Source: an optimization exercise on an open RTL-to-GDS flow (aim: small area and a short achievable clock period). Production flows keep margins and buffers that such runs may drop.
At most, simulation tests tie the RTL to the original design; equivalence was not proved.
Not every run is shown, and edits may drop behaviour that the tests do not exercise.
Only the layout flow was run in runs 1 and 5; the RTL was not checked for function there.

run_1/clock_wires.png
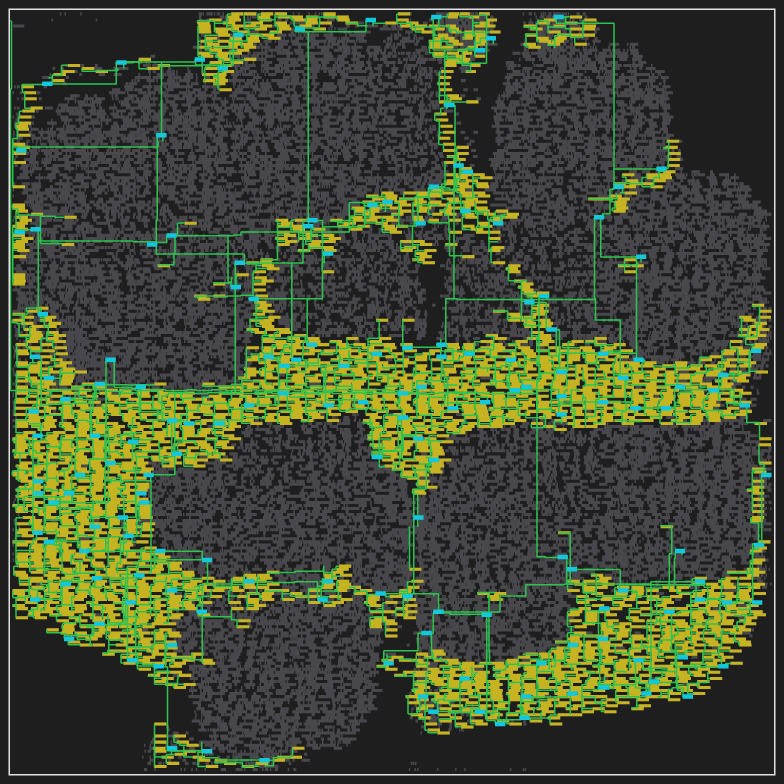
run_1/congestion_map.png
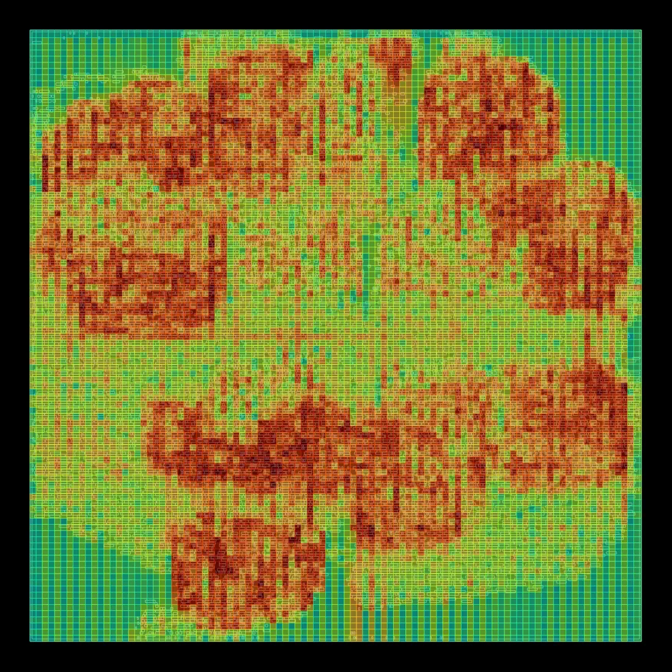
run_1/route_heat.png
34 x 34 tiles, from dark purple (low) to yellow (high), scaled to the fullest tile. Values are wire area over tile area, all layers added.
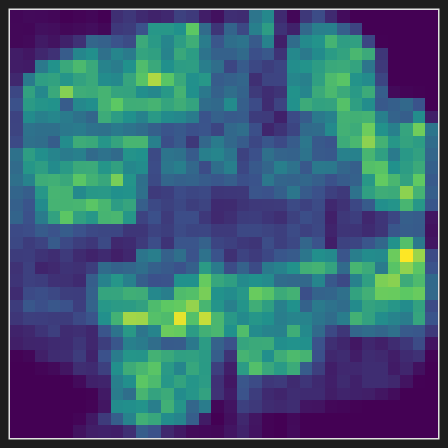
--- flow/design.v: outline only ---
// module csa4: 190 lines
// module csa3: 97 lines
// module cadd32: 168 lines
// module cadd31: 112 lines
// module mul_rows: 2739 lines
// module fa_cell: 4 lines
// module wrap31: 4 lines
// module pair_add: 16 lines
// module p9_add: 15 lines
// module smadd: 13 lines
// module conv2d_3x3: 108 lines
module conv2d_3x3 #(
    parameter SIZE  = 32 ,
    WEIGHT = 34,
    LENGHT = 302
) (
    input clk,
    input reset_n,
    input load,
    input en,
    input [SIZE-1:0] in,
    input [SIZE-1:0] k1,
    input [SIZE-1:0] k2,
    input [SIZE-1:0] k3,
    input [SIZE-1:0] k4,
    input [SIZE-1:0] k5,
    input [SIZE-1:0] k6,
    input [SIZE-1:0] k7,
    input [SIZE-1:0] k8,
    input [SIZE-1:0] k9,
    output valid_out,
    output[SIZE-1:0] out
);
  // ...
==> flow/flow/run.sh <==
#!/bin/bash
# Standard ORFS layout (standard.sh) with:
#  - timing repair aimed below the design's period: repair_timing treats
#    slack under SETUP_SLACK_MARGIN as a violation (the SDC is the standard flow's);
#  - plain buffers on the ports;
#  - after repair_design, flow/load_tree.tcl rebuilds the buffer tree of the
#    load input as a clustered two-level tree, and puts each output's port
#    buffer and its flip-flop next to the pin;
#  - larger clock-tree sink clusters.
set -euo pipefail
export SETUP_SLACK_MARGIN=30.65
export BUFFER_PORTS_ARGS="-buffer_cell sky130_fd_sc_hd__buf_4"
export POST_RESIZE_TCL=$PWD/flow/load_tree.tcl
export CTS_ARGS="-sink_clustering_enable -repair_clock_nets -sink_clustering_size 25 -sink_clustering_max_diameter 80"
bash standard.sh > flow_make.log 2>&1
==> flow/flow/load_tree.tcl <==
# Rebuild the buffer tree of the load input as a balanced, clustered tree.
# Sourced after repair_design (POST_RESIZE), before detailed placement.
namespace eval lt {
  variable block
  proc is_buf {inst} {
    return [regexp {__(buf|clkbuf|bufbuf)_[0-9]+$} [[$inst getMaster] getName]]
  }
  proc drv_iterm {net} {
    foreach it [$net getITerms] { if {[$it isOutputSignal]} { return $it } }
    return ""
  }
  # all non-buffer sinks below net, deleting the buffers in between
  proc collect {net sinksVar} {
    upvar $sinksVar sinks
    foreach it [$net getITerms] {
      if {[$it isOutputSignal]} continue
      set inst [$it getInst]
      if {[is_buf $inst]} {
        set onet ""
        foreach o [$inst getITerms] { if {[$o isOutputSignal]} { set onet [$o getNet] } }
        if {$onet ne "" && $onet ne "NULL"} { collect $onet sinks }
        odb::dbInst_destroy $inst
        if {$onet ne "" && $onet ne "NULL"} { odb::dbNet_destroy $onet }
      } else {
        lappend sinks $it
      }
    }
  }
  proc center {inst} {
    set b [$inst getBBox]
    return [list [expr {([$b xMin] + [$b xMax]) / 2}] [expr {([$b yMin] + [$b yMax]) / 2}]]
  }
  # k-means of points {x y}, returns list of cluster index per point
  proc kmeans {pts k} {
    set n [llength $pts]
    set cs {}
    for {set i 0} {$i < $k} {incr i} { lappend cs [lindex $pts [expr {($i * $n) / $k}]] }
    # seed by sorting along x then y bands for a spread start
    set asg [lrepeat $n 0]
    for {set it 0} {$it < 25} {incr it} {
      set asg {}
      foreach p $pts {
        set best 0; set bd 1e30; set j 0
        lassign $p px py
        foreach c $cs {
          lassign $c cx cy
          set d [expr {abs($px - $cx) + abs($py - $cy)}]
          if {$d < $bd} { set bd $d; set best $j }
          incr j
        }
        lappend asg $best
      }
      set sx [lrepeat $k 0.0]; set sy [lrepeat $k 0.0]; set sn [lrepeat $k 0]
      foreach p $pts a $asg {
        lset sx $a [expr {[lindex $sx $a] + [lindex $p 0]}]
        lset sy $a [expr {[lindex $sy $a] + [lindex $p 1]}]
        lset sn $a [expr {[lindex $sn $a] + 1}]
      }
      set ncs {}
      for {set j 0} {$j < $k} {incr j} {
        if {[lindex $sn $j] > 0} {
          lappend ncs [list [expr {int([lindex $sx $j] / [lindex $sn $j])}] [expr {int([lindex $sy $j] / [lindex $sn $j])}]]
        } else { lappend ncs [lindex $cs $j] }
      }
      set cs $ncs
    }
    return [list $asg $cs]
  }
  variable cnt 0
  proc mkbuf {master x y innet outnet} {
    variable block; variable cnt
    incr cnt
    set inst [odb::dbInst_create $block $master "ltbuf_$cnt"]
    $inst setLocation $x $y
    $inst setPlacementStatus PLACED
    [$inst findITerm A] connect $innet
    [$inst findITerm X] connect $outnet
    return $inst
  }
  proc mknet {} {
    variable block; variable cnt
    incr cnt
    set net [odb::dbNet_create $block "ltnet_$cnt"]
    $net setSigType SIGNAL
    return $net
  }
  proc build {port leaf_size fan2 leafcell midcell} {
    variable block
    set block [ord::get_db_block]
    set db [ord::get_db]
    set bt [$block findBTerm $port]
    set pnet [$bt getNet]
    # the input buffer on the port
    set ibuf ""
    foreach it [$pnet getITerms] { set ibuf [$it getInst] }
    set root ""
    foreach o [$ibuf getITerms] { if {[$o isOutputSignal]} { set root [$o getNet] } }
    set sinks {}
    collect $root sinks
    foreach it $sinks { $it disconnect }
    set n [llength $sinks]
    set pts {}
    foreach it $sinks { lappend pts [center [$it getInst]] }
    set k1 [expr {($n + $leaf_size - 1) / $leaf_size}]
    lassign [kmeans $pts $k1] asg cs
    set lm [$db findMaster $leafcell]
    set mm [$db findMaster $midcell]
    # level 2 clustering of leaf buffers
    set k2 [expr {($k1 + $fan2 - 1) / $fan2}]
    lassign [kmeans $cs $k2] asg2 cs2
    set midnets {}
    foreach c $cs2 {
      set net [mknet]
      lassign $c x y
      mkbuf $mm $x $y $root $net
      lappend midnets $net
    }
    set j 0
    foreach c $cs a2 $asg2 {
      set net [mknet]
      lassign $c x y
      mkbuf $lm $x $y [lindex $midnets $a2] $net
      set leafnets($j) $net
      incr j
    }
    foreach it $sinks a $asg { $it connect $leafnets($a) }
    puts "load tree: $n sinks, $k1 leaf buffers ($leafcell), $k2 mid buffers ($midcell)"
  }
}
lt::build load 40 8 sky130_fd_sc_hd__buf_8 sky130_fd_sc_hd__buf_16

# Put each output's port buffer and the flip-flop that drives it next to the
# port's pin, so that the register-to-output paths stay short.
namespace eval lt {
  proc out_regs {} {
    set block [ord::get_db_block]
    set core [$block getCoreArea]
    set cx0 [$core xMin]; set cy0 [$core yMin]; set cx1 [$core xMax]; set cy1 [$core yMax]
    set moved 0
    foreach bt [$block getBTerms] {
      if {[$bt getIoType] ne "OUTPUT"} continue
      set net [$bt getNet]
      set buf ""
      foreach it [$net getITerms] { if {[$it isOutputSignal]} { set buf [$it getInst] } }
      if {$buf eq ""} continue
      set bnet [[$buf findITerm A] getNet]
      set ff ""
      foreach it [$bnet getITerms] { if {[$it isOutputSignal]} { set ff [$it getInst] } }
      if {$ff eq ""} continue
      set bb [$bt getBBox]
      set px [expr {([$bb xMin] + [$bb xMax]) / 2}]
      set py [expr {([$bb yMin] + [$bb yMax]) / 2}]
      # inside the core, a little away from the edge
      set m 4000
      set x [expr {min(max($px, $cx0 + $m), $cx1 - $m - 20000)}]
      set y [expr {min(max($py, $cy0 + $m), $cy1 - $m - 3000)}]
      # direction towards the core: flop one cell further in
      set dx 0; set dy 0
      if {$px <= $cx0} { set dx 6000 } elseif {$px >= $cx1} { set dx -6000 } elseif {$py <= $cy0} { set dy 3000 } else { set dy -3000 }
      $buf setLocation $x $y
      $ff setLocation [expr {$x + $dx}] [expr {$y + $dy}]
      incr moved
    }
    puts "output registers moved next to their pins: $moved"
  }
}
lt::out_regs

# Inputs other than load have time to spare: their port buffers can be the
# smallest buffer (repair_timing sizes them up if a path needs it).
namespace eval lt {
  proc small_inbufs {keep cell} {
    set block [ord::get_db_block]
    set m [[ord::get_db] findMaster $cell]
    set n 0
    foreach bt [$block getBTerms] {
      if {[$bt getIoType] ne "INPUT" || [lsearch $keep [$bt getName]] >= 0} continue
      set net [$bt getNet]
      if {$net eq "NULL"} continue
      foreach it [$net getITerms] {
        set inst [$it getInst]
        if {[regexp {__buf_[0-9]+$} [[$inst getMaster] getName]]} { $inst swapMaster $m; incr n }
      }
    }
    puts "input port buffers set to $cell: $n"
  }
}
lt::small_inbufs {load clk reset_n} sky130_fd_sc_hd__buf_1
==> flow/standard.sh <==
#!/bin/bash
# synth_recipe.tcl (not shown) runs the flow's synth.tcl, then flattens the netlist and writes it again
# the make line also repeats each setting of config.mk as NAME=value (left out here)
make -C /OpenROAD-flow-scripts/flow DESIGN_CONFIG=/design/flow/config.mk WORK_HOME=/design/flow/orfs CLKGATE_MAP_FILE= SYNTH_SCRIPT=/design/flow/synth_recipe.tcl "${@:-finish}"
==> flow/config.mk <==
export PLATFORM = sky130hd
export DESIGN_NAME = conv2d_3x3
export DESIGN_NICKNAME = conv2d_3x3
export VERILOG_FILES = /design/flow/design.v
export SDC_FILE = /design/flow/constraint.sdc
export NUM_CORES = 8
export LEC_CHECK = 0
export CAP_MARGIN = 20
export CORE_MARGIN = 2
export CORE_UTILIZATION = 55
export PLACE_DENSITY = 0.65
export SLEW_MARGIN = 20
export SYNTH_HIERARCHICAL = 1
==> flow/constraint.sdc <==
create_clock -name core_clock -period 40.0 [get_ports {clk}]
set_input_delay 8.0000 -clock core_clock [delete_from_list [all_inputs] [get_ports {clk}]]
set_output_delay 8.0000 -clock core_clock [all_outputs]
set_load 0.01 [all_outputs]
==> results.json, run 1 <==
{
  "holdPathStages": 0,
  "slowest_delay_ps": 440,
  "fin_skew_ps": 113,
  "status": "finished clean",
  "cp_cell_sequence": "buf_6",
  "setup-tns-final_ps": 0,
  "die_w_um": 685,
  "critical-path-slowest-cell": "dfrtp_1",
  "drv_slew": 0,
  "post-place-cells": 24541,
  "cts_buffers": 165,
  "drive_gt1_share_pct": 7.40,
  "die_area_um2": 469000,
  "worstMarginPinSlew_ps": 1150,
  "synth_warnings": 7,
  "hpwl_mm": 445,
  "drt_pass1_iterations": 7,
  "critPathArrivalTime_ps": 1510,
  "clk_pin_slew_ps": 100,
  "reg2reg_depth": 21,
  "drt-met1-wl_mm": 234,
  "fin_worst_hold_slack_ps": 375,
  "drv_cap": 0,
  "worst-setup-path-type": "flop to primary output",
  "rows": 250,
  "syn_inst": 19750,
  "crit_required_ps": 32000,
  "antenna_found_initial": 15,
  "ant_nets": 0,
  "grt_max_degree": 74,
  "setup_viol": 0,
  "grt_setup_unrepaired": "true",
  "slew_headroom_pct": 23.4,
  "drt_iter0_markers": 14183,
  "hold_violations": 0,
  "largest_reg_flops": 2304,
  "vias": 150612,
  "final_cell_mix": "5478 x nand2_1, 5066 x fa_1, 2771 x edfxtp_1",
  "crit_path_max_fanout": 2,
  "num_io_pins": 357,
  "met2_length_mm": 303,
  "cts.sinks": 2815,
  "start_kind": "flop",
  "place_congestion": 0.927,
  "end_kind": "primary output",
  "use_met1_pct": 36.5,
  "min_period_ps": 9510,
  "grt_pass1_wl_mm": 998,
  "die_y_um": 685,
  "final_common_cell": "nand2_1",
  "top_layer": "met5",
  "cp.depth": 1,
  "area_delta_synth_final_pct": 2.65,
  "nets": 24805,
  "critPathBufInv": 1,
  "cp_top_family": "flip-flops",
  "worstHoldPathType": "flop to flop",
  "syn_area_per_cell_um2": 12.9,
  "core_area_um2": 463000,
  "clock_latency_ps": 980,
  "stdcell_count": 25124,
  "overflow": 0,
  "post-route-period-util_pct": 23.8,
  "start_util_pct": 55.1,
  "io_buffers": 293,
  "ctsHtreeMaxLevel": 4,
  "clockBufferDepth": 4
}
Notes on clock_wires.png above:
- clock-net drivers: cyan (count 165)
- clock wires: green (length 31.1 mm)
- flip-flops: yellow (count 2815)
- routed clock nets: 166

Notes on congestion_map.png above:
GRT busiest layer: met2
met3 Usage GRT: 6.96%
GRT Util Overall: 28.3%
grt met2 use: 44.7%
Core Util, Final: 56.6%

Notes on route_heat.png above:
- fullest tile: 0.74
- tiles over half the peak: 25%
- mean over tiles: 0.24
- emptiest ninth of the die: south-east
final WL: 650 mm
wire length per cell: 25.9 um

==> run 1: area by class of cell <==
class	instances	area, um2
Buffer	80	1310
Antenna cell	8	20.0
Clock inverter	64	1140
Clock buffer	176	4190
Sequential cell	2815	84300
Inverter	120	460
Multi-Input combinational cell	14725	154000
Timing Repair Buffer	962	8130
Tap cell	6174	7720
Fill cell	37006	201000
==> run 1: what timing repair did <==
| item | CTS | global route |
|---|---|---|
| pin swaps | 3 | 4 |
| setup endpoints to repair | 201 | 225 |
| gates cloned | 5 | 2 |
| hold buffers | 0 | 0 |
| gates resized for setup | 92 | 159 |
| setup buffers | 182 | 144 |
==> run 1: per-stage QoR <==
step / utilization, % / instance area [um2] / setup WS, ps
global placement: 54.4 / 252000 / 25030
floorplan: - / 255000 / 31100
global route: 56.6 / 262000 / 30430
CTS: 56.1 / 259000 / 30410
finish: 56.6 / 262000 / 30490
detailed placement: 54.4 / 252000 / 28840
run_1/m2.png
Cells faint in the background.
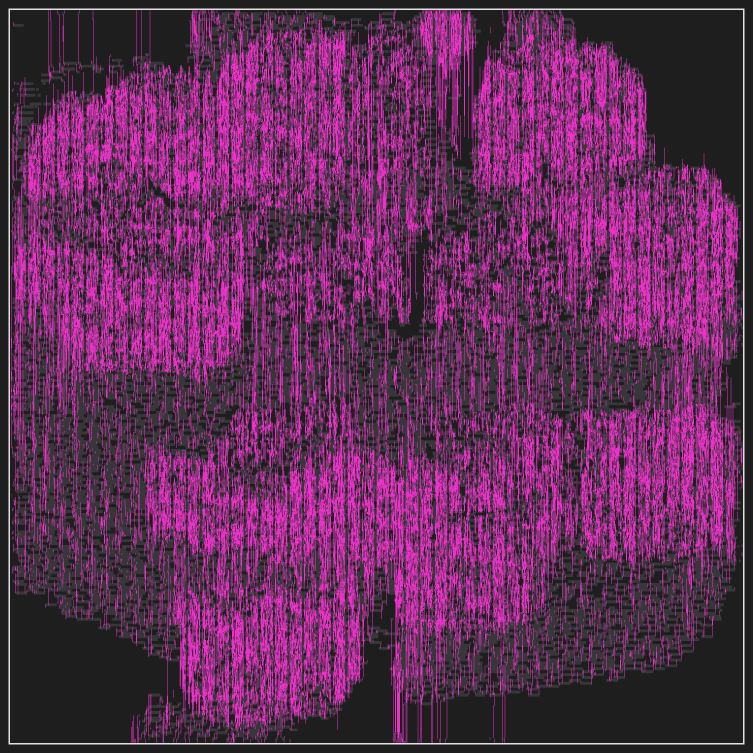

## Run 2: what changed since run 1
--- a/flow/design.v
+++ b/flow/design.v
@@ -3470,7 +3470,6 @@
         if (load) r19 <= sall;
     reg [31:0] r_out;
-    always @(posedge clk or negedge reset_n)
-        if (!reset_n)  r_out <= 32'd0;
-        else if (load) r_out <= r19;
+    always @(posedge clk)
+        if (load) r_out <= r19;
     assign out       = r_out;
     assign valid_out = e5;
--- a/flow/flow/run.sh
+++ b/flow/flow/run.sh
@@ -9,5 +9,5 @@
 #  - larger clock-tree sink clusters.
 set -euo pipefail
-export SETUP_SLACK_MARGIN=30.65
+export SETUP_SLACK_MARGIN=30.55
 export BUFFER_PORTS_ARGS="-buffer_cell sky130_fd_sc_hd__buf_4"
 export POST_RESIZE_TCL=$PWD/flow/load_tree.tcl
--- a/flow/config.mk
+++ b/flow/config.mk
@@ -8,6 +8,6 @@
 export CAP_MARGIN = 20
 export CORE_MARGIN = 2
-export CORE_UTILIZATION = 55
-export PLACE_DENSITY = 0.65
+export CORE_UTILIZATION = 45
+export PLACE_DENSITY = 0.55
 export SLEW_MARGIN = 20
 export SYNTH_HIERARCHICAL = 1
run_2/m2.png
Cells faint in the background.
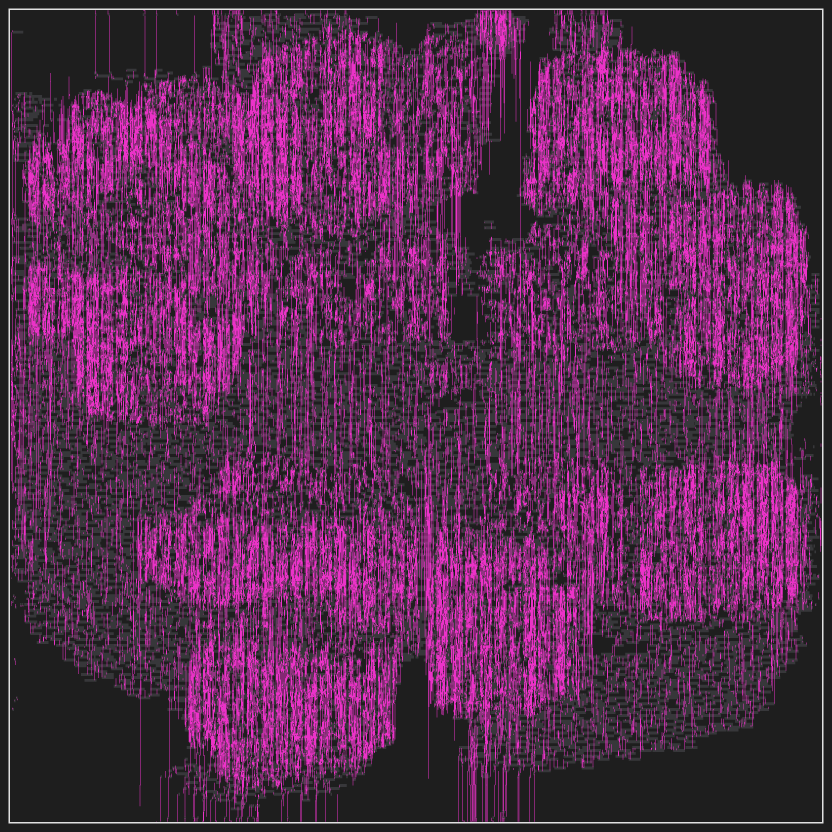
- main direction: vertical
- longest straight run: 347 um

==> run 2 against run 1 <==
Against the previous run: sequential cell count did not move; die area rose by 22%; clock-buffer cell count is 13 higher; largest cell class unchanged; via count is 1.5% lower; routed wire length up 3.8%; first-iteration DRC count down 11%; utilization fell by 10 points; critical path depth unchanged.
==> results.json, run 2 <==
{
  "status": "finished clean",
  "cp.depth": 1,
  "grt_pass1_wl_mm": 1030,
  "cts_buffers": 174,
  "die_y_um": 756,
  "wl_mm": 674,
  "seqAreaFraction_pct": 32.2,
  "place_congestion": 0.890,
  "multi_input_gates": 14689,
  "largest_reg_flops": 2304,
  "holdPathStages": 0,
  "min_period_ps": 9510,
  "clock_cell_area_share_pct": 2.32,
  "drive_gt1_share_pct": 6.78,
  "hold_violations": 0,
  "worst-setup-path-type": "flop to primary output",
  "final_cell_mix": "5477 x nand2_1, 5069 x fa_1, 2803 x edfxtp_1",
  "reg2reg_depth": 21,
  "cp_cell_sequence": "buf_6",
  "area_dominant_class": "multi-input combinational cells",
  "multi_input_area_share_pct": 58.6,
  "worstMarginPinSlew_ps": 1120,
  "n_all_inverters": 120,
  "critPathArrivalTime_ps": 1510,
  "slew_headroom_pct": 25.0,
  "fin_area_um2": 262000,
  "drt_iter0_markers": 12617,
  "vias": 148345,
  "rows": 276,
  "hpwl_mm": 469,
  "grt_usage_pct": 24.0,
  "n_clock_buffer": 189,
  "buffer_area_share_pct": 3.11,
  "multi_input_area_um2": 154000,
  "antenna_cells": 5,
  "area_delta_synth_final_pct": 3.02,
  "die_w_um": 756,
  "seq_cells": 2815,
  "rrSetupSlack_ps": 30800,
  "clockBufferDepth": 4,
  "antenna_found_initial": 11,
  "cts_setup_buffers": 129,
  "crit_required_ps": 32000,
  "place_area_um2": 253000,
  "slowest_delay_ps": 430,
  "fin_worst_hold_slack_ps": 374,
  "drv_slew": 0,
  "fin_skew_ps": 62.4,
  "critPathBufInv": 1,
  "start_util_pct": 45.1,
  "critical-path-slowest-cell": "edfxtp_1",
  "drt_pass1_iterations": 8,
  "nets": 24671,
  "syn_inst": 19715,
  "cts.sinks": 2815,
  "worstHoldPathType": "flop to flop",
  "die_area_um2": 572000,
  "final_common_cell": "nand2_1",
  "cp_top_family": "flip-flops",
  "post-route-period-util_pct": 23.8,
  "setup_viol": 0,
  "drv_cap": 0,
  "cts_hold_buf": 0,
  "synth_warnings": 7,
  "grt_max_degree": 94,
  "syn_area_per_cell_um2": 12.9
}
run_2/congestion_map.png
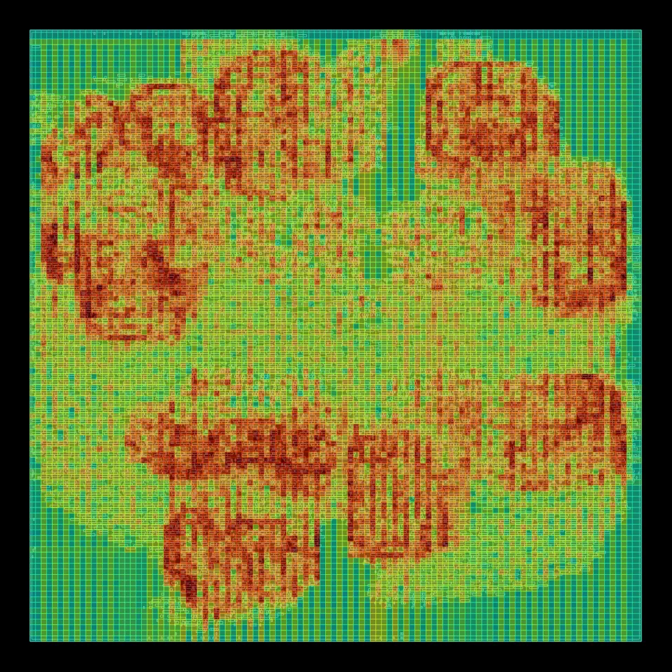
wire length per cell: 25.6 um
met1 GRT Util: 31.7%
met3 Usage GRT: 5.00%
Core Util, Final: 46.5%

==> run 2: cell types whose count changed in the layout (fill, tap and decap cells not counted), moves of 6 or more <==
| cell | previous run | this run |
|---|---|---|
| mux2_2 | 42 | 10 |
| edfxtp_1 | 2771 | 2803 |
| buf_4 | 464 | 424 |
| buf_6 | 116 | 81 |
| bufinv_16 | 3 | 9 |
| dfrtp_1 | 37 | 12 |
| buf_8 | 90 | 83 |
| buf_12 | 96 | 72 |
| dfrtp_2 | 7 | 0 |
| xnor2_1 | 520 | 528 |
| clkinv_16 | 14 | 20 |
| clkbuf_16 | 168 | 176 |
==> run 2: layer usage <==
| metal | share of wire, % | vias to the layer above | track usage, % |
|---|---|---|---|
| met3 | 8.8 | 1751 | 5.00 |
| met2 | 47 | 6925 | 38.3 |
| met5 | 0.0093 | - | 0.0673 |
| met4 | 5.8 | 5 | 11.0 |
| li1 | - | 61086 | - |
| met1 | 39 | 78578 | 31.7 |
==> run 2: metrics by stage <==
stage | worst slack, ps | utilization [%] | std cells
finish | 30490 | 46.5 | 26349
global route | 30410 | 46.5 | 26345
CTS | 30400 | 46.3 | 26288
detailed placement | 29130 | 44.9 | 25879
global placement | 27250 | 44.9 | 25830
floorplan | 31170 | - | 19832
run_2/clock_wires.png
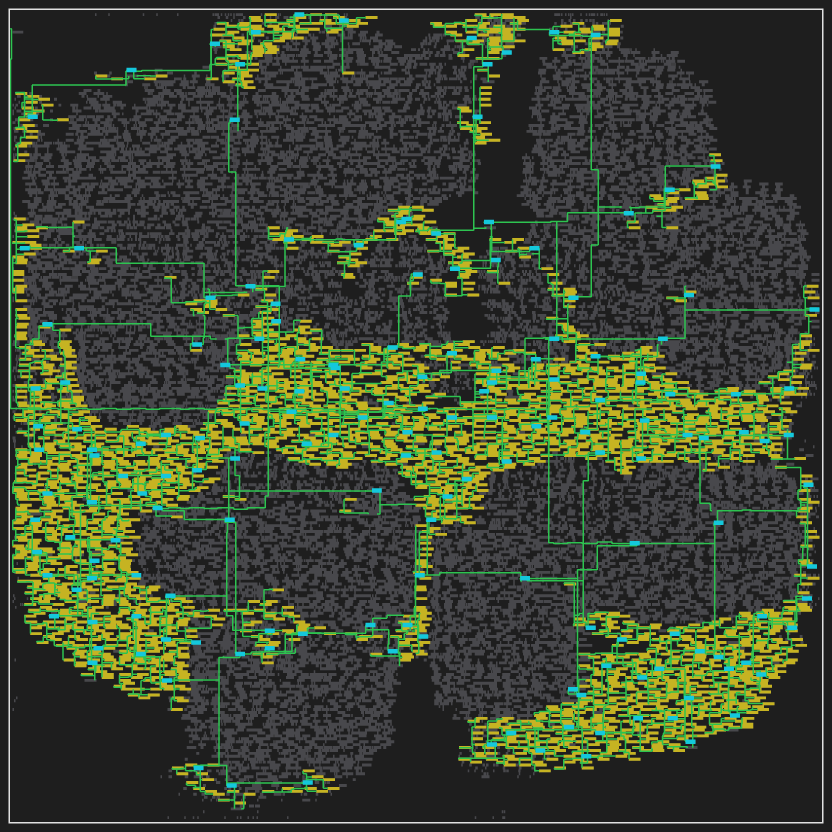

## Run 3: what changed since run 2
--- a/flow/flow/run.sh
+++ b/flow/flow/run.sh
@@ -12,4 +12,4 @@
 export BUFFER_PORTS_ARGS="-buffer_cell sky130_fd_sc_hd__buf_4"
 export POST_RESIZE_TCL=$PWD/flow/load_tree.tcl
-export CTS_ARGS="-sink_clustering_enable -repair_clock_nets -sink_clustering_size 25 -sink_clustering_max_diameter 80"
+export CTS_ARGS="-sink_clustering_enable -repair_clock_nets -sink_clustering_size 25 -sink_clustering_max_diameter 80 -dont_use_dummy_load"
 bash standard.sh > flow_make.log 2>&1
--- a/flow/flow/load_tree.tcl
+++ b/flow/flow/load_tree.tcl
@@ -128,5 +128,5 @@
   }
 }
-lt::build load 40 8 sky130_fd_sc_hd__buf_8 sky130_fd_sc_hd__buf_16
+lt::build load 50 8 sky130_fd_sc_hd__buf_6 sky130_fd_sc_hd__buf_16
 
 # Put each output's port buffer and the flip-flop that drives it next to the
run_3/clock_wires.png
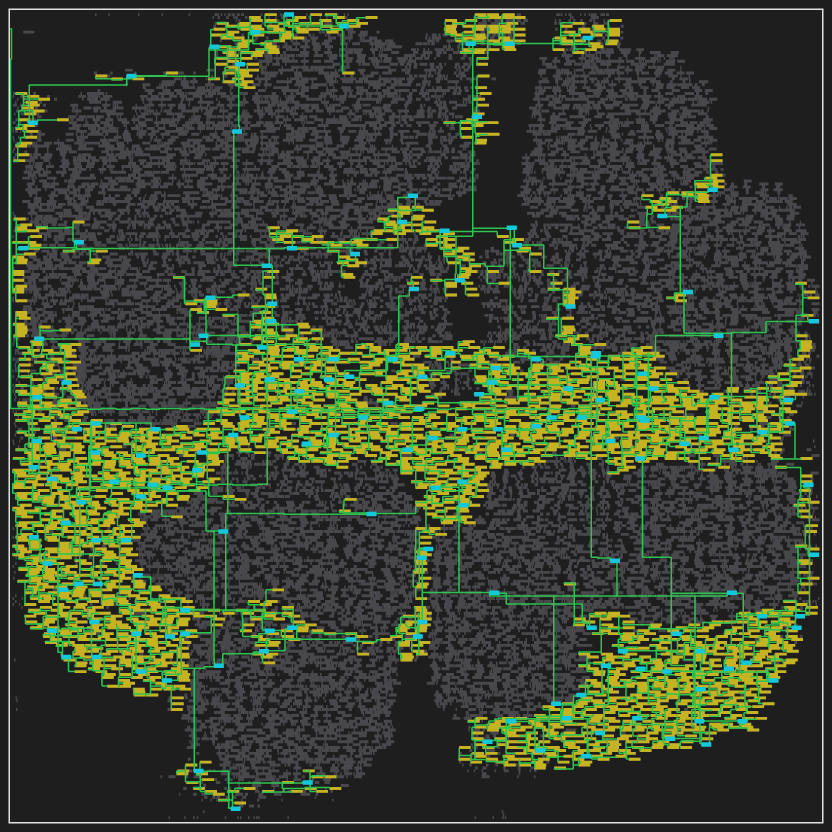
- clock-net drivers: cyan (count 169)
- clock wires: green (length 33.9 mm)
- flip-flops: yellow (count 2815)
- routed clock nets: 170
Clock Skew: 112 ps

==> run 3 against run 2 <==
Against the previous run: still clean on timing, DRC and antenna; area after synthesis unchanged; first-iteration DRC count rose by 1.1%; fmax increased by 0.51%; largest cell class unchanged.
==> results.json, run 3 <==
{
  "final_cell_mix": "5477 x nand2_1, 5072 x fa_1, 2803 x edfxtp_1",
  "cts.sinks": 2815,
  "clock_latency_ps": 920,
  "crit_required_ps": 32000,
  "cts_buffers": 169,
  "cts_root_buffer": "clkbuf_16",
  "num_io_pins": 357,
  "wl_met3_mm": 58.9,
  "n_fill_cell": 50413,
  "drt-met1-wl_mm": 262,
  "setup_viol": 0,
  "post-place-ws_ps": 29160,
  "drt_pass1_iterations": 9,
  "grt_pass1_vias": 162950,
  "cts_hold_buf": 0,
  "setup-tns-final_ps": 0,
  "largest_reg_flops": 2304,
  "final_common_cell": "nand2_1",
  "slew_headroom_pct": 23.6,
  "top_layer": "met5",
  "gr-usage-met2_pct": 38.4,
  "start_kind": "flop",
  "syn-cell-area_um2": 255000,
  "cp_top_family": "flip-flops",
  "viasPerCell": 5.64,
  "wl_mm": 674,
  "place_congestion": 0.890,
  "grt_setup_unrepaired": "true",
  "slowest_delay_ps": 420,
  "die_y_um": 756,
  "core_area_um2": 564000,
  "overflow": 0,
  "status": "finished clean",
  "worst_slack_ps": 30540,
  "antenna_found_initial": 7,
  "route.detailed.drc": 0,
  "ant_nets": 0,
  "vias": 147900,
  "drv_cap": 0,
  "drt_iter0_markers": 12755,
  "reg2reg_depth": 21,
  "cts_tree": "built",
  "critPathBufInv": 1,
  "worstMarginPinSlew_ps": 1150,
  "area_delta_synth_final_pct": 2.11,
  "hpwl_mm": 468,
  "crit_path_max_fanout": 1,
  "io_buffers": 293,
  "rows": 276,
  "fin_worst_hold_slack_ps": 357,
  "drive_gt1_share_pct": 6.23,
  "nets": 24653,
  "fmax_mhz": 106,
  "critical-path-slowest-cell": "edfxtp_1",
  "grt_max_degree": 94,
  "clockBufferDepth": 4,
  "worstHoldPathType": "flop to flop",
  "busiest_layer": "met2",
  "grt_usage_pct": 24.0,
  "wire_per_inst_um": 25.7,
  "grt_pass1_wl_mm": 1030,
  "rrSetupSlack_ps": 30770,
  "die_w_um": 756,
  "start_util_pct": 45.1,
  "worst-setup-path-type": "flop to primary output",
  "syn_inst": 19715,
  "holdPathStages": 0,
  "min_period_ps": 9460,
  "grtUsageMet3_pct": 4.99,
  "end_kind": "primary output",
  "critPathArrivalTime_ps": 1460,
  "clk_pin_slew_ps": 90,
  "hold_violations": 0,
  "syn_area_per_cell_um2": 12.9,
  "post-route-period-util_pct": 23.7,
  "cp.depth": 1,
  "cp_cell_sequence": "buf_6",
  "drv_slew": 0,
  "met2_length_mm": 314,
  "use_met1_pct": 31.7,
  "synth_warnings": 7,
  "die_area_um2": 572000,
  "ctsHtreeMaxLevel": 4
}
run_3/route_heat.png
38 x 38 tiles, from dark purple (low) to yellow (high), scaled to the fullest tile. Values are wire area over tile area, all layers added.
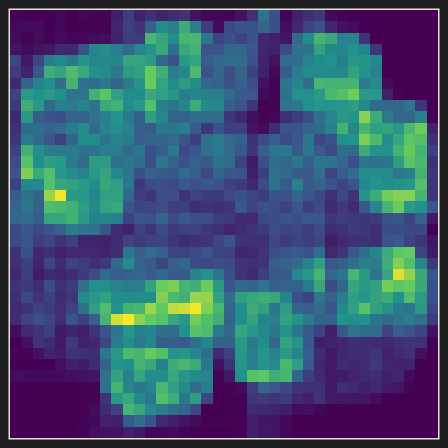
- emptiest ninth of the die: south-east
- tiles over half the peak: 20%
- mean over tiles: 0.20

[run 3: repair_timing]
| item | in CTS | in global routing |
|---|---|---|
| cloned | 1 | 1 |
| setup buffers | 135 | 49 |
| pin swaps | 1 | 3 |
| resized for setup | 65 | 136 |
| endpoints found under the setup margin | 209 | 192 |
[run 3: through the flow]
stage	util, %	instances	instance area [um2]
floorplan	-	19832	255000
global placement	44.9	25830	253000
finish	46.1	26228	260000
global route	46.1	26222	260000
CTS	45.9	26169	259000
detailed placement	44.8	25864	253000
[run 3: cell type report]
cell class | instances | area, um2 | area share, %
multi-input cells | 14689 | 154000 | 59.1
flip-flops and latches | 2815 | 84500 | 32.5
repair buffers | 857 | 6840 | 2.63
diodes | 7 | 17.5 | 0.00673
well taps | 7506 | 9390 | 3.61
clock buffers | 169 | 4230 | 1.63
inverters | 120 | 460 | 0.177
plain buffers | 65 | 862 | 0.331
run_3/m2.png
Cells faint in the background.
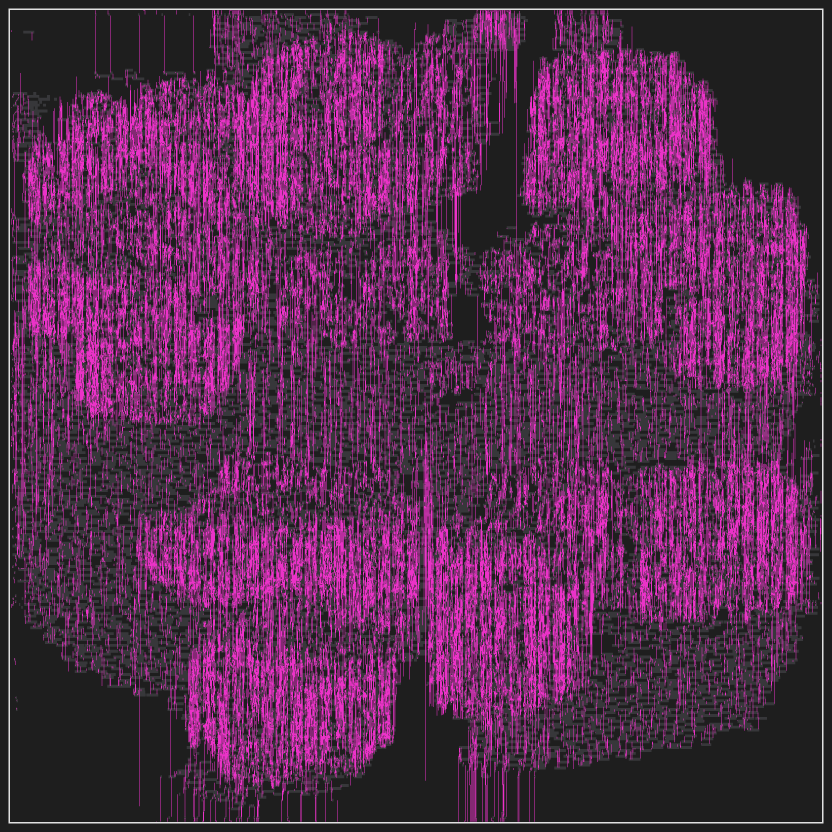

## Run 4: what changed since run 3
--- a/flow/flow/run.sh
+++ b/flow/flow/run.sh
@@ -12,4 +12,4 @@
 export BUFFER_PORTS_ARGS="-buffer_cell sky130_fd_sc_hd__buf_4"
 export POST_RESIZE_TCL=$PWD/flow/load_tree.tcl
-export CTS_ARGS="-sink_clustering_enable -repair_clock_nets -sink_clustering_size 25 -sink_clustering_max_diameter 80 -dont_use_dummy_load"
+export CTS_ARGS="-sink_clustering_enable -repair_clock_nets -sink_clustering_size 25 -sink_clustering_max_diameter 120 -dont_use_dummy_load"
 bash standard.sh > flow_make.log 2>&1
--- a/flow/config.mk
+++ b/flow/config.mk
@@ -6,8 +6,8 @@
 export NUM_CORES = 8
 export LEC_CHECK = 0
-export CAP_MARGIN = 20
+export CAP_MARGIN = 5
 export CORE_MARGIN = 2
 export CORE_UTILIZATION = 45
 export PLACE_DENSITY = 0.55
-export SLEW_MARGIN = 20
+export SLEW_MARGIN = 5
 export SYNTH_HIERARCHICAL = 1
run_4/m2.png
Cells faint in the background.
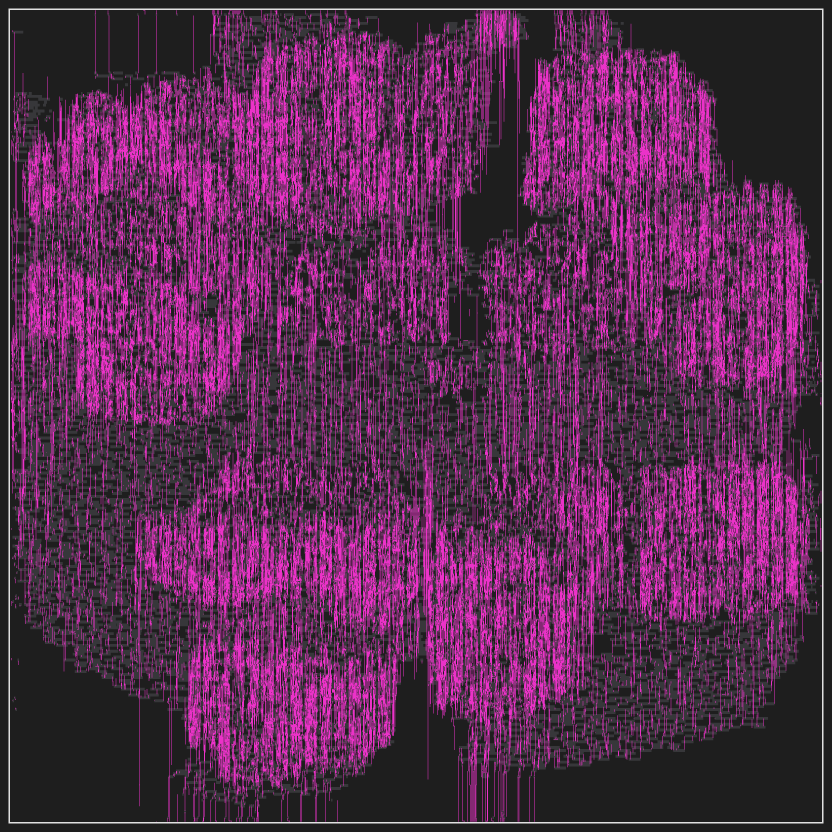
- share of all routed wire: 47%
- main direction: vertical

==> run 4 against run 3 <==
Against the previous run: utilization shrank 0.081 points; cell count is essentially flat; non-clock buffer count decreased by 4; clock-buffer cell count down 18; sequential cell count stayed put; fmax about the same; critical endpoint is now out[9]; clock skew up 0.56 ps; synthesized cell count did not move.
==> results.json, run 4 <==
{
  "crit_required_ps": 32000,
  "grt_max_degree": 94,
  "largest_reg_flops": 2304,
  "cp.depth": 1,
  "antenna_found_initial": 11,
  "fin_area_um2": 260000,
  "rrSetupSlack_ps": 30720,
  "place_area_um2": 253000,
  "clk_pin_slew_ps": 100,
  "clockBufferDepth": 4,
  "drt-met1-wl_mm": 263,
  "n_fill_cell": 50330,
  "post-place-ws_ps": 29100,
  "cts_setup_buffers": 143,
  "worstHoldPathType": "flop to flop",
  "cp_cell_sequence": "buf_6",
  "stdcell_count": 26205,
  "overflow": 0,
  "wl_met3_mm": 57.3,
  "hold_violations": 0,
  "start_kind": "flop",
  "ant_nets": 0,
  "critical-path-slowest-cell": "edfxtp_1",
  "die_y_um": 756,
  "met2_length_mm": 316,
  "core_area_um2": 564000,
  "start_util_pct": 45.1,
  "wl_mm": 673,
  "place_congestion": 0.890,
  "worst-setup-path-type": "flop to primary output",
  "ctsHtreeMaxLevel": 4,
  "viasPerCell": 5.64,
  "setup-tns-final_ps": 0,
  "final_common_cell": "nand2_1",
  "num_io_pins": 357,
  "route.detailed.drc": 0,
  "final_cell_mix": "5478 x nand2_1, 5069 x fa_1, 2803 x edfxtp_1",
  "io_buffers": 293,
  "rows": 276,
  "drt_iter0_markers": 12722,
  "holdPathStages": 0,
  "critPathArrivalTime_ps": 1470,
  "slew_headroom_pct": 16.3,
  "area_delta_synth_final_pct": 1.93,
  "hpwl_mm": 468,
  "cts_tree": "built",
  "grt_usage_pct": 24.0,
  "status": "finished clean",
  "drv_slew": 0,
  "synth_warnings": 7,
  "cts_buffers": 151,
  "die_area_um2": 572000,
  "critPathBufInv": 1,
  "syn-cell-area_um2": 255000,
  "clock_latency_ps": 920,
  "nets": 24631,
  "syn_area_per_cell_um2": 12.9,
  "drive_gt1_share_pct": 6.13,
  "cts.sinks": 2815,
  "reg2reg_depth": 21,
  "cp_top_family": "flip-flops",
  "grt_pass1_wl_mm": 1030,
  "worstMarginPinSlew_ps": 1260,
  "post-place-cells": 25861,
  "cts_root_buffer": "clkbuf_16",
  "fin_skew_ps": 113,
  "post-route-period-util_pct": 23.7,
  "setup_viol": 0,
  "grt_setup_unrepaired": "true",
  "grt_pass1_vias": 162686,
  "vias": 147868,
  "slowest_delay_ps": 430,
  "worst_slack_ps": 30530,
  "fmax_mhz": 106,
  "drv_cap": 0,
  "top_layer": "met5",
  "end_kind": "primary output",
  "min_period_ps": 9470,
  "drt_pass1_iterations": 8,
  "cts_resized": 67,
  "crit_path_max_fanout": 1,
  "syn_inst": 19715,
  "wire_per_inst_um": 25.7,
  "cts_hold_buf": 0,
  "die_w_um": 756
}
run_4/route_heat.png
38 x 38 tiles, from dark purple (low) to yellow (high), scaled to the fullest tile. Values are wire area over tile area, all layers added.
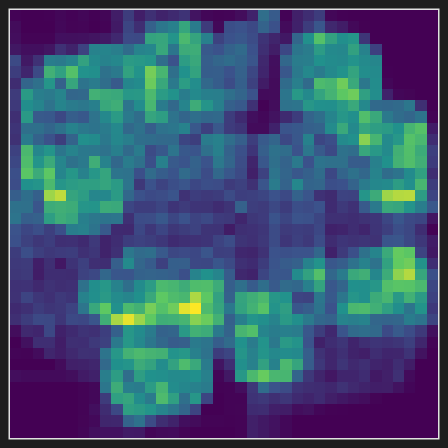
- mean over tiles: 0.20
- fullest tile: 0.67
- emptiest ninth of the die: south-east
- tiles over half the peak: 19%
- nearly empty tiles: 13%

run 4: cell types whose count changed in the layout (fill, tap and decap cells not counted), sizes merged:
cell,change
buf,-5
clkbuf,-17
diode,-1
run 4: layout make-up:
type	instances	area (um2)	area share (%)
Buffer	65	862	0.332
Sequential cell	2815	84500	32.5
Clock buffer	151	3780	1.46
Timing Repair Buffer	853	6850	2.64
Tap cell	7506	9390	3.62
Inverter	120	460	0.177
Antenna cell	6	15.0	0.00578
Multi-Input combinational cell	14689	154000	59.2
run 4: metal layers:
| layer | GRT usage, % | vias up |
|---|---|---|
| met5 | 0 | - |
| li1 | - | 60873 |
| met3 | 4.89 | 1727 |
| met1 | 31.8 | 78293 |
| met4 | 10.6 | 4 |
| met2 | 38.4 | 6971 |
run 4: metrics by stage:
| step | hold slack [ps] | util (%) |
|---|---|---|
| after global routing | 332 | 46.0 |
| after CTS | 333 | 45.8 |
| after global placement | 400 | 44.9 |
| final | 346 | 46.0 |
| after floorplan | 400 | - |
| after detailed placement | 405 | 44.8 |
run_4/congestion_map.png
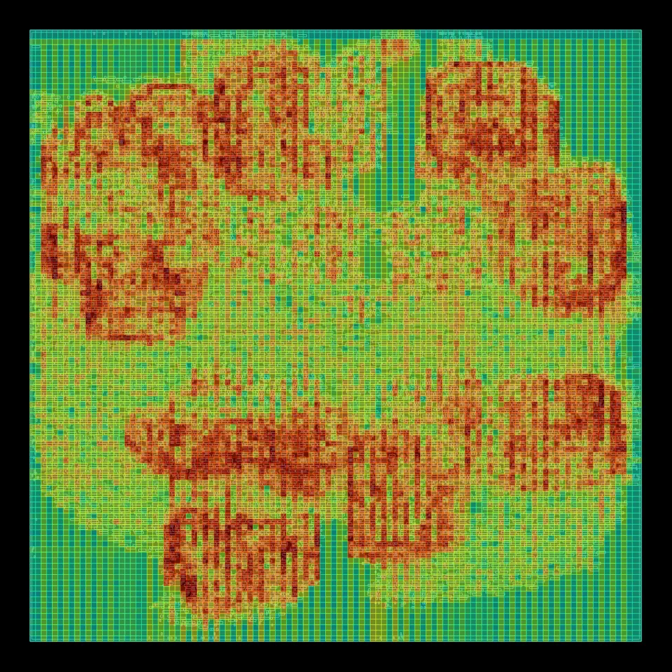

## Run 5: what changed since run 4
--- a/flow/design.v
+++ b/flow/design.v
@@ -3413,32 +3413,31 @@
     always @(posedge clk)
         if (load) begin
-            kr1 <= {k1[31], k1[23:0] & {24{cnt >= 2*W+3}}};
-            kr2 <= {k2[31], k2[23:0] & {24{cnt >= 2*W+2}}};
-            kr3 <= {k3[31], k3[23:0] & {24{cnt >= 2*W+1}}};
-            kr4 <= {k4[31], k4[23:0] & {24{cnt >= W+3}}};
-            kr5 <= {k5[31], k5[23:0] & {24{cnt >= W+2}}};
-            kr6 <= {k6[31], k6[23:0] & {24{cnt >= W+1}}};
-            kr7 <= {k7[31], k7[23:0] & {24{cnt >= 3}}};
-            kr8 <= {k8[31], k8[23:0] & {24{cnt >= 2}}};
-            kr9 <= {k9[31], k9[23:0] & {24{cnt >= 1}}};
+            kr1 <= {k1[31], k1[23:0]}; kr2 <= {k2[31], k2[23:0]};
+            kr3 <= {k3[31], k3[23:0]}; kr4 <= {k4[31], k4[23:0]};
+            kr5 <= {k5[31], k5[23:0]}; kr6 <= {k6[31], k6[23:0]};
+            kr7 <= {k7[31], k7[23:0]}; kr8 <= {k8[31], k8[23:0]};
+            kr9 <= {k9[31], k9[23:0]};
         end
     wire [30:0] ra1, rb1, ra2, rb2, ra3, rb3, ra4, rb4;
     wire [30:0] ra5, rb5, ra6, rb6, ra7, rb7, ra8, rb8, ra9, rb9;
-    mul_rows m1 (.a(c[2*W+3][30:0]), .b(kr1[23:0]), .ra(ra1), .rb(rb1));
-    mul_rows m2 (.a(c[2*W+2][30:0]), .b(kr2[23:0]), .ra(ra2), .rb(rb2));
-    mul_rows m3 (.a(c[2*W+1][30:0]), .b(kr3[23:0]), .ra(ra3), .rb(rb3));
-    mul_rows m4 (.a(c[W+3][30:0]),   .b(kr4[23:0]), .ra(ra4), .rb(rb4));
-    mul_rows m5 (.a(c[W+2][30:0]),   .b(kr5[23:0]), .ra(ra5), .rb(rb5));
-    mul_rows m6 (.a(c[W+1][30:0]),   .b(kr6[23:0]), .ra(ra6), .rb(rb6));
-    mul_rows m7 (.a(c[3][30:0]),     .b(kr7[23:0]), .ra(ra7), .rb(rb7));
-    mul_rows m8 (.a(c[2][30:0]),     .b(kr8[23:0]), .ra(ra8), .rb(rb8));
-    wire sg1 = kr1[24] ^ (c[2*W+3][31] & (cnt > 2*W+3));
-    wire sg2 = kr2[24] ^ (c[2*W+2][31] & (cnt > 2*W+2));
-    wire sg3 = kr3[24] ^ (c[2*W+1][31] & (cnt > 2*W+1));
-    wire sg4 = kr4[24] ^ (c[W+3][31]   & (cnt > W+3));
-    wire sg5 = kr5[24] ^ (c[W+2][31]   & (cnt > W+2));
-    wire sg6 = kr6[24] ^ (c[W+1][31]   & (cnt > W+1));
-    wire sg7 = kr7[24] ^ (c[3][31]     & (cnt > 3));
-    wire sg8 = kr8[24] ^ (c[2][31]     & (cnt > 2));
+    wire v1 = cnt > 2*W+3, v2 = cnt > 2*W+2, v3 = cnt > 2*W+1;
+    wire v4 = cnt > W+3,   v5 = cnt > W+2,   v6 = cnt > W+1;
+    wire v7 = cnt > 3,     v8 = cnt > 2;
+    mul_rows m1 (.a(c[2*W+3][30:0]), .b(kr1[23:0] & {24{v1}}), .ra(ra1), .rb(rb1));
+    mul_rows m2 (.a(c[2*W+2][30:0]), .b(kr2[23:0] & {24{v2}}), .ra(ra2), .rb(rb2));
+    mul_rows m3 (.a(c[2*W+1][30:0]), .b(kr3[23:0] & {24{v3}}), .ra(ra3), .rb(rb3));
+    mul_rows m4 (.a(c[W+3][30:0]),   .b(kr4[23:0] & {24{v4}}), .ra(ra4), .rb(rb4));
+    mul_rows m5 (.a(c[W+2][30:0]),   .b(kr5[23:0] & {24{v5}}), .ra(ra5), .rb(rb5));
+    mul_rows m6 (.a(c[W+1][30:0]),   .b(kr6[23:0] & {24{v6}}), .ra(ra6), .rb(rb6));
+    mul_rows m7 (.a(c[3][30:0]),     .b(kr7[23:0] & {24{v7}}), .ra(ra7), .rb(rb7));
+    mul_rows m8 (.a(c[2][30:0]),     .b(kr8[23:0] & {24{v8}}), .ra(ra8), .rb(rb8));
+    wire sg1 = kr1[24] ^ (c[2*W+3][31] & v1);
+    wire sg2 = kr2[24] ^ (c[2*W+2][31] & v2);
+    wire sg3 = kr3[24] ^ (c[2*W+1][31] & v3);
+    wire sg4 = kr4[24] ^ (c[W+3][31]   & v4);
+    wire sg5 = kr5[24] ^ (c[W+2][31]   & v5);
+    wire sg6 = kr6[24] ^ (c[W+1][31]   & v6);
+    wire sg7 = kr7[24] ^ (c[3][31]     & v7);
+    wire sg8 = kr8[24] ^ (c[2][31]     & v8);
     wire [31:0] s12, s34, s56, s78;
     pair_add a12 (.ra1(ra1), .rb1(rb1), .s1(sg1), .ra2(ra2), .rb2(rb2), .s2(sg2), .z(s12));
@@ -3462,6 +3461,7 @@
             r18 <= s18; kdd9 <= kd9;
         end
-    mul_rows m9 (.a(c[3][30:0]), .b(kdd9[23:0]), .ra(ra9), .rb(rb9));
-    wire sg9 = kdd9[24] ^ (c[3][31] & (cnt > 3));
+    wire v9 = cnt > 3;
+    mul_rows m9 (.a(c[3][30:0]), .b(kdd9[23:0] & {24{v9}}), .ra(ra9), .rb(rb9));
+    wire sg9 = kdd9[24] ^ (c[3][31] & v9);
     wire [31:0] sall;
     p9_add a19 (.xi(r18[30:0]), .sx(r18[31]), .ra(ra9), .rb(rb9), .s9(sg9), .z(sall));
--- a/flow/flow/run.sh
+++ b/flow/flow/run.sh
@@ -12,4 +12,4 @@
 export BUFFER_PORTS_ARGS="-buffer_cell sky130_fd_sc_hd__buf_4"
 export POST_RESIZE_TCL=$PWD/flow/load_tree.tcl
-export CTS_ARGS="-sink_clustering_enable -repair_clock_nets -sink_clustering_size 25 -sink_clustering_max_diameter 120 -dont_use_dummy_load"
+export CTS_ARGS="-sink_clustering_enable -repair_clock_nets -sink_clustering_size 25 -sink_clustering_max_diameter 80 -dont_use_dummy_load"
 bash standard.sh > flow_make.log 2>&1
--- a/flow/config.mk
+++ b/flow/config.mk
@@ -6,8 +6,8 @@
 export NUM_CORES = 8
 export LEC_CHECK = 0
-export CAP_MARGIN = 5
+export CAP_MARGIN = 20
 export CORE_MARGIN = 2
 export CORE_UTILIZATION = 45
 export PLACE_DENSITY = 0.55
-export SLEW_MARGIN = 5
+export SLEW_MARGIN = 20
 export SYNTH_HIERARCHICAL = 1
run_5/congestion_map.png
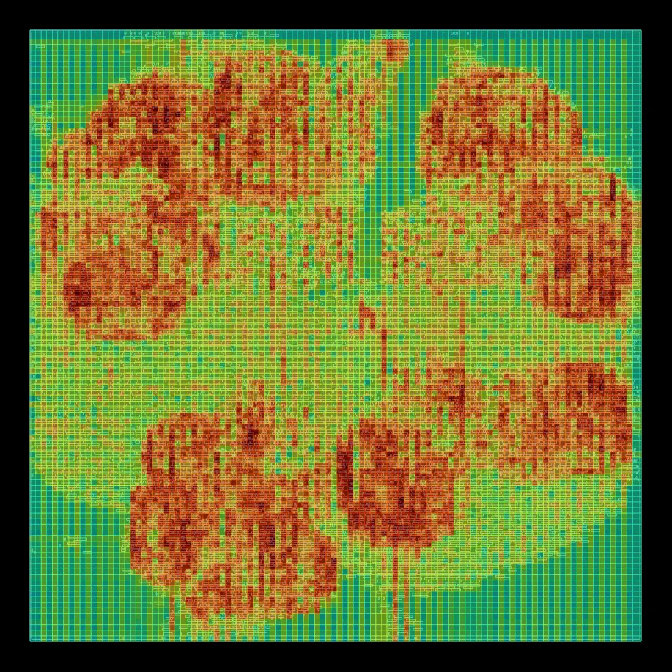
met1 GRT Util: 33.3%
GRT Util Overall: 25.6%
grt met2 use: 41.0%

run_5/clock_wires.png
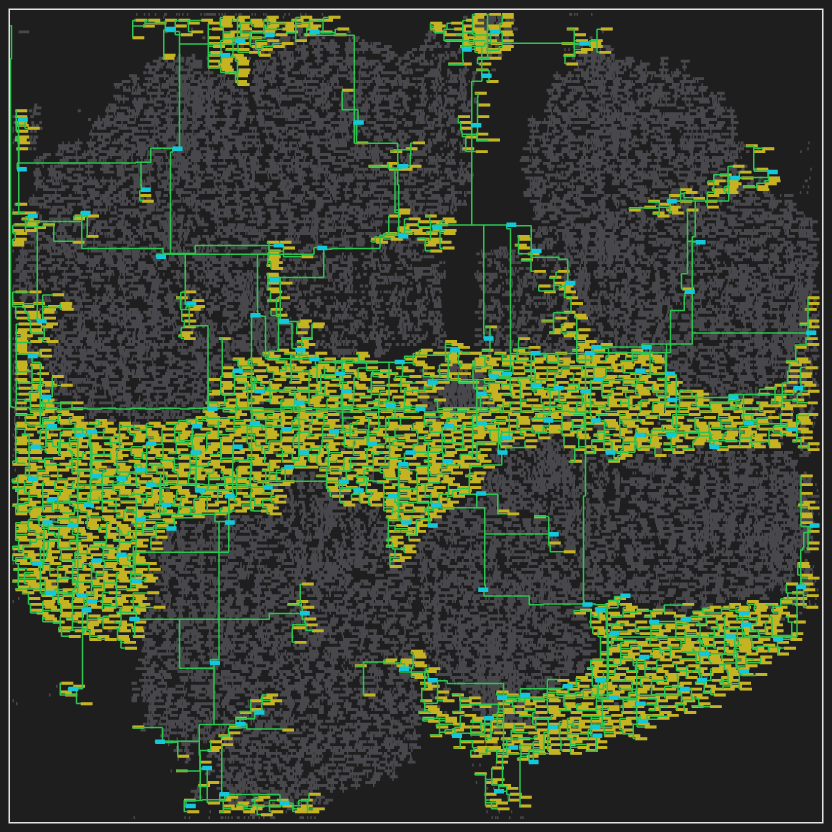
- clock-net drivers: cyan (count 176)
- clock wires: green (length 33.8 mm)
- flip-flops: yellow (count 2815)
- routed clock nets: 177
clk latency of the worst-skew pair: 930 ps
Clock Skew: 108 ps

==> run 5 against run 4 <==
Against the previous run: first-iteration DRC count is 13% higher; cell area is 5.5% higher; cell count is 2.2% higher; worst setup slack worse by 360 ps; critical path depth is 32 higher; via count is 3.9% higher; area after synthesis hardly changed; routed wire length is 8.5% higher; die area hardly changed; critical endpoint is now r56[30]; highest routed layer unchanged.
==> results.json, run 5 <==
{
  "multi_input_area_share_pct": 58.3,
  "nets": 25190,
  "grt_setup_unrepaired": "true",
  "status": "finished clean",
  "crit_path_max_fanout": 8,
  "cts_resized": 1423,
  "place_congestion": 0.893,
  "critPathArrivalTime_ps": 10450,
  "area_delta_synth_final_pct": 7.56,
  "setup-tns-final_ps": 0,
  "syn-cell-area_um2": 255000,
  "ctsHtreeMaxLevel": 4,
  "drive_gt1_share_pct": 15.0,
  "num_io_pins": 357,
  "largest_reg_flops": 2304,
  "die_y_um": 756,
  "worstHoldPathType": "flop to flop",
  "cts_tree": "built",
  "seqAreaFraction_pct": 30.9,
  "drv_cap": 0,
  "hpwl_mm": 464,
  "final_common_cell": "nand2_1",
  "multi_input_gates": 14727,
  "area_dominant_class": "multi-input combinational cells",
  "fin_area_um2": 274000,
  "cts.sinks": 2815,
  "grtUsageMet3_pct": 6.06,
  "rrSetupSlack_ps": 30180,
  "crit_path_frequent_cell": "fa_2",
  "cts_root_buffer": "clkbuf_16",
  "cts_setup_buffers": 506,
  "post-place-ws_ps": 28410,
  "start_util_pct": 45.1,
  "antenna_cells": 14,
  "end_kind": "flop",
  "worst_slack_ps": 30180,
  "fin_worst_hold_slack_ps": 336,
  "syn_area_per_cell_um2": 12.9,
  "reg2reg_depth": 33,
  "crit_required_ps": 40630,
  "place_area_um2": 253000,
  "holdPathStages": 0,
  "io_buffers": 293,
  "cts_hold_buf": 0,
  "n_fill_cell": 49086,
  "slew_headroom_pct": 20.7,
  "grt_max_degree": 78,
  "viasPerCell": 5.74,
  "multi_input_area_um2": 160000,
  "die_area_um2": 572000,
  "clockBufferDepth": 4,
  "clock_cell_area_share_pct": 1.61,
  "rows": 276,
  "drt_iter0_markers": 14326,
  "fmax_mhz": 102,
  "syn_inst": 19693,
  "post-route-period-util_pct": 24.6,
  "critical-path-slowest-cell": "fa_2",
  "busiest_layer": "met2",
  "clk_pin_slew_ps": 90,
  "ant_nets": 0,
  "grt_pass1_wl_mm": 1090,
  "antenna_found_initial": 19,
  "core_area_um2": 564000,
  "die_w_um": 756,
  "slowest_delay_ps": 580,
  "overflow": 0,
  "route.detailed.drc": 0,
  "wire_per_inst_um": 27.3,
  "seqCellArea_um2": 84500,
  "cts_buffers": 176,
  "wl_mm": 730,
  "seq_cells": 2815,
  "setup_viol": 0,
  "drt_pass1_iterations": 8,
  "taps": 7506,
  "hold_violations": 0,
  "signal_buffers": 1415,
  "n_clock_buffer": 176,
  "start_kind": "flop",
  "grt_pass1_vias": 166961,
  "worstMarginPinSlew_ps": 1190,
  "buffer_area_share_pct": 5.60,
  "vias": 153692,
  "synth_warnings": 7,
  "final_cell_mix": "5463 x nand2_1, 4488 x fa_1, 2803 x edfxtp_1",
  "n_all_inverters": 119,
  "drv_slew": 0,
  "worst-setup-path-type": "flop to flop",
  "min_period_ps": 9820
}
[run 5: changes by cell type in the layout (fill, tap and decap cells not counted), sizes merged, moves of 10 or more]
cell | before | now
buf | 911 | 1362
clkbuf | 158 | 195
bufbuf | 0 | 34
and3 | 65 | 98
nor2b | 119 | 141
and2b | 10 | 0
[run 5: stage by stage]
stage	utilization, %	instances
floorplan	-	19810
global placement	44.9	25746
detailed placement	44.8	25778
CTS	47.9	26602
global route	48.5	26759
finish	48.5	26772
[run 5: critical path, delay by kind of cell (launching register included)]
kind                       cells  cell delay [ps]
adders and majority gates     11             4810
AOI/OAI and AO/OA              6             1550
buffers and inverters          8             1190
xor gates and xnor gates       3              790
and+or+nand+nor                5              670
DFF                            1              440
[run 5: per-layer routing]
metal	wire (um)	up-vias
met3	73300	2202
met1	274000	81117
li1	-	62189
met5	83	-
met2	340000	8170
met4	43000	14
run_5/m2.png
Cells faint in the background.
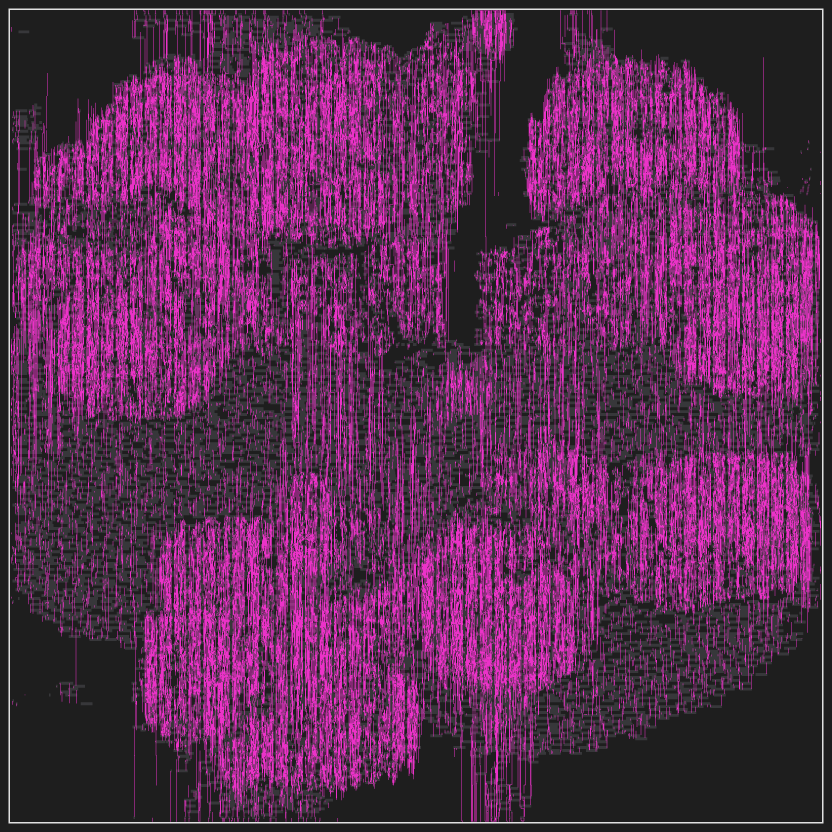

## Run 6: what changed since run 5
--- a/flow/design.v
+++ b/flow/design.v
@@ -571,4 +571,67 @@
     assign co1 = G30_52 | P30_52;
 endmodule
+module wrap31 (input [30:0] ra, input [30:0] rb, output c);
+    wire g1 = (ra[1] & rb[1]) | ((ra[1] | rb[1]) & (ra[0] & rb[0]));
+    wire t1 = (ra[1] | rb[1]) & (ra[0] | rb[0]);
+    wire g2 = (ra[3] & rb[3]) | ((ra[3] | rb[3]) & (ra[2] & rb[2]));
+    wire t2 = (ra[3] | rb[3]) & (ra[2] | rb[2]);
+    wire g3 = (ra[5] & rb[5]) | ((ra[5] | rb[5]) & (ra[4] & rb[4]));
+    wire t3 = (ra[5] | rb[5]) & (ra[4] | rb[4]);
+    wire g4 = (ra[7] & rb[7]) | ((ra[7] | rb[7]) & (ra[6] & rb[6]));
+    wire t4 = (ra[7] | rb[7]) & (ra[6] | rb[6]);
+    wire g5 = (ra[9] & rb[9]) | ((ra[9] | rb[9]) & (ra[8] & rb[8]));
+    wire t5 = (ra[9] | rb[9]) & (ra[8] | rb[8]);
+    wire g6 = (ra[11] & rb[11]) | ((ra[11] | rb[11]) & (ra[10] & rb[10]));
+    wire t6 = (ra[11] | rb[11]) & (ra[10] | rb[10]);
+    wire g7 = (ra[13] & rb[13]) | ((ra[13] | rb[13]) & (ra[12] & rb[12]));
+    wire t7 = (ra[13] | rb[13]) & (ra[12] | rb[12]);
+    wire g8 = (ra[15] & rb[15]) | ((ra[15] | rb[15]) & (ra[14] & rb[14]));
+    wire t8 = (ra[15] | rb[15]) & (ra[14] | rb[14]);
+    wire g9 = (ra[17] & rb[17]) | ((ra[17] | rb[17]) & (ra[16] & rb[16]));
+    wire t9 = (ra[17] | rb[17]) & (ra[16] | rb[16]);
+    wire g10 = (ra[19] & rb[19]) | ((ra[19] | rb[19]) & (ra[18] & rb[18]));
+    wire t10 = (ra[19] | rb[19]) & (ra[18] | rb[18]);
+    wire g11 = (ra[21] & rb[21]) | ((ra[21] | rb[21]) & (ra[20] & rb[20]));
+    wire t11 = (ra[21] | rb[21]) & (ra[20] | rb[20]);
+    wire g12 = (ra[23] & rb[23]) | ((ra[23] | rb[23]) & (ra[22] & rb[22]));
+    wire t12 = (ra[23] | rb[23]) & (ra[22] | rb[22]);
+    wire g13 = (ra[25] & rb[25]) | ((ra[25] | rb[25]) & (ra[24] & rb[24]));
+    wire t13 = (ra[25] | rb[25]) & (ra[24] | rb[24]);
+    wire g14 = (ra[27] & rb[27]) | ((ra[27] | rb[27]) & (ra[26] & rb[26]));
+    wire t14 = (ra[27] | rb[27]) & (ra[26] | rb[26]);
+    wire g15 = (ra[29] & rb[29]) | ((ra[29] | rb[29]) & (ra[28] & rb[28]));
+    wire t15 = (ra[29] | rb[29]) & (ra[28] | rb[28]);
+    wire g16 = g2 | (t2 & g1);
+    wire t16 = t2 & t1;
+    wire g17 = g4 | (t4 & g3);
+    wire t17 = t4 & t3;
+    wire g18 = g6 | (t6 & g5);
+    wire t18 = t6 & t5;
+    wire g19 = g8 | (t8 & g7);
+    wire t19 = t8 & t7;
+    wire g20 = g10 | (t10 & g9);
+    wire t20 = t10 & t9;
+    wire g21 = g12 | (t12 & g11);
+    wire t21 = t12 & t11;
+    wire g22 = g14 | (t14 & g13);
+    wire t22 = t14 & t13;
+    wire g23 = (ra[30] & rb[30]) | ((ra[30] | rb[30]) & g15);
+    wire t23 = (ra[30] | rb[30]) & t15;
+    wire g24 = g17 | (t17 & g16);
+    wire t24 = t17 & t16;
+    wire g25 = g19 | (t19 & g18);
+    wire t25 = t19 & t18;
+    wire g26 = g21 | (t21 & g20);
+    wire t26 = t21 & t20;
+    wire g27 = g23 | (t23 & g22);
+    wire t27 = t23 & t22;
+    wire g28 = g25 | (t25 & g24);
+    wire t28 = t25 & t24;
+    wire g29 = g27 | (t27 & g26);
+    wire t29 = t27 & t26;
+    wire g30 = g29 | (t29 & g28);
+    wire t30 = t29 & t28;
+    assign c = ~(g30 | t30);
+endmodule
 `timescale 1ns / 1ps
 `timescale 1ns / 1ps
@@ -3319,8 +3382,4 @@
 `timescale 1ns / 1ps
 `timescale 1ns / 1ps
-module wrap31 (input [30:0] ra, input [30:0] rb, output c);
-    wire [31:0] t = {1'b0, ra} + {1'b0, rb} + 32'd1;
-    assign c = ~t[31];
-endmodule
 module pair_add (
     input  [30:0] ra1, input [30:0] rb1, input s1,
@@ -3413,31 +3472,32 @@
     always @(posedge clk)
         if (load) begin
-            kr1 <= {k1[31], k1[23:0]}; kr2 <= {k2[31], k2[23:0]};
-            kr3 <= {k3[31], k3[23:0]}; kr4 <= {k4[31], k4[23:0]};
-            kr5 <= {k5[31], k5[23:0]}; kr6 <= {k6[31], k6[23:0]};
-            kr7 <= {k7[31], k7[23:0]}; kr8 <= {k8[31], k8[23:0]};
-            kr9 <= {k9[31], k9[23:0]};
+            kr1 <= {k1[31], k1[23:0] & {24{cnt >= 2*W+3}}};
+            kr2 <= {k2[31], k2[23:0] & {24{cnt >= 2*W+2}}};
+            kr3 <= {k3[31], k3[23:0] & {24{cnt >= 2*W+1}}};
+            kr4 <= {k4[31], k4[23:0] & {24{cnt >= W+3}}};
+            kr5 <= {k5[31], k5[23:0] & {24{cnt >= W+2}}};
+            kr6 <= {k6[31], k6[23:0] & {24{cnt >= W+1}}};
+            kr7 <= {k7[31], k7[23:0] & {24{cnt >= 3}}};
+            kr8 <= {k8[31], k8[23:0] & {24{cnt >= 2}}};
+            kr9 <= {k9[31], k9[23:0] & {24{cnt >= 1}}};
         end
     wire [30:0] ra1, rb1, ra2, rb2, ra3, rb3, ra4, rb4;
     wire [30:0] ra5, rb5, ra6, rb6, ra7, rb7, ra8, rb8, ra9, rb9;
-    wire v1 = cnt > 2*W+3, v2 = cnt > 2*W+2, v3 = cnt > 2*W+1;
-    wire v4 = cnt > W+3,   v5 = cnt > W+2,   v6 = cnt > W+1;
-    wire v7 = cnt > 3,     v8 = cnt > 2;
-    mul_rows m1 (.a(c[2*W+3][30:0]), .b(kr1[23:0] & {24{v1}}), .ra(ra1), .rb(rb1));
-    mul_rows m2 (.a(c[2*W+2][30:0]), .b(kr2[23:0] & {24{v2}}), .ra(ra2), .rb(rb2));
-    mul_rows m3 (.a(c[2*W+1][30:0]), .b(kr3[23:0] & {24{v3}}), .ra(ra3), .rb(rb3));
-    mul_rows m4 (.a(c[W+3][30:0]),   .b(kr4[23:0] & {24{v4}}), .ra(ra4), .rb(rb4));
-    mul_rows m5 (.a(c[W+2][30:0]),   .b(kr5[23:0] & {24{v5}}), .ra(ra5), .rb(rb5));
-    mul_rows m6 (.a(c[W+1][30:0]),   .b(kr6[23:0] & {24{v6}}), .ra(ra6), .rb(rb6));
-    mul_rows m7 (.a(c[3][30:0]),     .b(kr7[23:0] & {24{v7}}), .ra(ra7), .rb(rb7));
-    mul_rows m8 (.a(c[2][30:0]),     .b(kr8[23:0] & {24{v8}}), .ra(ra8), .rb(rb8));
-    wire sg1 = kr1[24] ^ (c[2*W+3][31] & v1);
-    wire sg2 = kr2[24] ^ (c[2*W+2][31] & v2);
-    wire sg3 = kr3[24] ^ (c[2*W+1][31] & v3);
-    wire sg4 = kr4[24] ^ (c[W+3][31]   & v4);
-    wire sg5 = kr5[24] ^ (c[W+2][31]   & v5);
-    wire sg6 = kr6[24] ^ (c[W+1][31]   & v6);
-    wire sg7 = kr7[24] ^ (c[3][31]     & v7);
-    wire sg8 = kr8[24] ^ (c[2][31]     & v8);
+    mul_rows m1 (.a(c[2*W+3][30:0]), .b(kr1[23:0]), .ra(ra1), .rb(rb1));
+    mul_rows m2 (.a(c[2*W+2][30:0]), .b(kr2[23:0]), .ra(ra2), .rb(rb2));
+    mul_rows m3 (.a(c[2*W+1][30:0]), .b(kr3[23:0]), .ra(ra3), .rb(rb3));
+    mul_rows m4 (.a(c[W+3][30:0]),   .b(kr4[23:0]), .ra(ra4), .rb(rb4));
+    mul_rows m5 (.a(c[W+2][30:0]),   .b(kr5[23:0]), .ra(ra5), .rb(rb5));
+    mul_rows m6 (.a(c[W+1][30:0]),   .b(kr6[23:0]), .ra(ra6), .rb(rb6));
+    mul_rows m7 (.a(c[3][30:0]),     .b(kr7[23:0]), .ra(ra7), .rb(rb7));
+    mul_rows m8 (.a(c[2][30:0]),     .b(kr8[23:0]), .ra(ra8), .rb(rb8));
+    wire sg1 = kr1[24] ^ (c[2*W+3][31] & (cnt > 2*W+3));
+    wire sg2 = kr2[24] ^ (c[2*W+2][31] & (cnt > 2*W+2));
+    wire sg3 = kr3[24] ^ (c[2*W+1][31] & (cnt > 2*W+1));
+    wire sg4 = kr4[24] ^ (c[W+3][31]   & (cnt > W+3));
+    wire sg5 = kr5[24] ^ (c[W+2][31]   & (cnt > W+2));
+    wire sg6 = kr6[24] ^ (c[W+1][31]   & (cnt > W+1));
+    wire sg7 = kr7[24] ^ (c[3][31]     & (cnt > 3));
+    wire sg8 = kr8[24] ^ (c[2][31]     & (cnt > 2));
     wire [31:0] s12, s34, s56, s78;
     pair_add a12 (.ra1(ra1), .rb1(rb1), .s1(sg1), .ra2(ra2), .rb2(rb2), .s2(sg2), .z(s12));
@@ -3461,7 +3521,6 @@
             r18 <= s18; kdd9 <= kd9;
         end
-    wire v9 = cnt > 3;
-    mul_rows m9 (.a(c[3][30:0]), .b(kdd9[23:0] & {24{v9}}), .ra(ra9), .rb(rb9));
-    wire sg9 = kdd9[24] ^ (c[3][31] & v9);
+    mul_rows m9 (.a(c[3][30:0]), .b(kdd9[23:0]), .ra(ra9), .rb(rb9));
+    wire sg9 = kdd9[24] ^ (c[3][31] & (cnt > 3));
     wire [31:0] sall;
     p9_add a19 (.xi(r18[30:0]), .sx(r18[31]), .ra(ra9), .rb(rb9), .s9(sg9), .z(sall));
run_6/m2.png
Cells faint in the background.
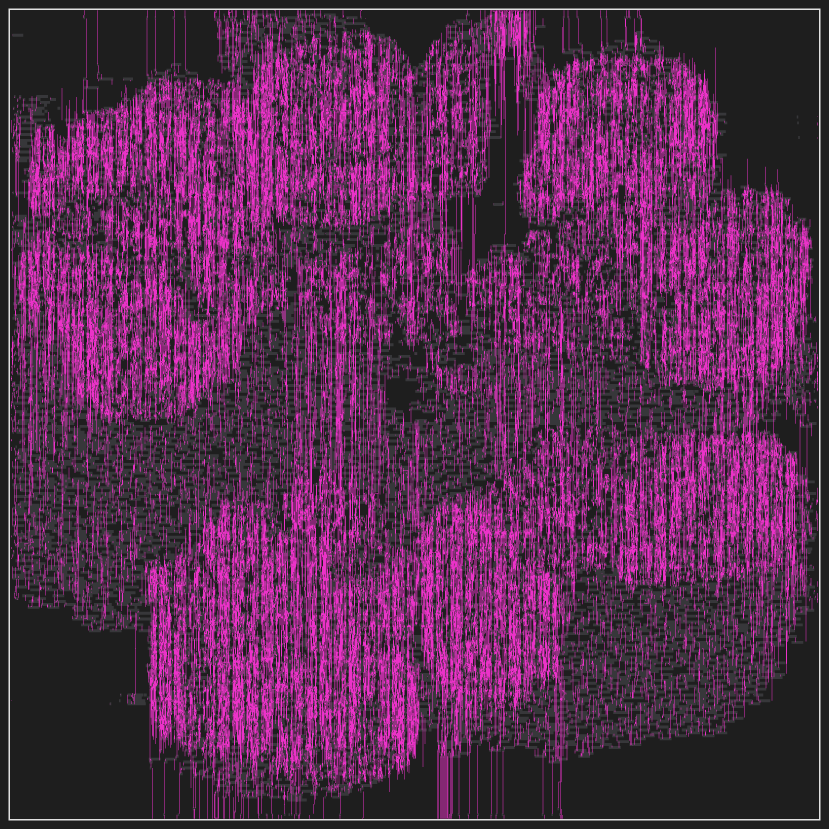
- nets with wire on the layer: 21326
- share of all routed wire: 47%
- wire length on this layer: 319 mm
- main direction: vertical

run_6/clock_wires.png
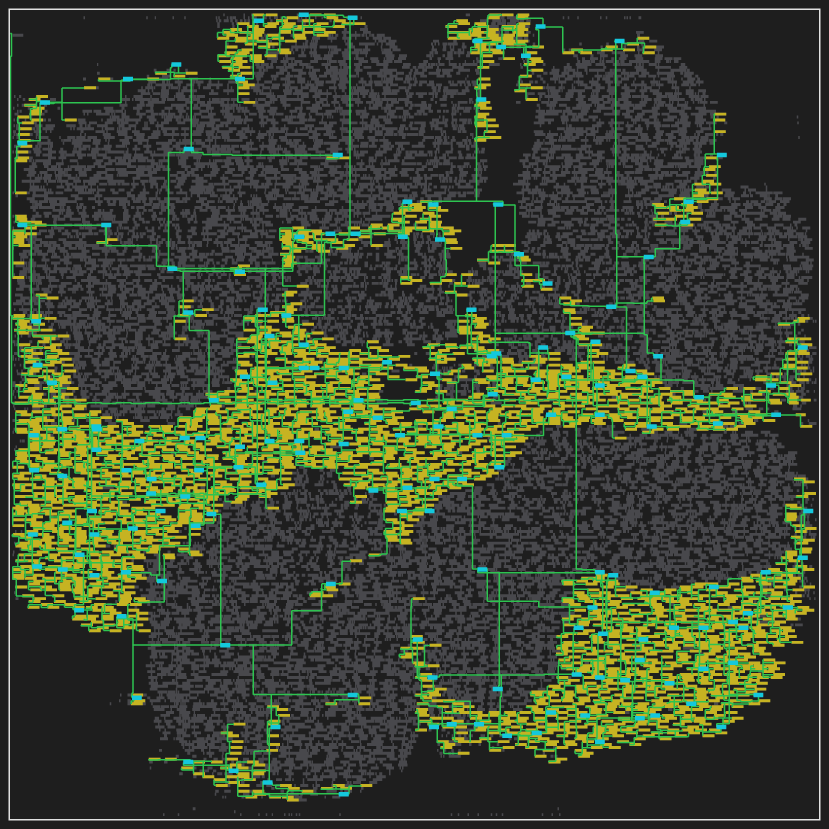
- clock wires: green (length 33.6 mm)
- clock-net drivers: cyan (count 176)
- flip-flops: yellow (count 2815)
- routed clock nets: 177

==> run 6 against run 5 <==
Against the previous run: worst hold slack worse by 8.5 ps; global-route usage is 1.6 points lower; non-clock buffer count is 498 lower; utilization is 2.4 points lower; synthesized cell count is 0.21% lower; critical path depth is 32 lower; worst setup slack better by 360 ps; sequential share of layout area is 1.8 points higher; first-iteration DRC count is 6.3% lower; area after synthesis is 0.61% lower; largest cell class unchanged.
==> results.json, run 6 <==
{
  "stdcell_count": 26146,
  "cts.sinks": 2815,
  "cts_buffers": 176,
  "final_cell_mix": "5460 x nand2_1, 5065 x fa_1, 2803 x edfxtp_1",
  "grt_max_degree": 84,
  "start_kind": "flop",
  "utilization_pct": 46.2,
  "post-route-period-util_pct": 23.7,
  "synth_warnings": 7,
  "die_y_um": 754,
  "fin_area_um2": 259000,
  "grt_usage_pct": 24.0,
  "area_delta_synth_final_pct": 2.25,
  "viasPerCell": 5.68,
  "antenna_found_initial": 20,
  "start_util_pct": 45.1,
  "cts_hold_buf": 0,
  "nets": 24323,
  "crit_path_max_fanout": 1,
  "ctsHtreeMaxLevel": 4,
  "drv_slew": 0,
  "slew_headroom_pct": 23.9,
  "critical-path-slowest-cell": "edfxtp_1",
  "critPathBufInv": 1,
  "grt_pass1_vias": 161608,
  "syn_inst": 19652,
  "drv_cap": 0,
  "ant_nets": 0,
  "wl_mm": 672,
  "post-place-ws_ps": 29500,
  "worst_slack_ps": 30530,
  "clockBufferDepth": 4,
  "min_period_ps": 9470,
  "cp.depth": 1,
  "route.detailed.drc": 0,
  "clock_latency_ps": 940,
  "setup_viol": 0,
  "fin_skew_ps": 99.5,
  "worst-setup-path-type": "flop to primary output",
  "status": "finished clean",
  "num_io_pins": 357,
  "slowest_delay_ps": 430,
  "worstMarginPinSlew_ps": 1140,
  "crit_required_ps": 32000,
  "worstHoldPathType": "flop to flop",
  "post-place-cells": 25776,
  "die_area_um2": 568000,
  "core_area_um2": 561000,
  "cp_top_family": "flip-flops",
  "clk_pin_slew_ps": 80,
  "final_common_cell": "nand2_1",
  "rrSetupSlack_ps": 30730,
  "vias": 148526,
  "cts_tree": "built",
  "fmax_mhz": 106,
  "place_congestion": 0.915,
  "io_buffers": 293,
  "drive_gt1_share_pct": 6.47,
  "drt_pass1_iterations": 9,
  "grt_pass1_wl_mm": 1030,
  "syn_area_per_cell_um2": 12.9,
  "fin_worst_hold_slack_ps": 327,
  "grt_setup_unrepaired": "true",
  "drt_iter0_markers": 13422,
  "rows": 275,
  "end_kind": "primary output",
  "hold_violations": 0,
  "wire_per_inst_um": 25.7,
  "die_w_um": 754,
  "place_area_um2": 251000,
  "largest_reg_flops": 2304,
  "hpwl_mm": 465,
  "setup-tns-final_ps": 0,
  "critPathArrivalTime_ps": 1470,
  "reg2reg_depth": 22,
  "syn-cell-area_um2": 253000,
  "cts_root_buffer": "clkbuf_16",
  "overflow": 0,
  "holdPathStages": 0
}
run 6: cell types whose count changed in the layout (fill, tap and decap cells not counted), sizes merged, moves of 42 or more:
cell / before / now
a31oi: 52 / 107
o22ai: 8 / 98
ha: 535 / 265
nor2: 470 / 582
and3: 98 / 56
a221oi: 28 / 73
buf: 1362 / 911
a21oi: 437 / 393
run 6: cell type report:
| cell class | instances | area (um2) |
|---|---|---|
| Multi-Input combinational cell | 14636 | 152000 |
| Sequential cell | 2815 | 84500 |
| Inverter | 111 | 427 |
| Tap cell | 7479 | 9360 |
| Buffer | 65 | 862 |
| Antenna cell | 12 | 30.0 |
| Timing Repair Buffer | 852 | 7020 |
| Clock buffer | 176 | 4400 |
| Fill cell | 49964 | 302000 |
run 6: routing by layer:
metal	GRT usage [%]	wire, um	up-vias	share of wire [%]
met3	4.54	57300	1707	8.5
met5	0	75	-	0.011
met4	9.34	32200	12	4.8
li1	-	-	60873	-
met2	39.0	319000	6995	47
met1	32.1	264000	78939	39
run 6: repair_timing:
item,in CTS,in global routing
pin swaps,2,2
buffers inserted,113,65
gates cloned,2,0
endpoints found under the setup margin,214,225
gates resized for setup,66,154
run_6/route_heat.png
38 x 38 tiles, from dark purple (low) to yellow (high), scaled to the fullest tile. Values are wire area over tile area, all layers added.
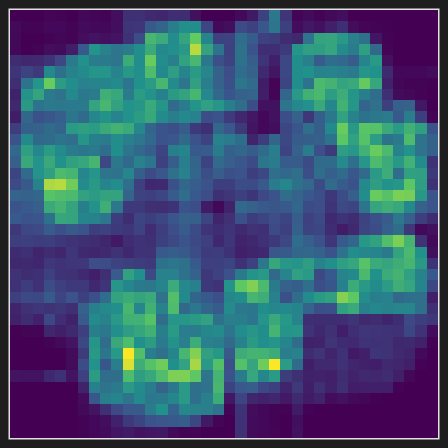

## Run 7: what changed since run 6
--- a/flow/flow/run.sh
+++ b/flow/flow/run.sh
@@ -12,4 +12,4 @@
 export BUFFER_PORTS_ARGS="-buffer_cell sky130_fd_sc_hd__buf_4"
 export POST_RESIZE_TCL=$PWD/flow/load_tree.tcl
-export CTS_ARGS="-sink_clustering_enable -repair_clock_nets -sink_clustering_size 25 -sink_clustering_max_diameter 80 -dont_use_dummy_load"
+export CTS_ARGS="-sink_clustering_enable -repair_clock_nets -sink_clustering_size 25 -sink_clustering_max_diameter 120 -dont_use_dummy_load"
 bash standard.sh > flow_make.log 2>&1
--- a/flow/config.mk
+++ b/flow/config.mk
@@ -6,4 +6,5 @@
 export NUM_CORES = 8
 export LEC_CHECK = 0
+export ABC_CLOCK_PERIOD_IN_PS = 9500
 export CAP_MARGIN = 20
 export CORE_MARGIN = 2
run_7/route_heat.png
38 x 38 tiles, from dark purple (low) to yellow (high), scaled to the fullest tile. Values are wire area over tile area, all layers added.
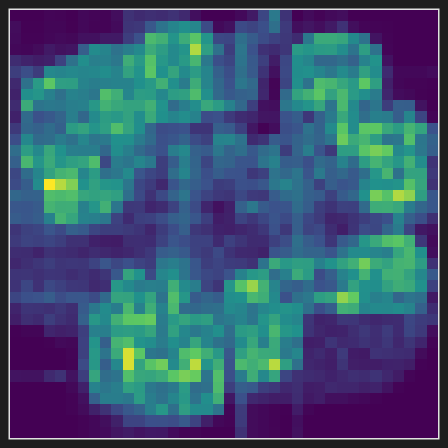
- nearly empty tiles: 13%
- emptiest ninth of the die: south-east
- tiles over half the peak: 20%
- mean over tiles: 0.20
- fullest tile: 0.66

==> run 7 against run 6 <==
Against the previous run: still clean on timing, DRC and antenna; synthesized cell count is the same; worst hold slack gained 36 ps; sequential cell count unchanged; utilization is 0.090 points lower; critical endpoint is now out[10]; highest routed layer unchanged.
==> results.json, run 7 <==
{
  "n_fill_cell": 50019,
  "viasPerCell": 5.68,
  "multi_input_area_um2": 152000,
  "min_period_ps": 9460,
  "fin_skew_ps": 87.1,
  "setup_viol": 0,
  "grt_pass1_vias": 161533,
  "busiest_layer": "met2",
  "worstHoldPathType": "flop to flop",
  "seqCellArea_um2": 84500,
  "worstMarginPinSlew_ps": 1150,
  "clk_pin_slew_ps": 100,
  "critical-path-slowest-cell": "edfxtp_1",
  "synth_warnings": 7,
  "reg2reg_depth": 22,
  "cts.sinks": 2815,
  "largest_reg_flops": 2304,
  "grt_max_degree": 84,
  "clockBufferDepth": 4,
  "area_delta_synth_final_pct": 2.05,
  "place_congestion": 0.915,
  "clock_latency_ps": 920,
  "status": "finished clean",
  "crit_path_max_fanout": 1,
  "slowest_delay_ps": 430,
  "nets": 24308,
  "cp_top_family": "flip-flops",
  "start_util_pct": 45.1,
  "drv_cap": 0,
  "cp.depth": 1,
  "grt_pass1_wl_mm": 1030,
  "slew_headroom_pct": 23.2,
  "overflow": 0,
  "drt_pass1_iterations": 8,
  "vias": 148477,
  "rrSetupSlack_ps": 30730,
  "syn_area_per_cell_um2": 12.9,
  "ant_nets": 0,
  "drt_iter0_markers": 13645,
  "io_buffers": 293,
  "die_y_um": 754,
  "critPathBufInv": 1,
  "final_cell_mix": "5460 x nand2_1, 5065 x fa_1, 2803 x edfxtp_1",
  "core_area_um2": 561000,
  "cts_root_buffer": "clkbuf_16",
  "end_kind": "primary output",
  "cts_hold_buf": 0,
  "setup-tns-final_ps": 0,
  "start_kind": "flop",
  "rows": 275,
  "cts_tree": "built",
  "grt_setup_unrepaired": "true",
  "route.detailed.drc": 0,
  "post-route-period-util_pct": 23.6,
  "die_area_um2": 568000,
  "hpwl_mm": 465,
  "drv_slew": 0,
  "final_common_cell": "nand2_1",
  "ctsHtreeMaxLevel": 4,
  "crit_required_ps": 32000,
  "critPathArrivalTime_ps": 1460,
  "die_w_um": 754,
  "antenna_found_initial": 19,
  "wl_mm": 674,
  "hold_violations": 0,
  "cts_buffers": 153
}
run_7/congestion_map.png
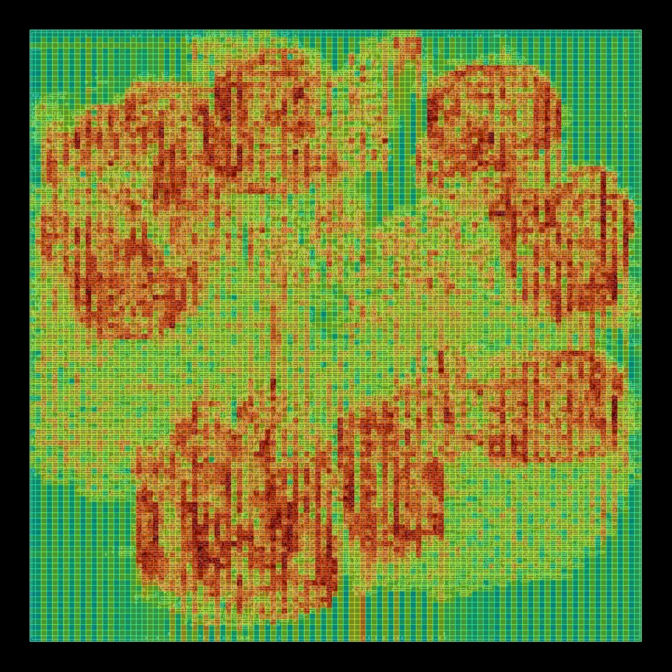
wire length per cell: 25.8 um
Core Util, Final: 46.1%
GRT Util Overall: 24.0%
grt met2 use: 39.3%
met1 GRT Util: 32.2%

-- run 7: routing by layer --
metal  vias to the layer above  share of wire [%]
met3                      1552                8.6
met5                         -              0.012
met2                      6993                 48
li1                      60847                  -
met4                        14                4.4
met1                     79071                 39
-- run 7: repair_timing --
item	CTS	global route
pin swaps	2	2
endpoints found under the setup margin	198	225
gates resized for setup	68	141
buffers inserted	116	70
gates cloned	2	0
-- run 7: area by class of cell --
class                           count  area share (%)
Antenna cell                       10         0.00969
Sequential cell                  2815            32.7
Inverter                          111           0.165
Tap cell                         7479            3.62
Multi-Input combinational cell  14636            58.9
Clock buffer                      153            1.48
Timing Repair Buffer              860            2.75
Buffer                             65           0.334
-- run 7: per-stage QoR --
stage	worst slack [ps]	instance area [um2]	hold slack, ps	cells
3_3_place_gp	24880	252000	400	25746
3_5_place_dp	29500	251000	405	25776
6_report	30540	258000	363	26129
5_1_grt	30450	258000	356	26121
2_1_floorplan	31170	253000	400	19769
4_1_cts	30410	257000	361	26047
run_7/clock_wires.png
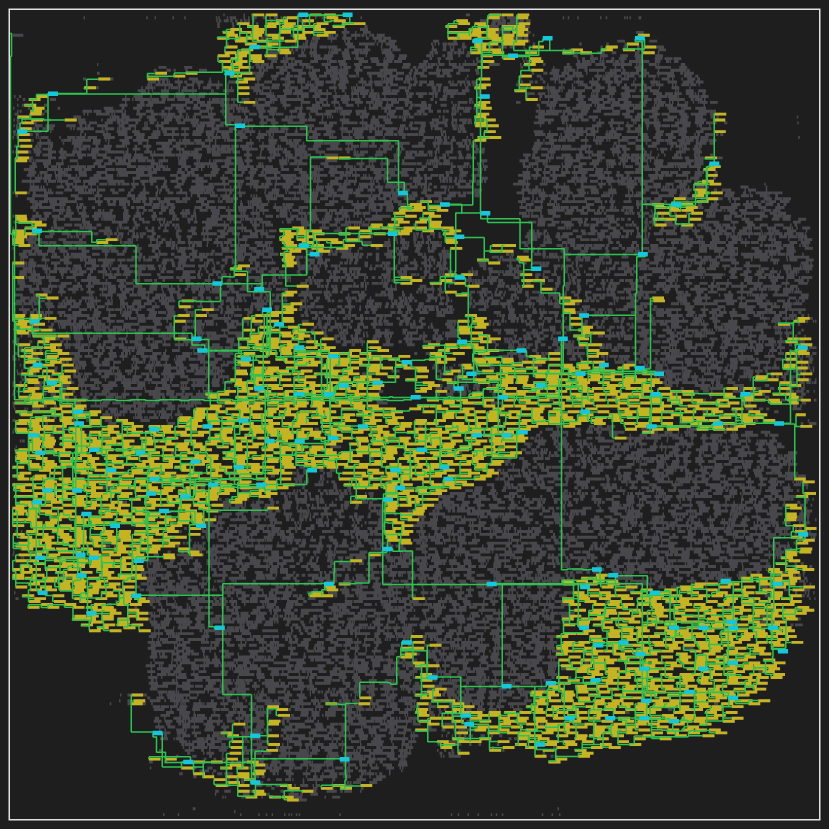

## Run 8: what changed since run 7
--- a/flow/config.mk
+++ b/flow/config.mk
@@ -6,9 +6,8 @@
 export NUM_CORES = 8
 export LEC_CHECK = 0
-export ABC_CLOCK_PERIOD_IN_PS = 9500
 export CAP_MARGIN = 20
 export CORE_MARGIN = 2
-export CORE_UTILIZATION = 45
-export PLACE_DENSITY = 0.55
+export CORE_UTILIZATION = 50
+export PLACE_DENSITY = 0.6
 export SLEW_MARGIN = 20
 export SYNTH_HIERARCHICAL = 1
run_8/clock_wires.png
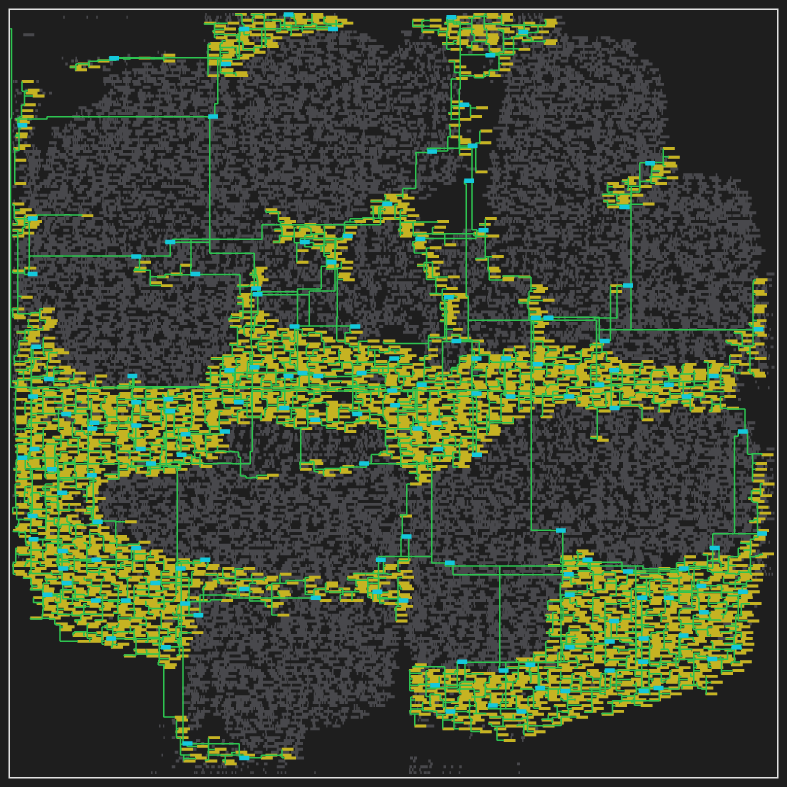
- clock wires: green (length 31.8 mm)
- clock-net drivers: cyan (count 152)
- flip-flops: yellow (count 2815)
- routed clock nets: 153

==> run 8 against run 7 <==
Against the previous run: die area shrank 9.9%; clock skew is 27 ps higher; cell area down 0.47%; global-route usage grew 1.8 points; sequential share of layout area rose by 0.15 points; fmax barely moved; synthesized cell count is the same; largest cell class unchanged; highest routed layer unchanged.
==> results.json, run 8 <==
{
  "status": "finished clean",
  "setup_viol": 0,
  "syn-cell-area_um2": 253000,
  "post-place-cells": 24978,
  "clockBufferDepth": 4,
  "grt_usage_pct": 25.9,
  "overflow": 0,
  "syn_inst": 19652,
  "setup-tns-final_ps": 0,
  "core_area_um2": 505000,
  "drive_gt1_share_pct": 6.30,
  "drv_cap": 0,
  "die_area_um2": 512000,
  "clk_pin_slew_ps": 90,
  "route.detailed.drc": 0,
  "fmax_mhz": 106,
  "place_congestion": 0.907,
  "io_buffers": 293,
  "ant_nets": 0,
  "viasPerCell": 5.86,
  "post-route-period-util_pct": 23.6,
  "nets": 24281,
  "drt_iter0_markers": 12894,
  "multi_input_area_um2": 152000,
  "drt_pass1_iterations": 6,
  "crit_path_max_fanout": 1,
  "place_area_um2": 250000,
  "fin_area_um2": 257000,
  "cp_cell_sequence": "buf_6",
  "critPathArrivalTime_ps": 1460,
  "seqCellArea_um2": 84500,
  "grt_pass1_vias": 162621,
  "grt_max_degree": 94,
  "min_period_ps": 9460,
  "hpwl_mm": 451,
  "cts_buffers": 152,
  "rrSetupSlack_ps": 30730,
  "antenna_found_initial": 9,
  "final_common_cell": "nand2_1",
  "reg2reg_depth": 22,
  "cts_tree": "built",
  "vias": 148476,
  "die_y_um": 715,
  "critical-path-slowest-cell": "edfxtp_1",
  "clock_latency_ps": 920,
  "cp_top_family": "flip-flops",
  "holdPathStages": 0,
  "critPathBufInv": 1,
  "num_io_pins": 357,
  "area_delta_synth_final_pct": 1.58,
  "worstHoldPathType": "flop to flop",
  "wl_mm": 647,
  "die_w_um": 715,
  "final_cell_mix": "5459 x nand2_1, 5068 x fa_1, 2803 x edfxtp_1",
  "cts.sinks": 2815,
  "drv_slew": 0,
  "syn_area_per_cell_um2": 12.9,
  "stdcell_count": 25325,
  "cp.depth": 1,
  "crit_required_ps": 32000,
  "rows": 261,
  "worst-setup-path-type": "flop to primary output",
  "ctsHtreeMaxLevel": 4,
  "largest_reg_flops": 2304,
  "start_util_pct": 50.2,
  "slew_headroom_pct": 24.1,
  "slowest_delay_ps": 430,
  "grt_pass1_wl_mm": 997,
  "synth_warnings": 7,
  "fin_skew_ps": 114,
  "worstMarginPinSlew_ps": 1140,
  "grt_setup_unrepaired": "true",
  "start_kind": "flop",
  "end_kind": "primary output",
  "cts_root_buffer": "clkbuf_16",
  "n_fill_cell": 43013,
  "hold_violations": 0
}
run_8/congestion_map.png
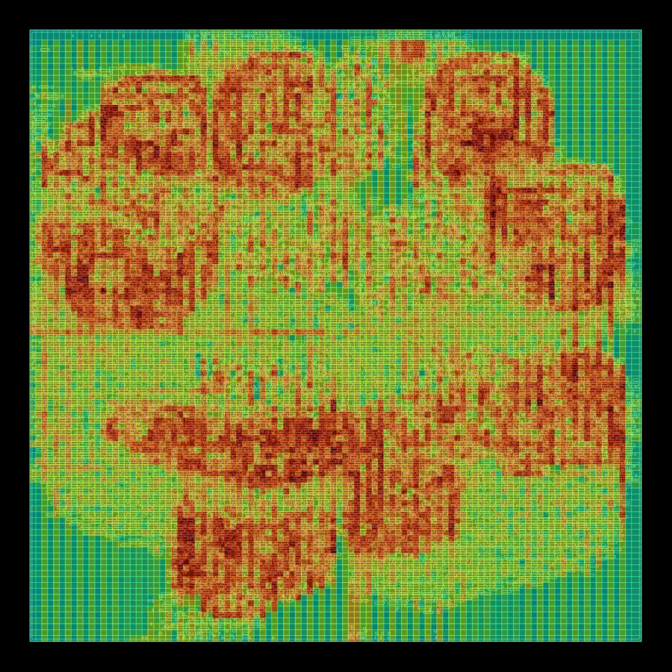
grt met2 use: 41.2%
met3 Usage GRT: 5.29%
wire length per cell: 25.6 um

[run 8: cell type report]
type	count	share of cell area, %
antenna	6	0.00584
timing repair buffer	836	2.67
tap	6706	3.26
buffer	65	0.335
sequential	2815	32.9
inverter	111	0.166
multi-input combinational	14634	59.2
clock buffer	152	1.48
[run 8: stage by stage]
step,hold WS (ps),util [%],worst slack (ps)
floorplan,400,-,31170
global placement,400,49.6,26210
detailed placement,405,49.6,29390
CTS,347,50.6,30470
global route,367,50.9,30490
finish,357,50.9,30540
[run 8: timing repair]
action / in CTS / in global routing
resized for setup: 61 / 132
setup buffers: 100 / 84
endpoints found under the setup margin: 193 / 192
hold endpoints to repair: 0 / 0
pin swaps: 0 / 5
hold buffers: 0 / 0
cloned: 0 / 2
[run 8: per-layer routing]
metal | GRT usage (%) | up-vias | share of wire, %
met5 | 0 | - | 0.0056
met4 | 12.8 | 6 | 6.0
met3 | 5.29 | 1820 | 9.3
met2 | 41.2 | 7773 | 47
met1 | 34.1 | 78068 | 38
li1 | - | 60809 | -
run_8/m2.png
Cells faint in the background.
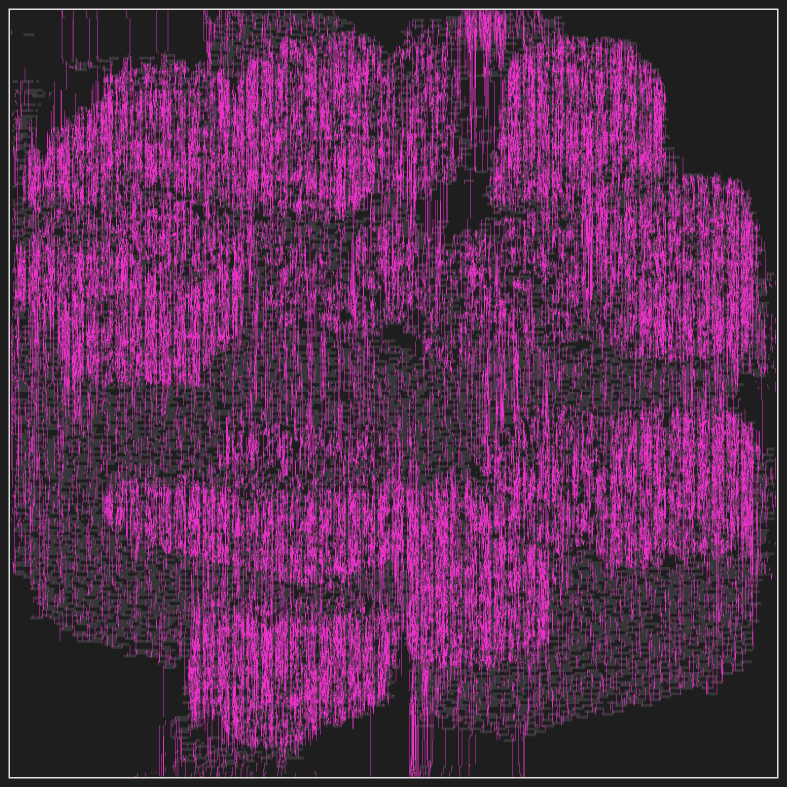

## Run 9: what changed since run 8
--- a/flow/config.mk
+++ b/flow/config.mk
@@ -8,6 +8,6 @@
 export CAP_MARGIN = 20
 export CORE_MARGIN = 2
-export CORE_UTILIZATION = 50
-export PLACE_DENSITY = 0.6
+export CORE_UTILIZATION = 40
+export PLACE_DENSITY = 0.5
 export SLEW_MARGIN = 20
 export SYNTH_HIERARCHICAL = 1
run_9/m2.png
Cells faint in the background.
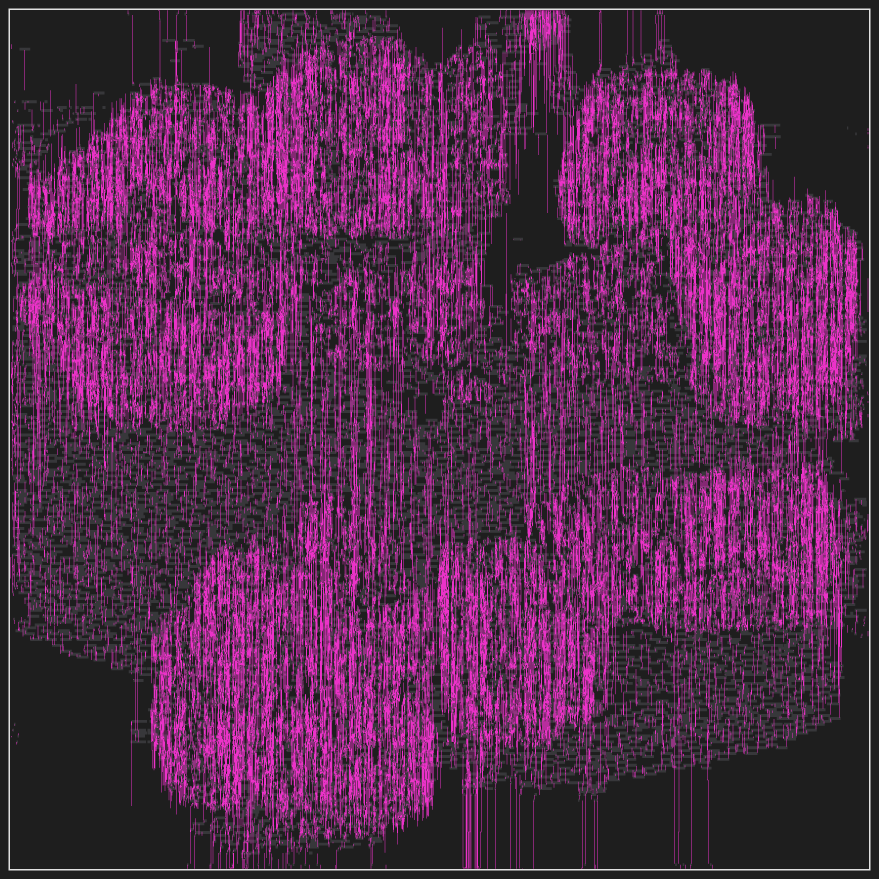
- share of all routed wire: 48%
- nets with wire on the layer: 21366
- main direction: vertical
- longest straight run: 416 um
- wire length on this layer: 334 mm

run_9/congestion_map.png
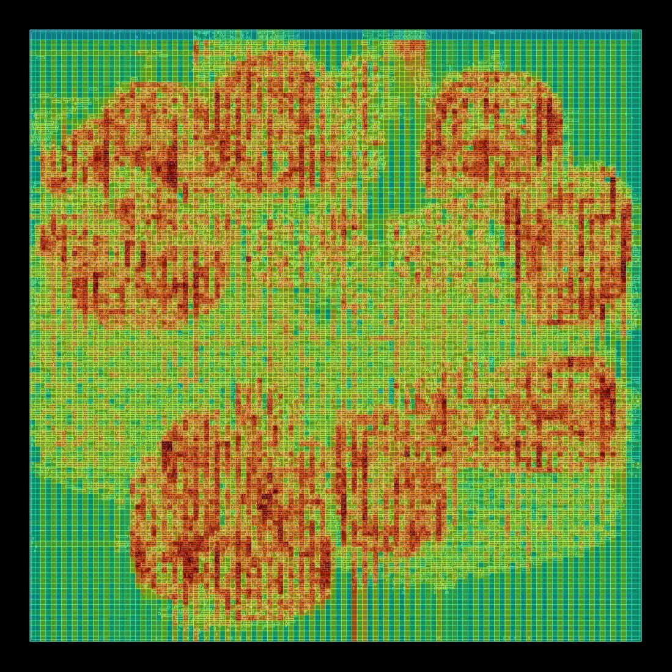
Core Util, Final: 41.0%
grt met2 use: 36.4%
met3 Usage GRT: 3.70%
wire length per cell: 25.8 um
met1 GRT Util: 29.7%

==> run 9 against run 8 <==
Against the previous run: first-iteration DRC count decreased by 6.4%; synthesized cell count unchanged; worst hold slack better by 13 ps; fmax down 0.20%.
==> results.json, run 9 <==
{
  "grt_setup_unrepaired": "true",
  "fin_area_um2": 259000,
  "n_fill_cell": 58976,
  "nets": 24267,
  "clock_latency_ps": 940,
  "fin_skew_ps": 105,
  "worstMarginPinSlew_ps": 1230,
  "start_kind": "flop",
  "setup-tns-final_ps": 0,
  "place_area_um2": 252000,
  "num_io_pins": 357,
  "status": "finished clean",
  "stdcell_count": 26989,
  "syn_area_per_cell_um2": 12.9,
  "grt_pass1_wl_mm": 1050,
  "crit_path_max_fanout": 1,
  "min_period_ps": 9480,
  "cp.depth": 1,
  "post-route-period-util_pct": 23.7,
  "critPathArrivalTime_ps": 1480,
  "cp_cell_sequence": "buf_6",
  "grt_usage_pct": 22.0,
  "drt_iter0_markers": 12075,
  "final_common_cell": "nand2_1",
  "io_buffers": 293,
  "syn-cell-area_um2": 253000,
  "ctsHtreeMaxLevel": 4,
  "critPathBufInv": 1,
  "clockBufferDepth": 4,
  "cts_buffers": 159,
  "hpwl_mm": 480,
  "die_y_um": 799,
  "rows": 292,
  "final_cell_mix": "5459 x nand2_1, 5066 x fa_1, 2803 x edfxtp_1",
  "antenna_found_initial": 16,
  "overflow": 0,
  "viasPerCell": 5.47,
  "cts_root_buffer": "clkbuf_16",
  "syn_inst": 19652,
  "start_util_pct": 40.1,
  "cts.sinks": 2815,
  "clk_pin_slew_ps": 100,
  "synth_warnings": 7,
  "setup_viol": 0,
  "grt_pass1_vias": 162056,
  "seqCellArea_um2": 84500,
  "largest_reg_flops": 2304,
  "worst_slack_ps": 30520,
  "worstHoldPathType": "flop to flop",
  "post-place-ws_ps": 29150,
  "place_congestion": 0.868,
  "fmax_mhz": 106,
  "die_w_um": 799,
  "fin_worst_hold_slack_ps": 370,
  "cp_top_family": "flip-flops",
  "drt_pass1_iterations": 8,
  "post-place-cells": 26671,
  "die_area_um2": 639000,
  "route.detailed.drc": 0,
  "reg2reg_depth": 22,
  "wl_mm": 696,
  "vias": 147584,
  "cts_hold_buf": 0,
  "end_kind": "primary output",
  "multi_input_area_um2": 152000,
  "worst-setup-path-type": "flop to primary output",
  "drv_cap": 0,
  "crit_required_ps": 32000,
  "area_delta_synth_final_pct": 2.32,
  "slowest_delay_ps": 420,
  "critical-path-slowest-cell": "edfxtp_1",
  "rrSetupSlack_ps": 30770,
  "grt_max_degree": 85,
  "drv_slew": 0,
  "holdPathStages": 0,
  "ant_nets": 0,
  "hold_violations": 0,
  "core_area_um2": 631000,
  "slew_headroom_pct": 18.0,
  "cts_tree": "built",
  "drive_gt1_share_pct": 6.18
}
## run 9: timing repair
item | in CTS | in global routing
pin swaps | 1 | 3
setup endpoints to repair | 193 | 194
buffers inserted | 102 | 43
cloned | 1 | 2
endpoints found under the hold margin | 0 | 0
resized for setup | 65 | 123
## run 9: cell type report
cell class / instances / share of cell area (%)
clock buffers: 159 / 1.54
well taps: 8379 / 4.05
repair buffers: 813 / 2.51
diodes: 11 / 0.0106
multi-input cells: 14636 / 58.8
plain buffers: 65 / 0.333
inverters: 111 / 0.165
flip-flops and latches: 2815 / 32.6
## run 9: routing by layer
metal  global-route usage, %  vias up  routed length, um
li1                        -    60790                  -
met3                    3.70     1416              50400
met1                    29.7    79478             284000
met4                    7.51        6              28000
met5                       0        -                 29
met2                    36.4     5894             334000
run_9/clock_wires.png
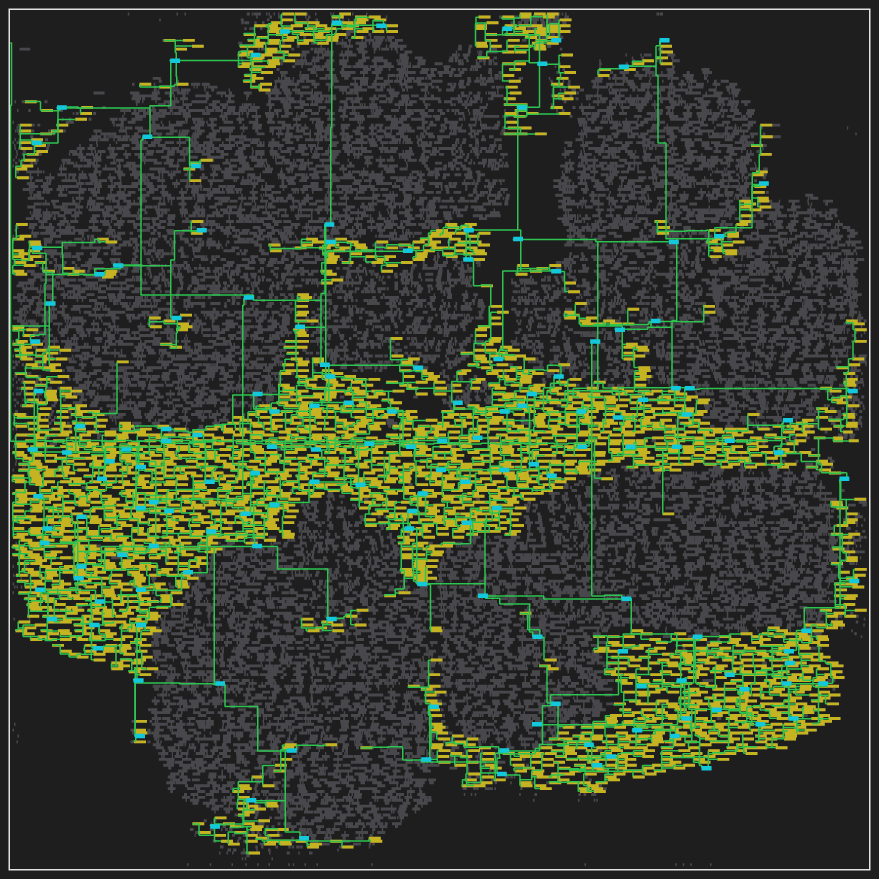

## Run 10: what changed since run 9
--- a/flow/config.mk
+++ b/flow/config.mk
@@ -8,6 +8,6 @@
 export CAP_MARGIN = 20
 export CORE_MARGIN = 2
-export CORE_UTILIZATION = 40
-export PLACE_DENSITY = 0.5
+export CORE_UTILIZATION = 60
+export PLACE_DENSITY = 0.7
 export SLEW_MARGIN = 20
 export SYNTH_HIERARCHICAL = 1
run_10/clock_wires.png
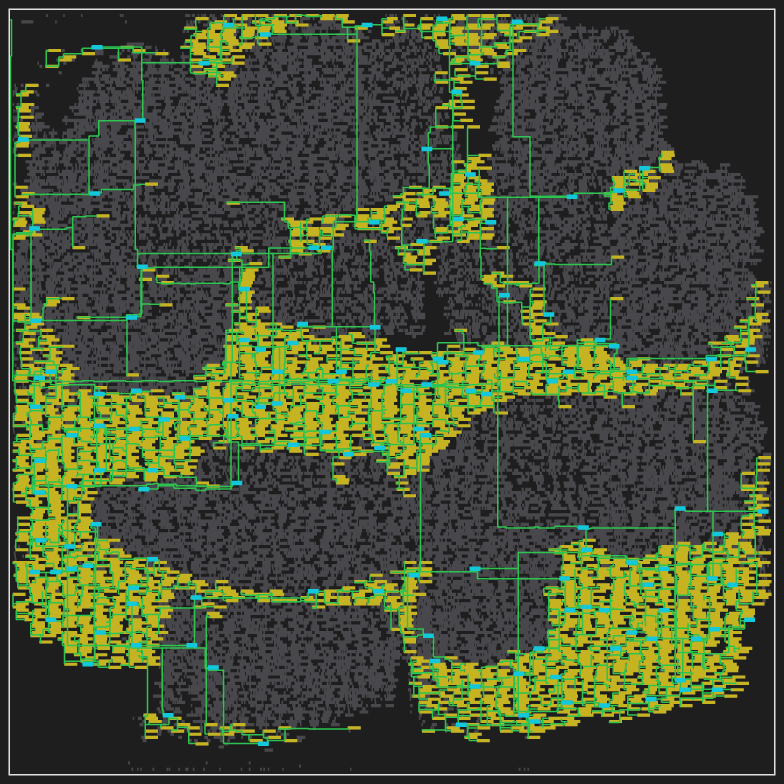
- clock wires: green (length 30.2 mm)
- clock-net drivers: cyan (count 148)
- flip-flops: yellow (count 2815)
- flops lie: all over the die

run_10/route_heat.png
33 x 33 tiles, from dark purple (low) to yellow (high), scaled to the fullest tile. Values are wire area over tile area, all layers added.
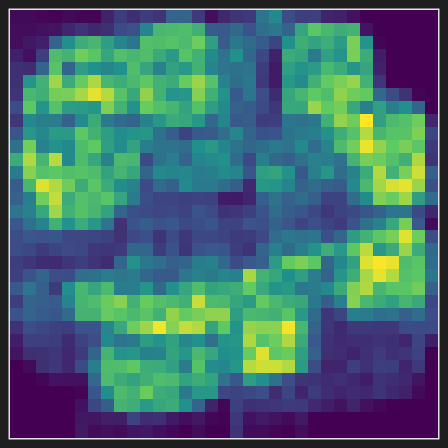
- nearly empty tiles: 8.8%
- mean over tiles: 0.26
- emptiest ninth of the die: south-east
- fullest tile: 0.65
- densest ninth of the die: east
- tiles over half the peak: 38%

==> run 10 against run 9 <==
Against the previous run: largest cell class unchanged; non-clock buffer count is 22 higher; routed wire length shrank 11%; worst setup slack better by 21 ps; cell area down 1.3%; register-to-register slack worse by 30 ps; die area fell by 33%; first-iteration DRC count rose by 17%; critical path type unchanged; clock-buffer cell count down 11; sequential share of layout area increased by 0.43 points; still clean on timing, DRC and antenna; utilization grew 20 points; fmax is 0.22% higher.
==> results.json, run 10 <==
{
  "start_util_pct": 60.2,
  "cts_tree": "built",
  "critical-path-slowest-cell": "edfxtp_1",
  "critPathArrivalTime_ps": 1460,
  "area_delta_synth_final_pct": 0.979,
  "hold_violations": 0,
  "syn_inst": 19652,
  "post-place-ws_ps": 29170,
  "fmax_mhz": 106,
  "post-place-cells": 23892,
  "drt_iter0_markers": 14145,
  "place_area_um2": 249000,
  "slew_headroom_pct": 18.4,
  "syn-cell-area_um2": 253000,
  "grt_usage_pct": 29.8,
  "start_kind": "flop",
  "cts_buffers": 148,
  "viasPerCell": 6.19,
  "drv_cap": 0,
  "cts_root_buffer": "clkbuf_16",
  "crit_required_ps": 32000,
  "route.detailed.drc": 0,
  "final_common_cell": "nand2_1",
  "rows": 238,
  "nets": 24278,
  "place_congestion": 0.937,
  "holdPathStages": 0,
  "vias": 150141,
  "num_io_pins": 357,
  "cp_top_family": "flip-flops",
  "cp_cell_sequence": "buf_6",
  "crit_path_max_fanout": 1,
  "io_buffers": 293,
  "grt_setup_unrepaired": "true",
  "reg2reg_depth": 22,
  "rrSetupSlack_ps": 30740,
  "core_area_um2": 420000,
  "fin_worst_hold_slack_ps": 323,
  "fin_skew_ps": 99.4,
  "wl_mm": 620,
  "worst-setup-path-type": "flop to primary output",
  "critPathBufInv": 1,
  "grt_pass1_vias": 163617,
  "slowest_delay_ps": 440,
  "die_w_um": 653,
  "clock_latency_ps": 930,
  "final_cell_mix": "5460 x nand2_1, 5074 x fa_1, 2803 x edfxtp_1",
  "stdcell_count": 24251,
  "synth_warnings": 7,
  "fin_area_um2": 256000,
  "die_area_um2": 427000,
  "cp.depth": 1,
  "drv_slew": 0,
  "clockBufferDepth": 4,
  "wire_per_inst_um": 25.6,
  "utilization_pct": 60.8,
  "worstHoldPathType": "flop to flop",
  "largest_reg_flops": 2304,
  "post-route-period-util_pct": 23.6,
  "grt_max_degree": 94,
  "antenna_found_initial": 13,
  "syn_area_per_cell_um2": 12.9,
  "ctsHtreeMaxLevel": 4,
  "drive_gt1_share_pct": 6.25,
  "hpwl_mm": 432,
  "status": "finished clean",
  "setup_viol": 0,
  "worst_slack_ps": 30540,
  "n_fill_cell": 31846,
  "worstMarginPinSlew_ps": 1220,
  "cts_hold_buf": 0,
  "cts.sinks": 2815,
  "end_kind": "primary output",
  "min_period_ps": 9460,
  "clk_pin_slew_ps": 90,
  "die_y_um": 653,
  "setup-tns-final_ps": 0,
  "grt_pass1_wl_mm": 962,
  "overflow": 0,
  "ant_nets": 0,
  "drt_pass1_iterations": 9
}
[run 10: layout make-up]
class | count | area [um2] | share of cell area (%)
Tap cell | 5640 | 7060 | 2.76
Timing Repair Buffer | 835 | 6770 | 2.65
Inverter | 111 | 427 | 0.167
Antenna cell | 1 | 2.50 | 0.000979
Buffer | 65 | 862 | 0.337
Clock buffer | 148 | 3700 | 1.45
Sequential cell | 2815 | 84500 | 33.1
Multi-Input combinational cell | 14636 | 152000 | 59.6
[run 10: layer usage]
metal  GRT usage (%)  vias to the layer above  wire (um)
li1                -                    60778          -
met1            38.4                    77509     217000
met2            46.5                     9419     287000
met3            7.09                     2421      69500
met4            17.9                       14      45800
met5               0                        -         90
[run 10: repair_timing]
action | CTS | global route
resized for setup | 56 | 111
setup buffers | 102 | 102
endpoints found under the setup margin | 193 | 194
endpoints found under the hold margin | 0 | 0
gates cloned | 1 | 3
pin swaps | 1 | 2

==> port drivers added, routing unchanged <==
The flow's constraints put no driver on any port. The routed layouts listed below were extracted and timed again, unchanged, in two steps. Step 1: set_driving_cell puts a clkbuf_16 on clk and a buf_2 on each other input, an assumption about the parent block. Step 2, shift: input delay + t, output delay - t, t = (earliest + latest rising clock arrival at the registers) / 2. This alone moves slack from input paths to output paths. Slacks: ideal / step 1 / step 2; pairs: ideal / step 1.
| run | t, ns | slack for setup (ns) | worst hold slack (ns) | worst slew at a driven data input, ns |
|---|---|---|---|---|
| run 1 | 1.044 | 30.485 / 30.361 / 30.303 | 0.375 / 0.375 / 0.375 | 0.10 |
| run 2 | 1.051 | 30.491 / 30.363 / 30.250 | 0.374 / 0.374 / 0.374 | 0.34 |
| run 3 | 0.994 | 30.539 / 30.415 / 30.123 | 0.357 / 0.357 / 0.357 | 0.25 |
| run 4 | 0.993 | 30.531 / 30.402 / 30.112 | 0.346 / 0.346 / 0.346 | 0.30 |
| run 5 | 1.000 | 30.175 / 30.175 / 30.032 | 0.336 / 0.336 / 0.336 | 0.10 |
| run 6 | 1.010 | 30.532 / 30.409 / 30.207 | 0.327 / 0.327 / 0.327 | 0.08 |
| run 7 | 0.998 | 30.540 / 30.412 / 30.186 | 0.363 / 0.363 / 0.363 | 0.08 |
| run 8 | 0.980 | 30.542 / 30.426 / 30.207 | 0.357 / 0.357 / 0.357 | 0.13 |
| run 9 | 1.008 | 30.523 / 30.399 / 30.062 | 0.370 / 0.370 / 0.370 | 0.11 |
| run 10 | 0.990 | 30.544 / 30.427 / 29.860 | 0.323 / 0.323 / 0.323 | 0.09 |
After both steps every run listed still meets setup and hold. For run 10, which loses most, drivers alone change the setup slack by -0.117 ns; drivers and shift together by -0.684 ns.
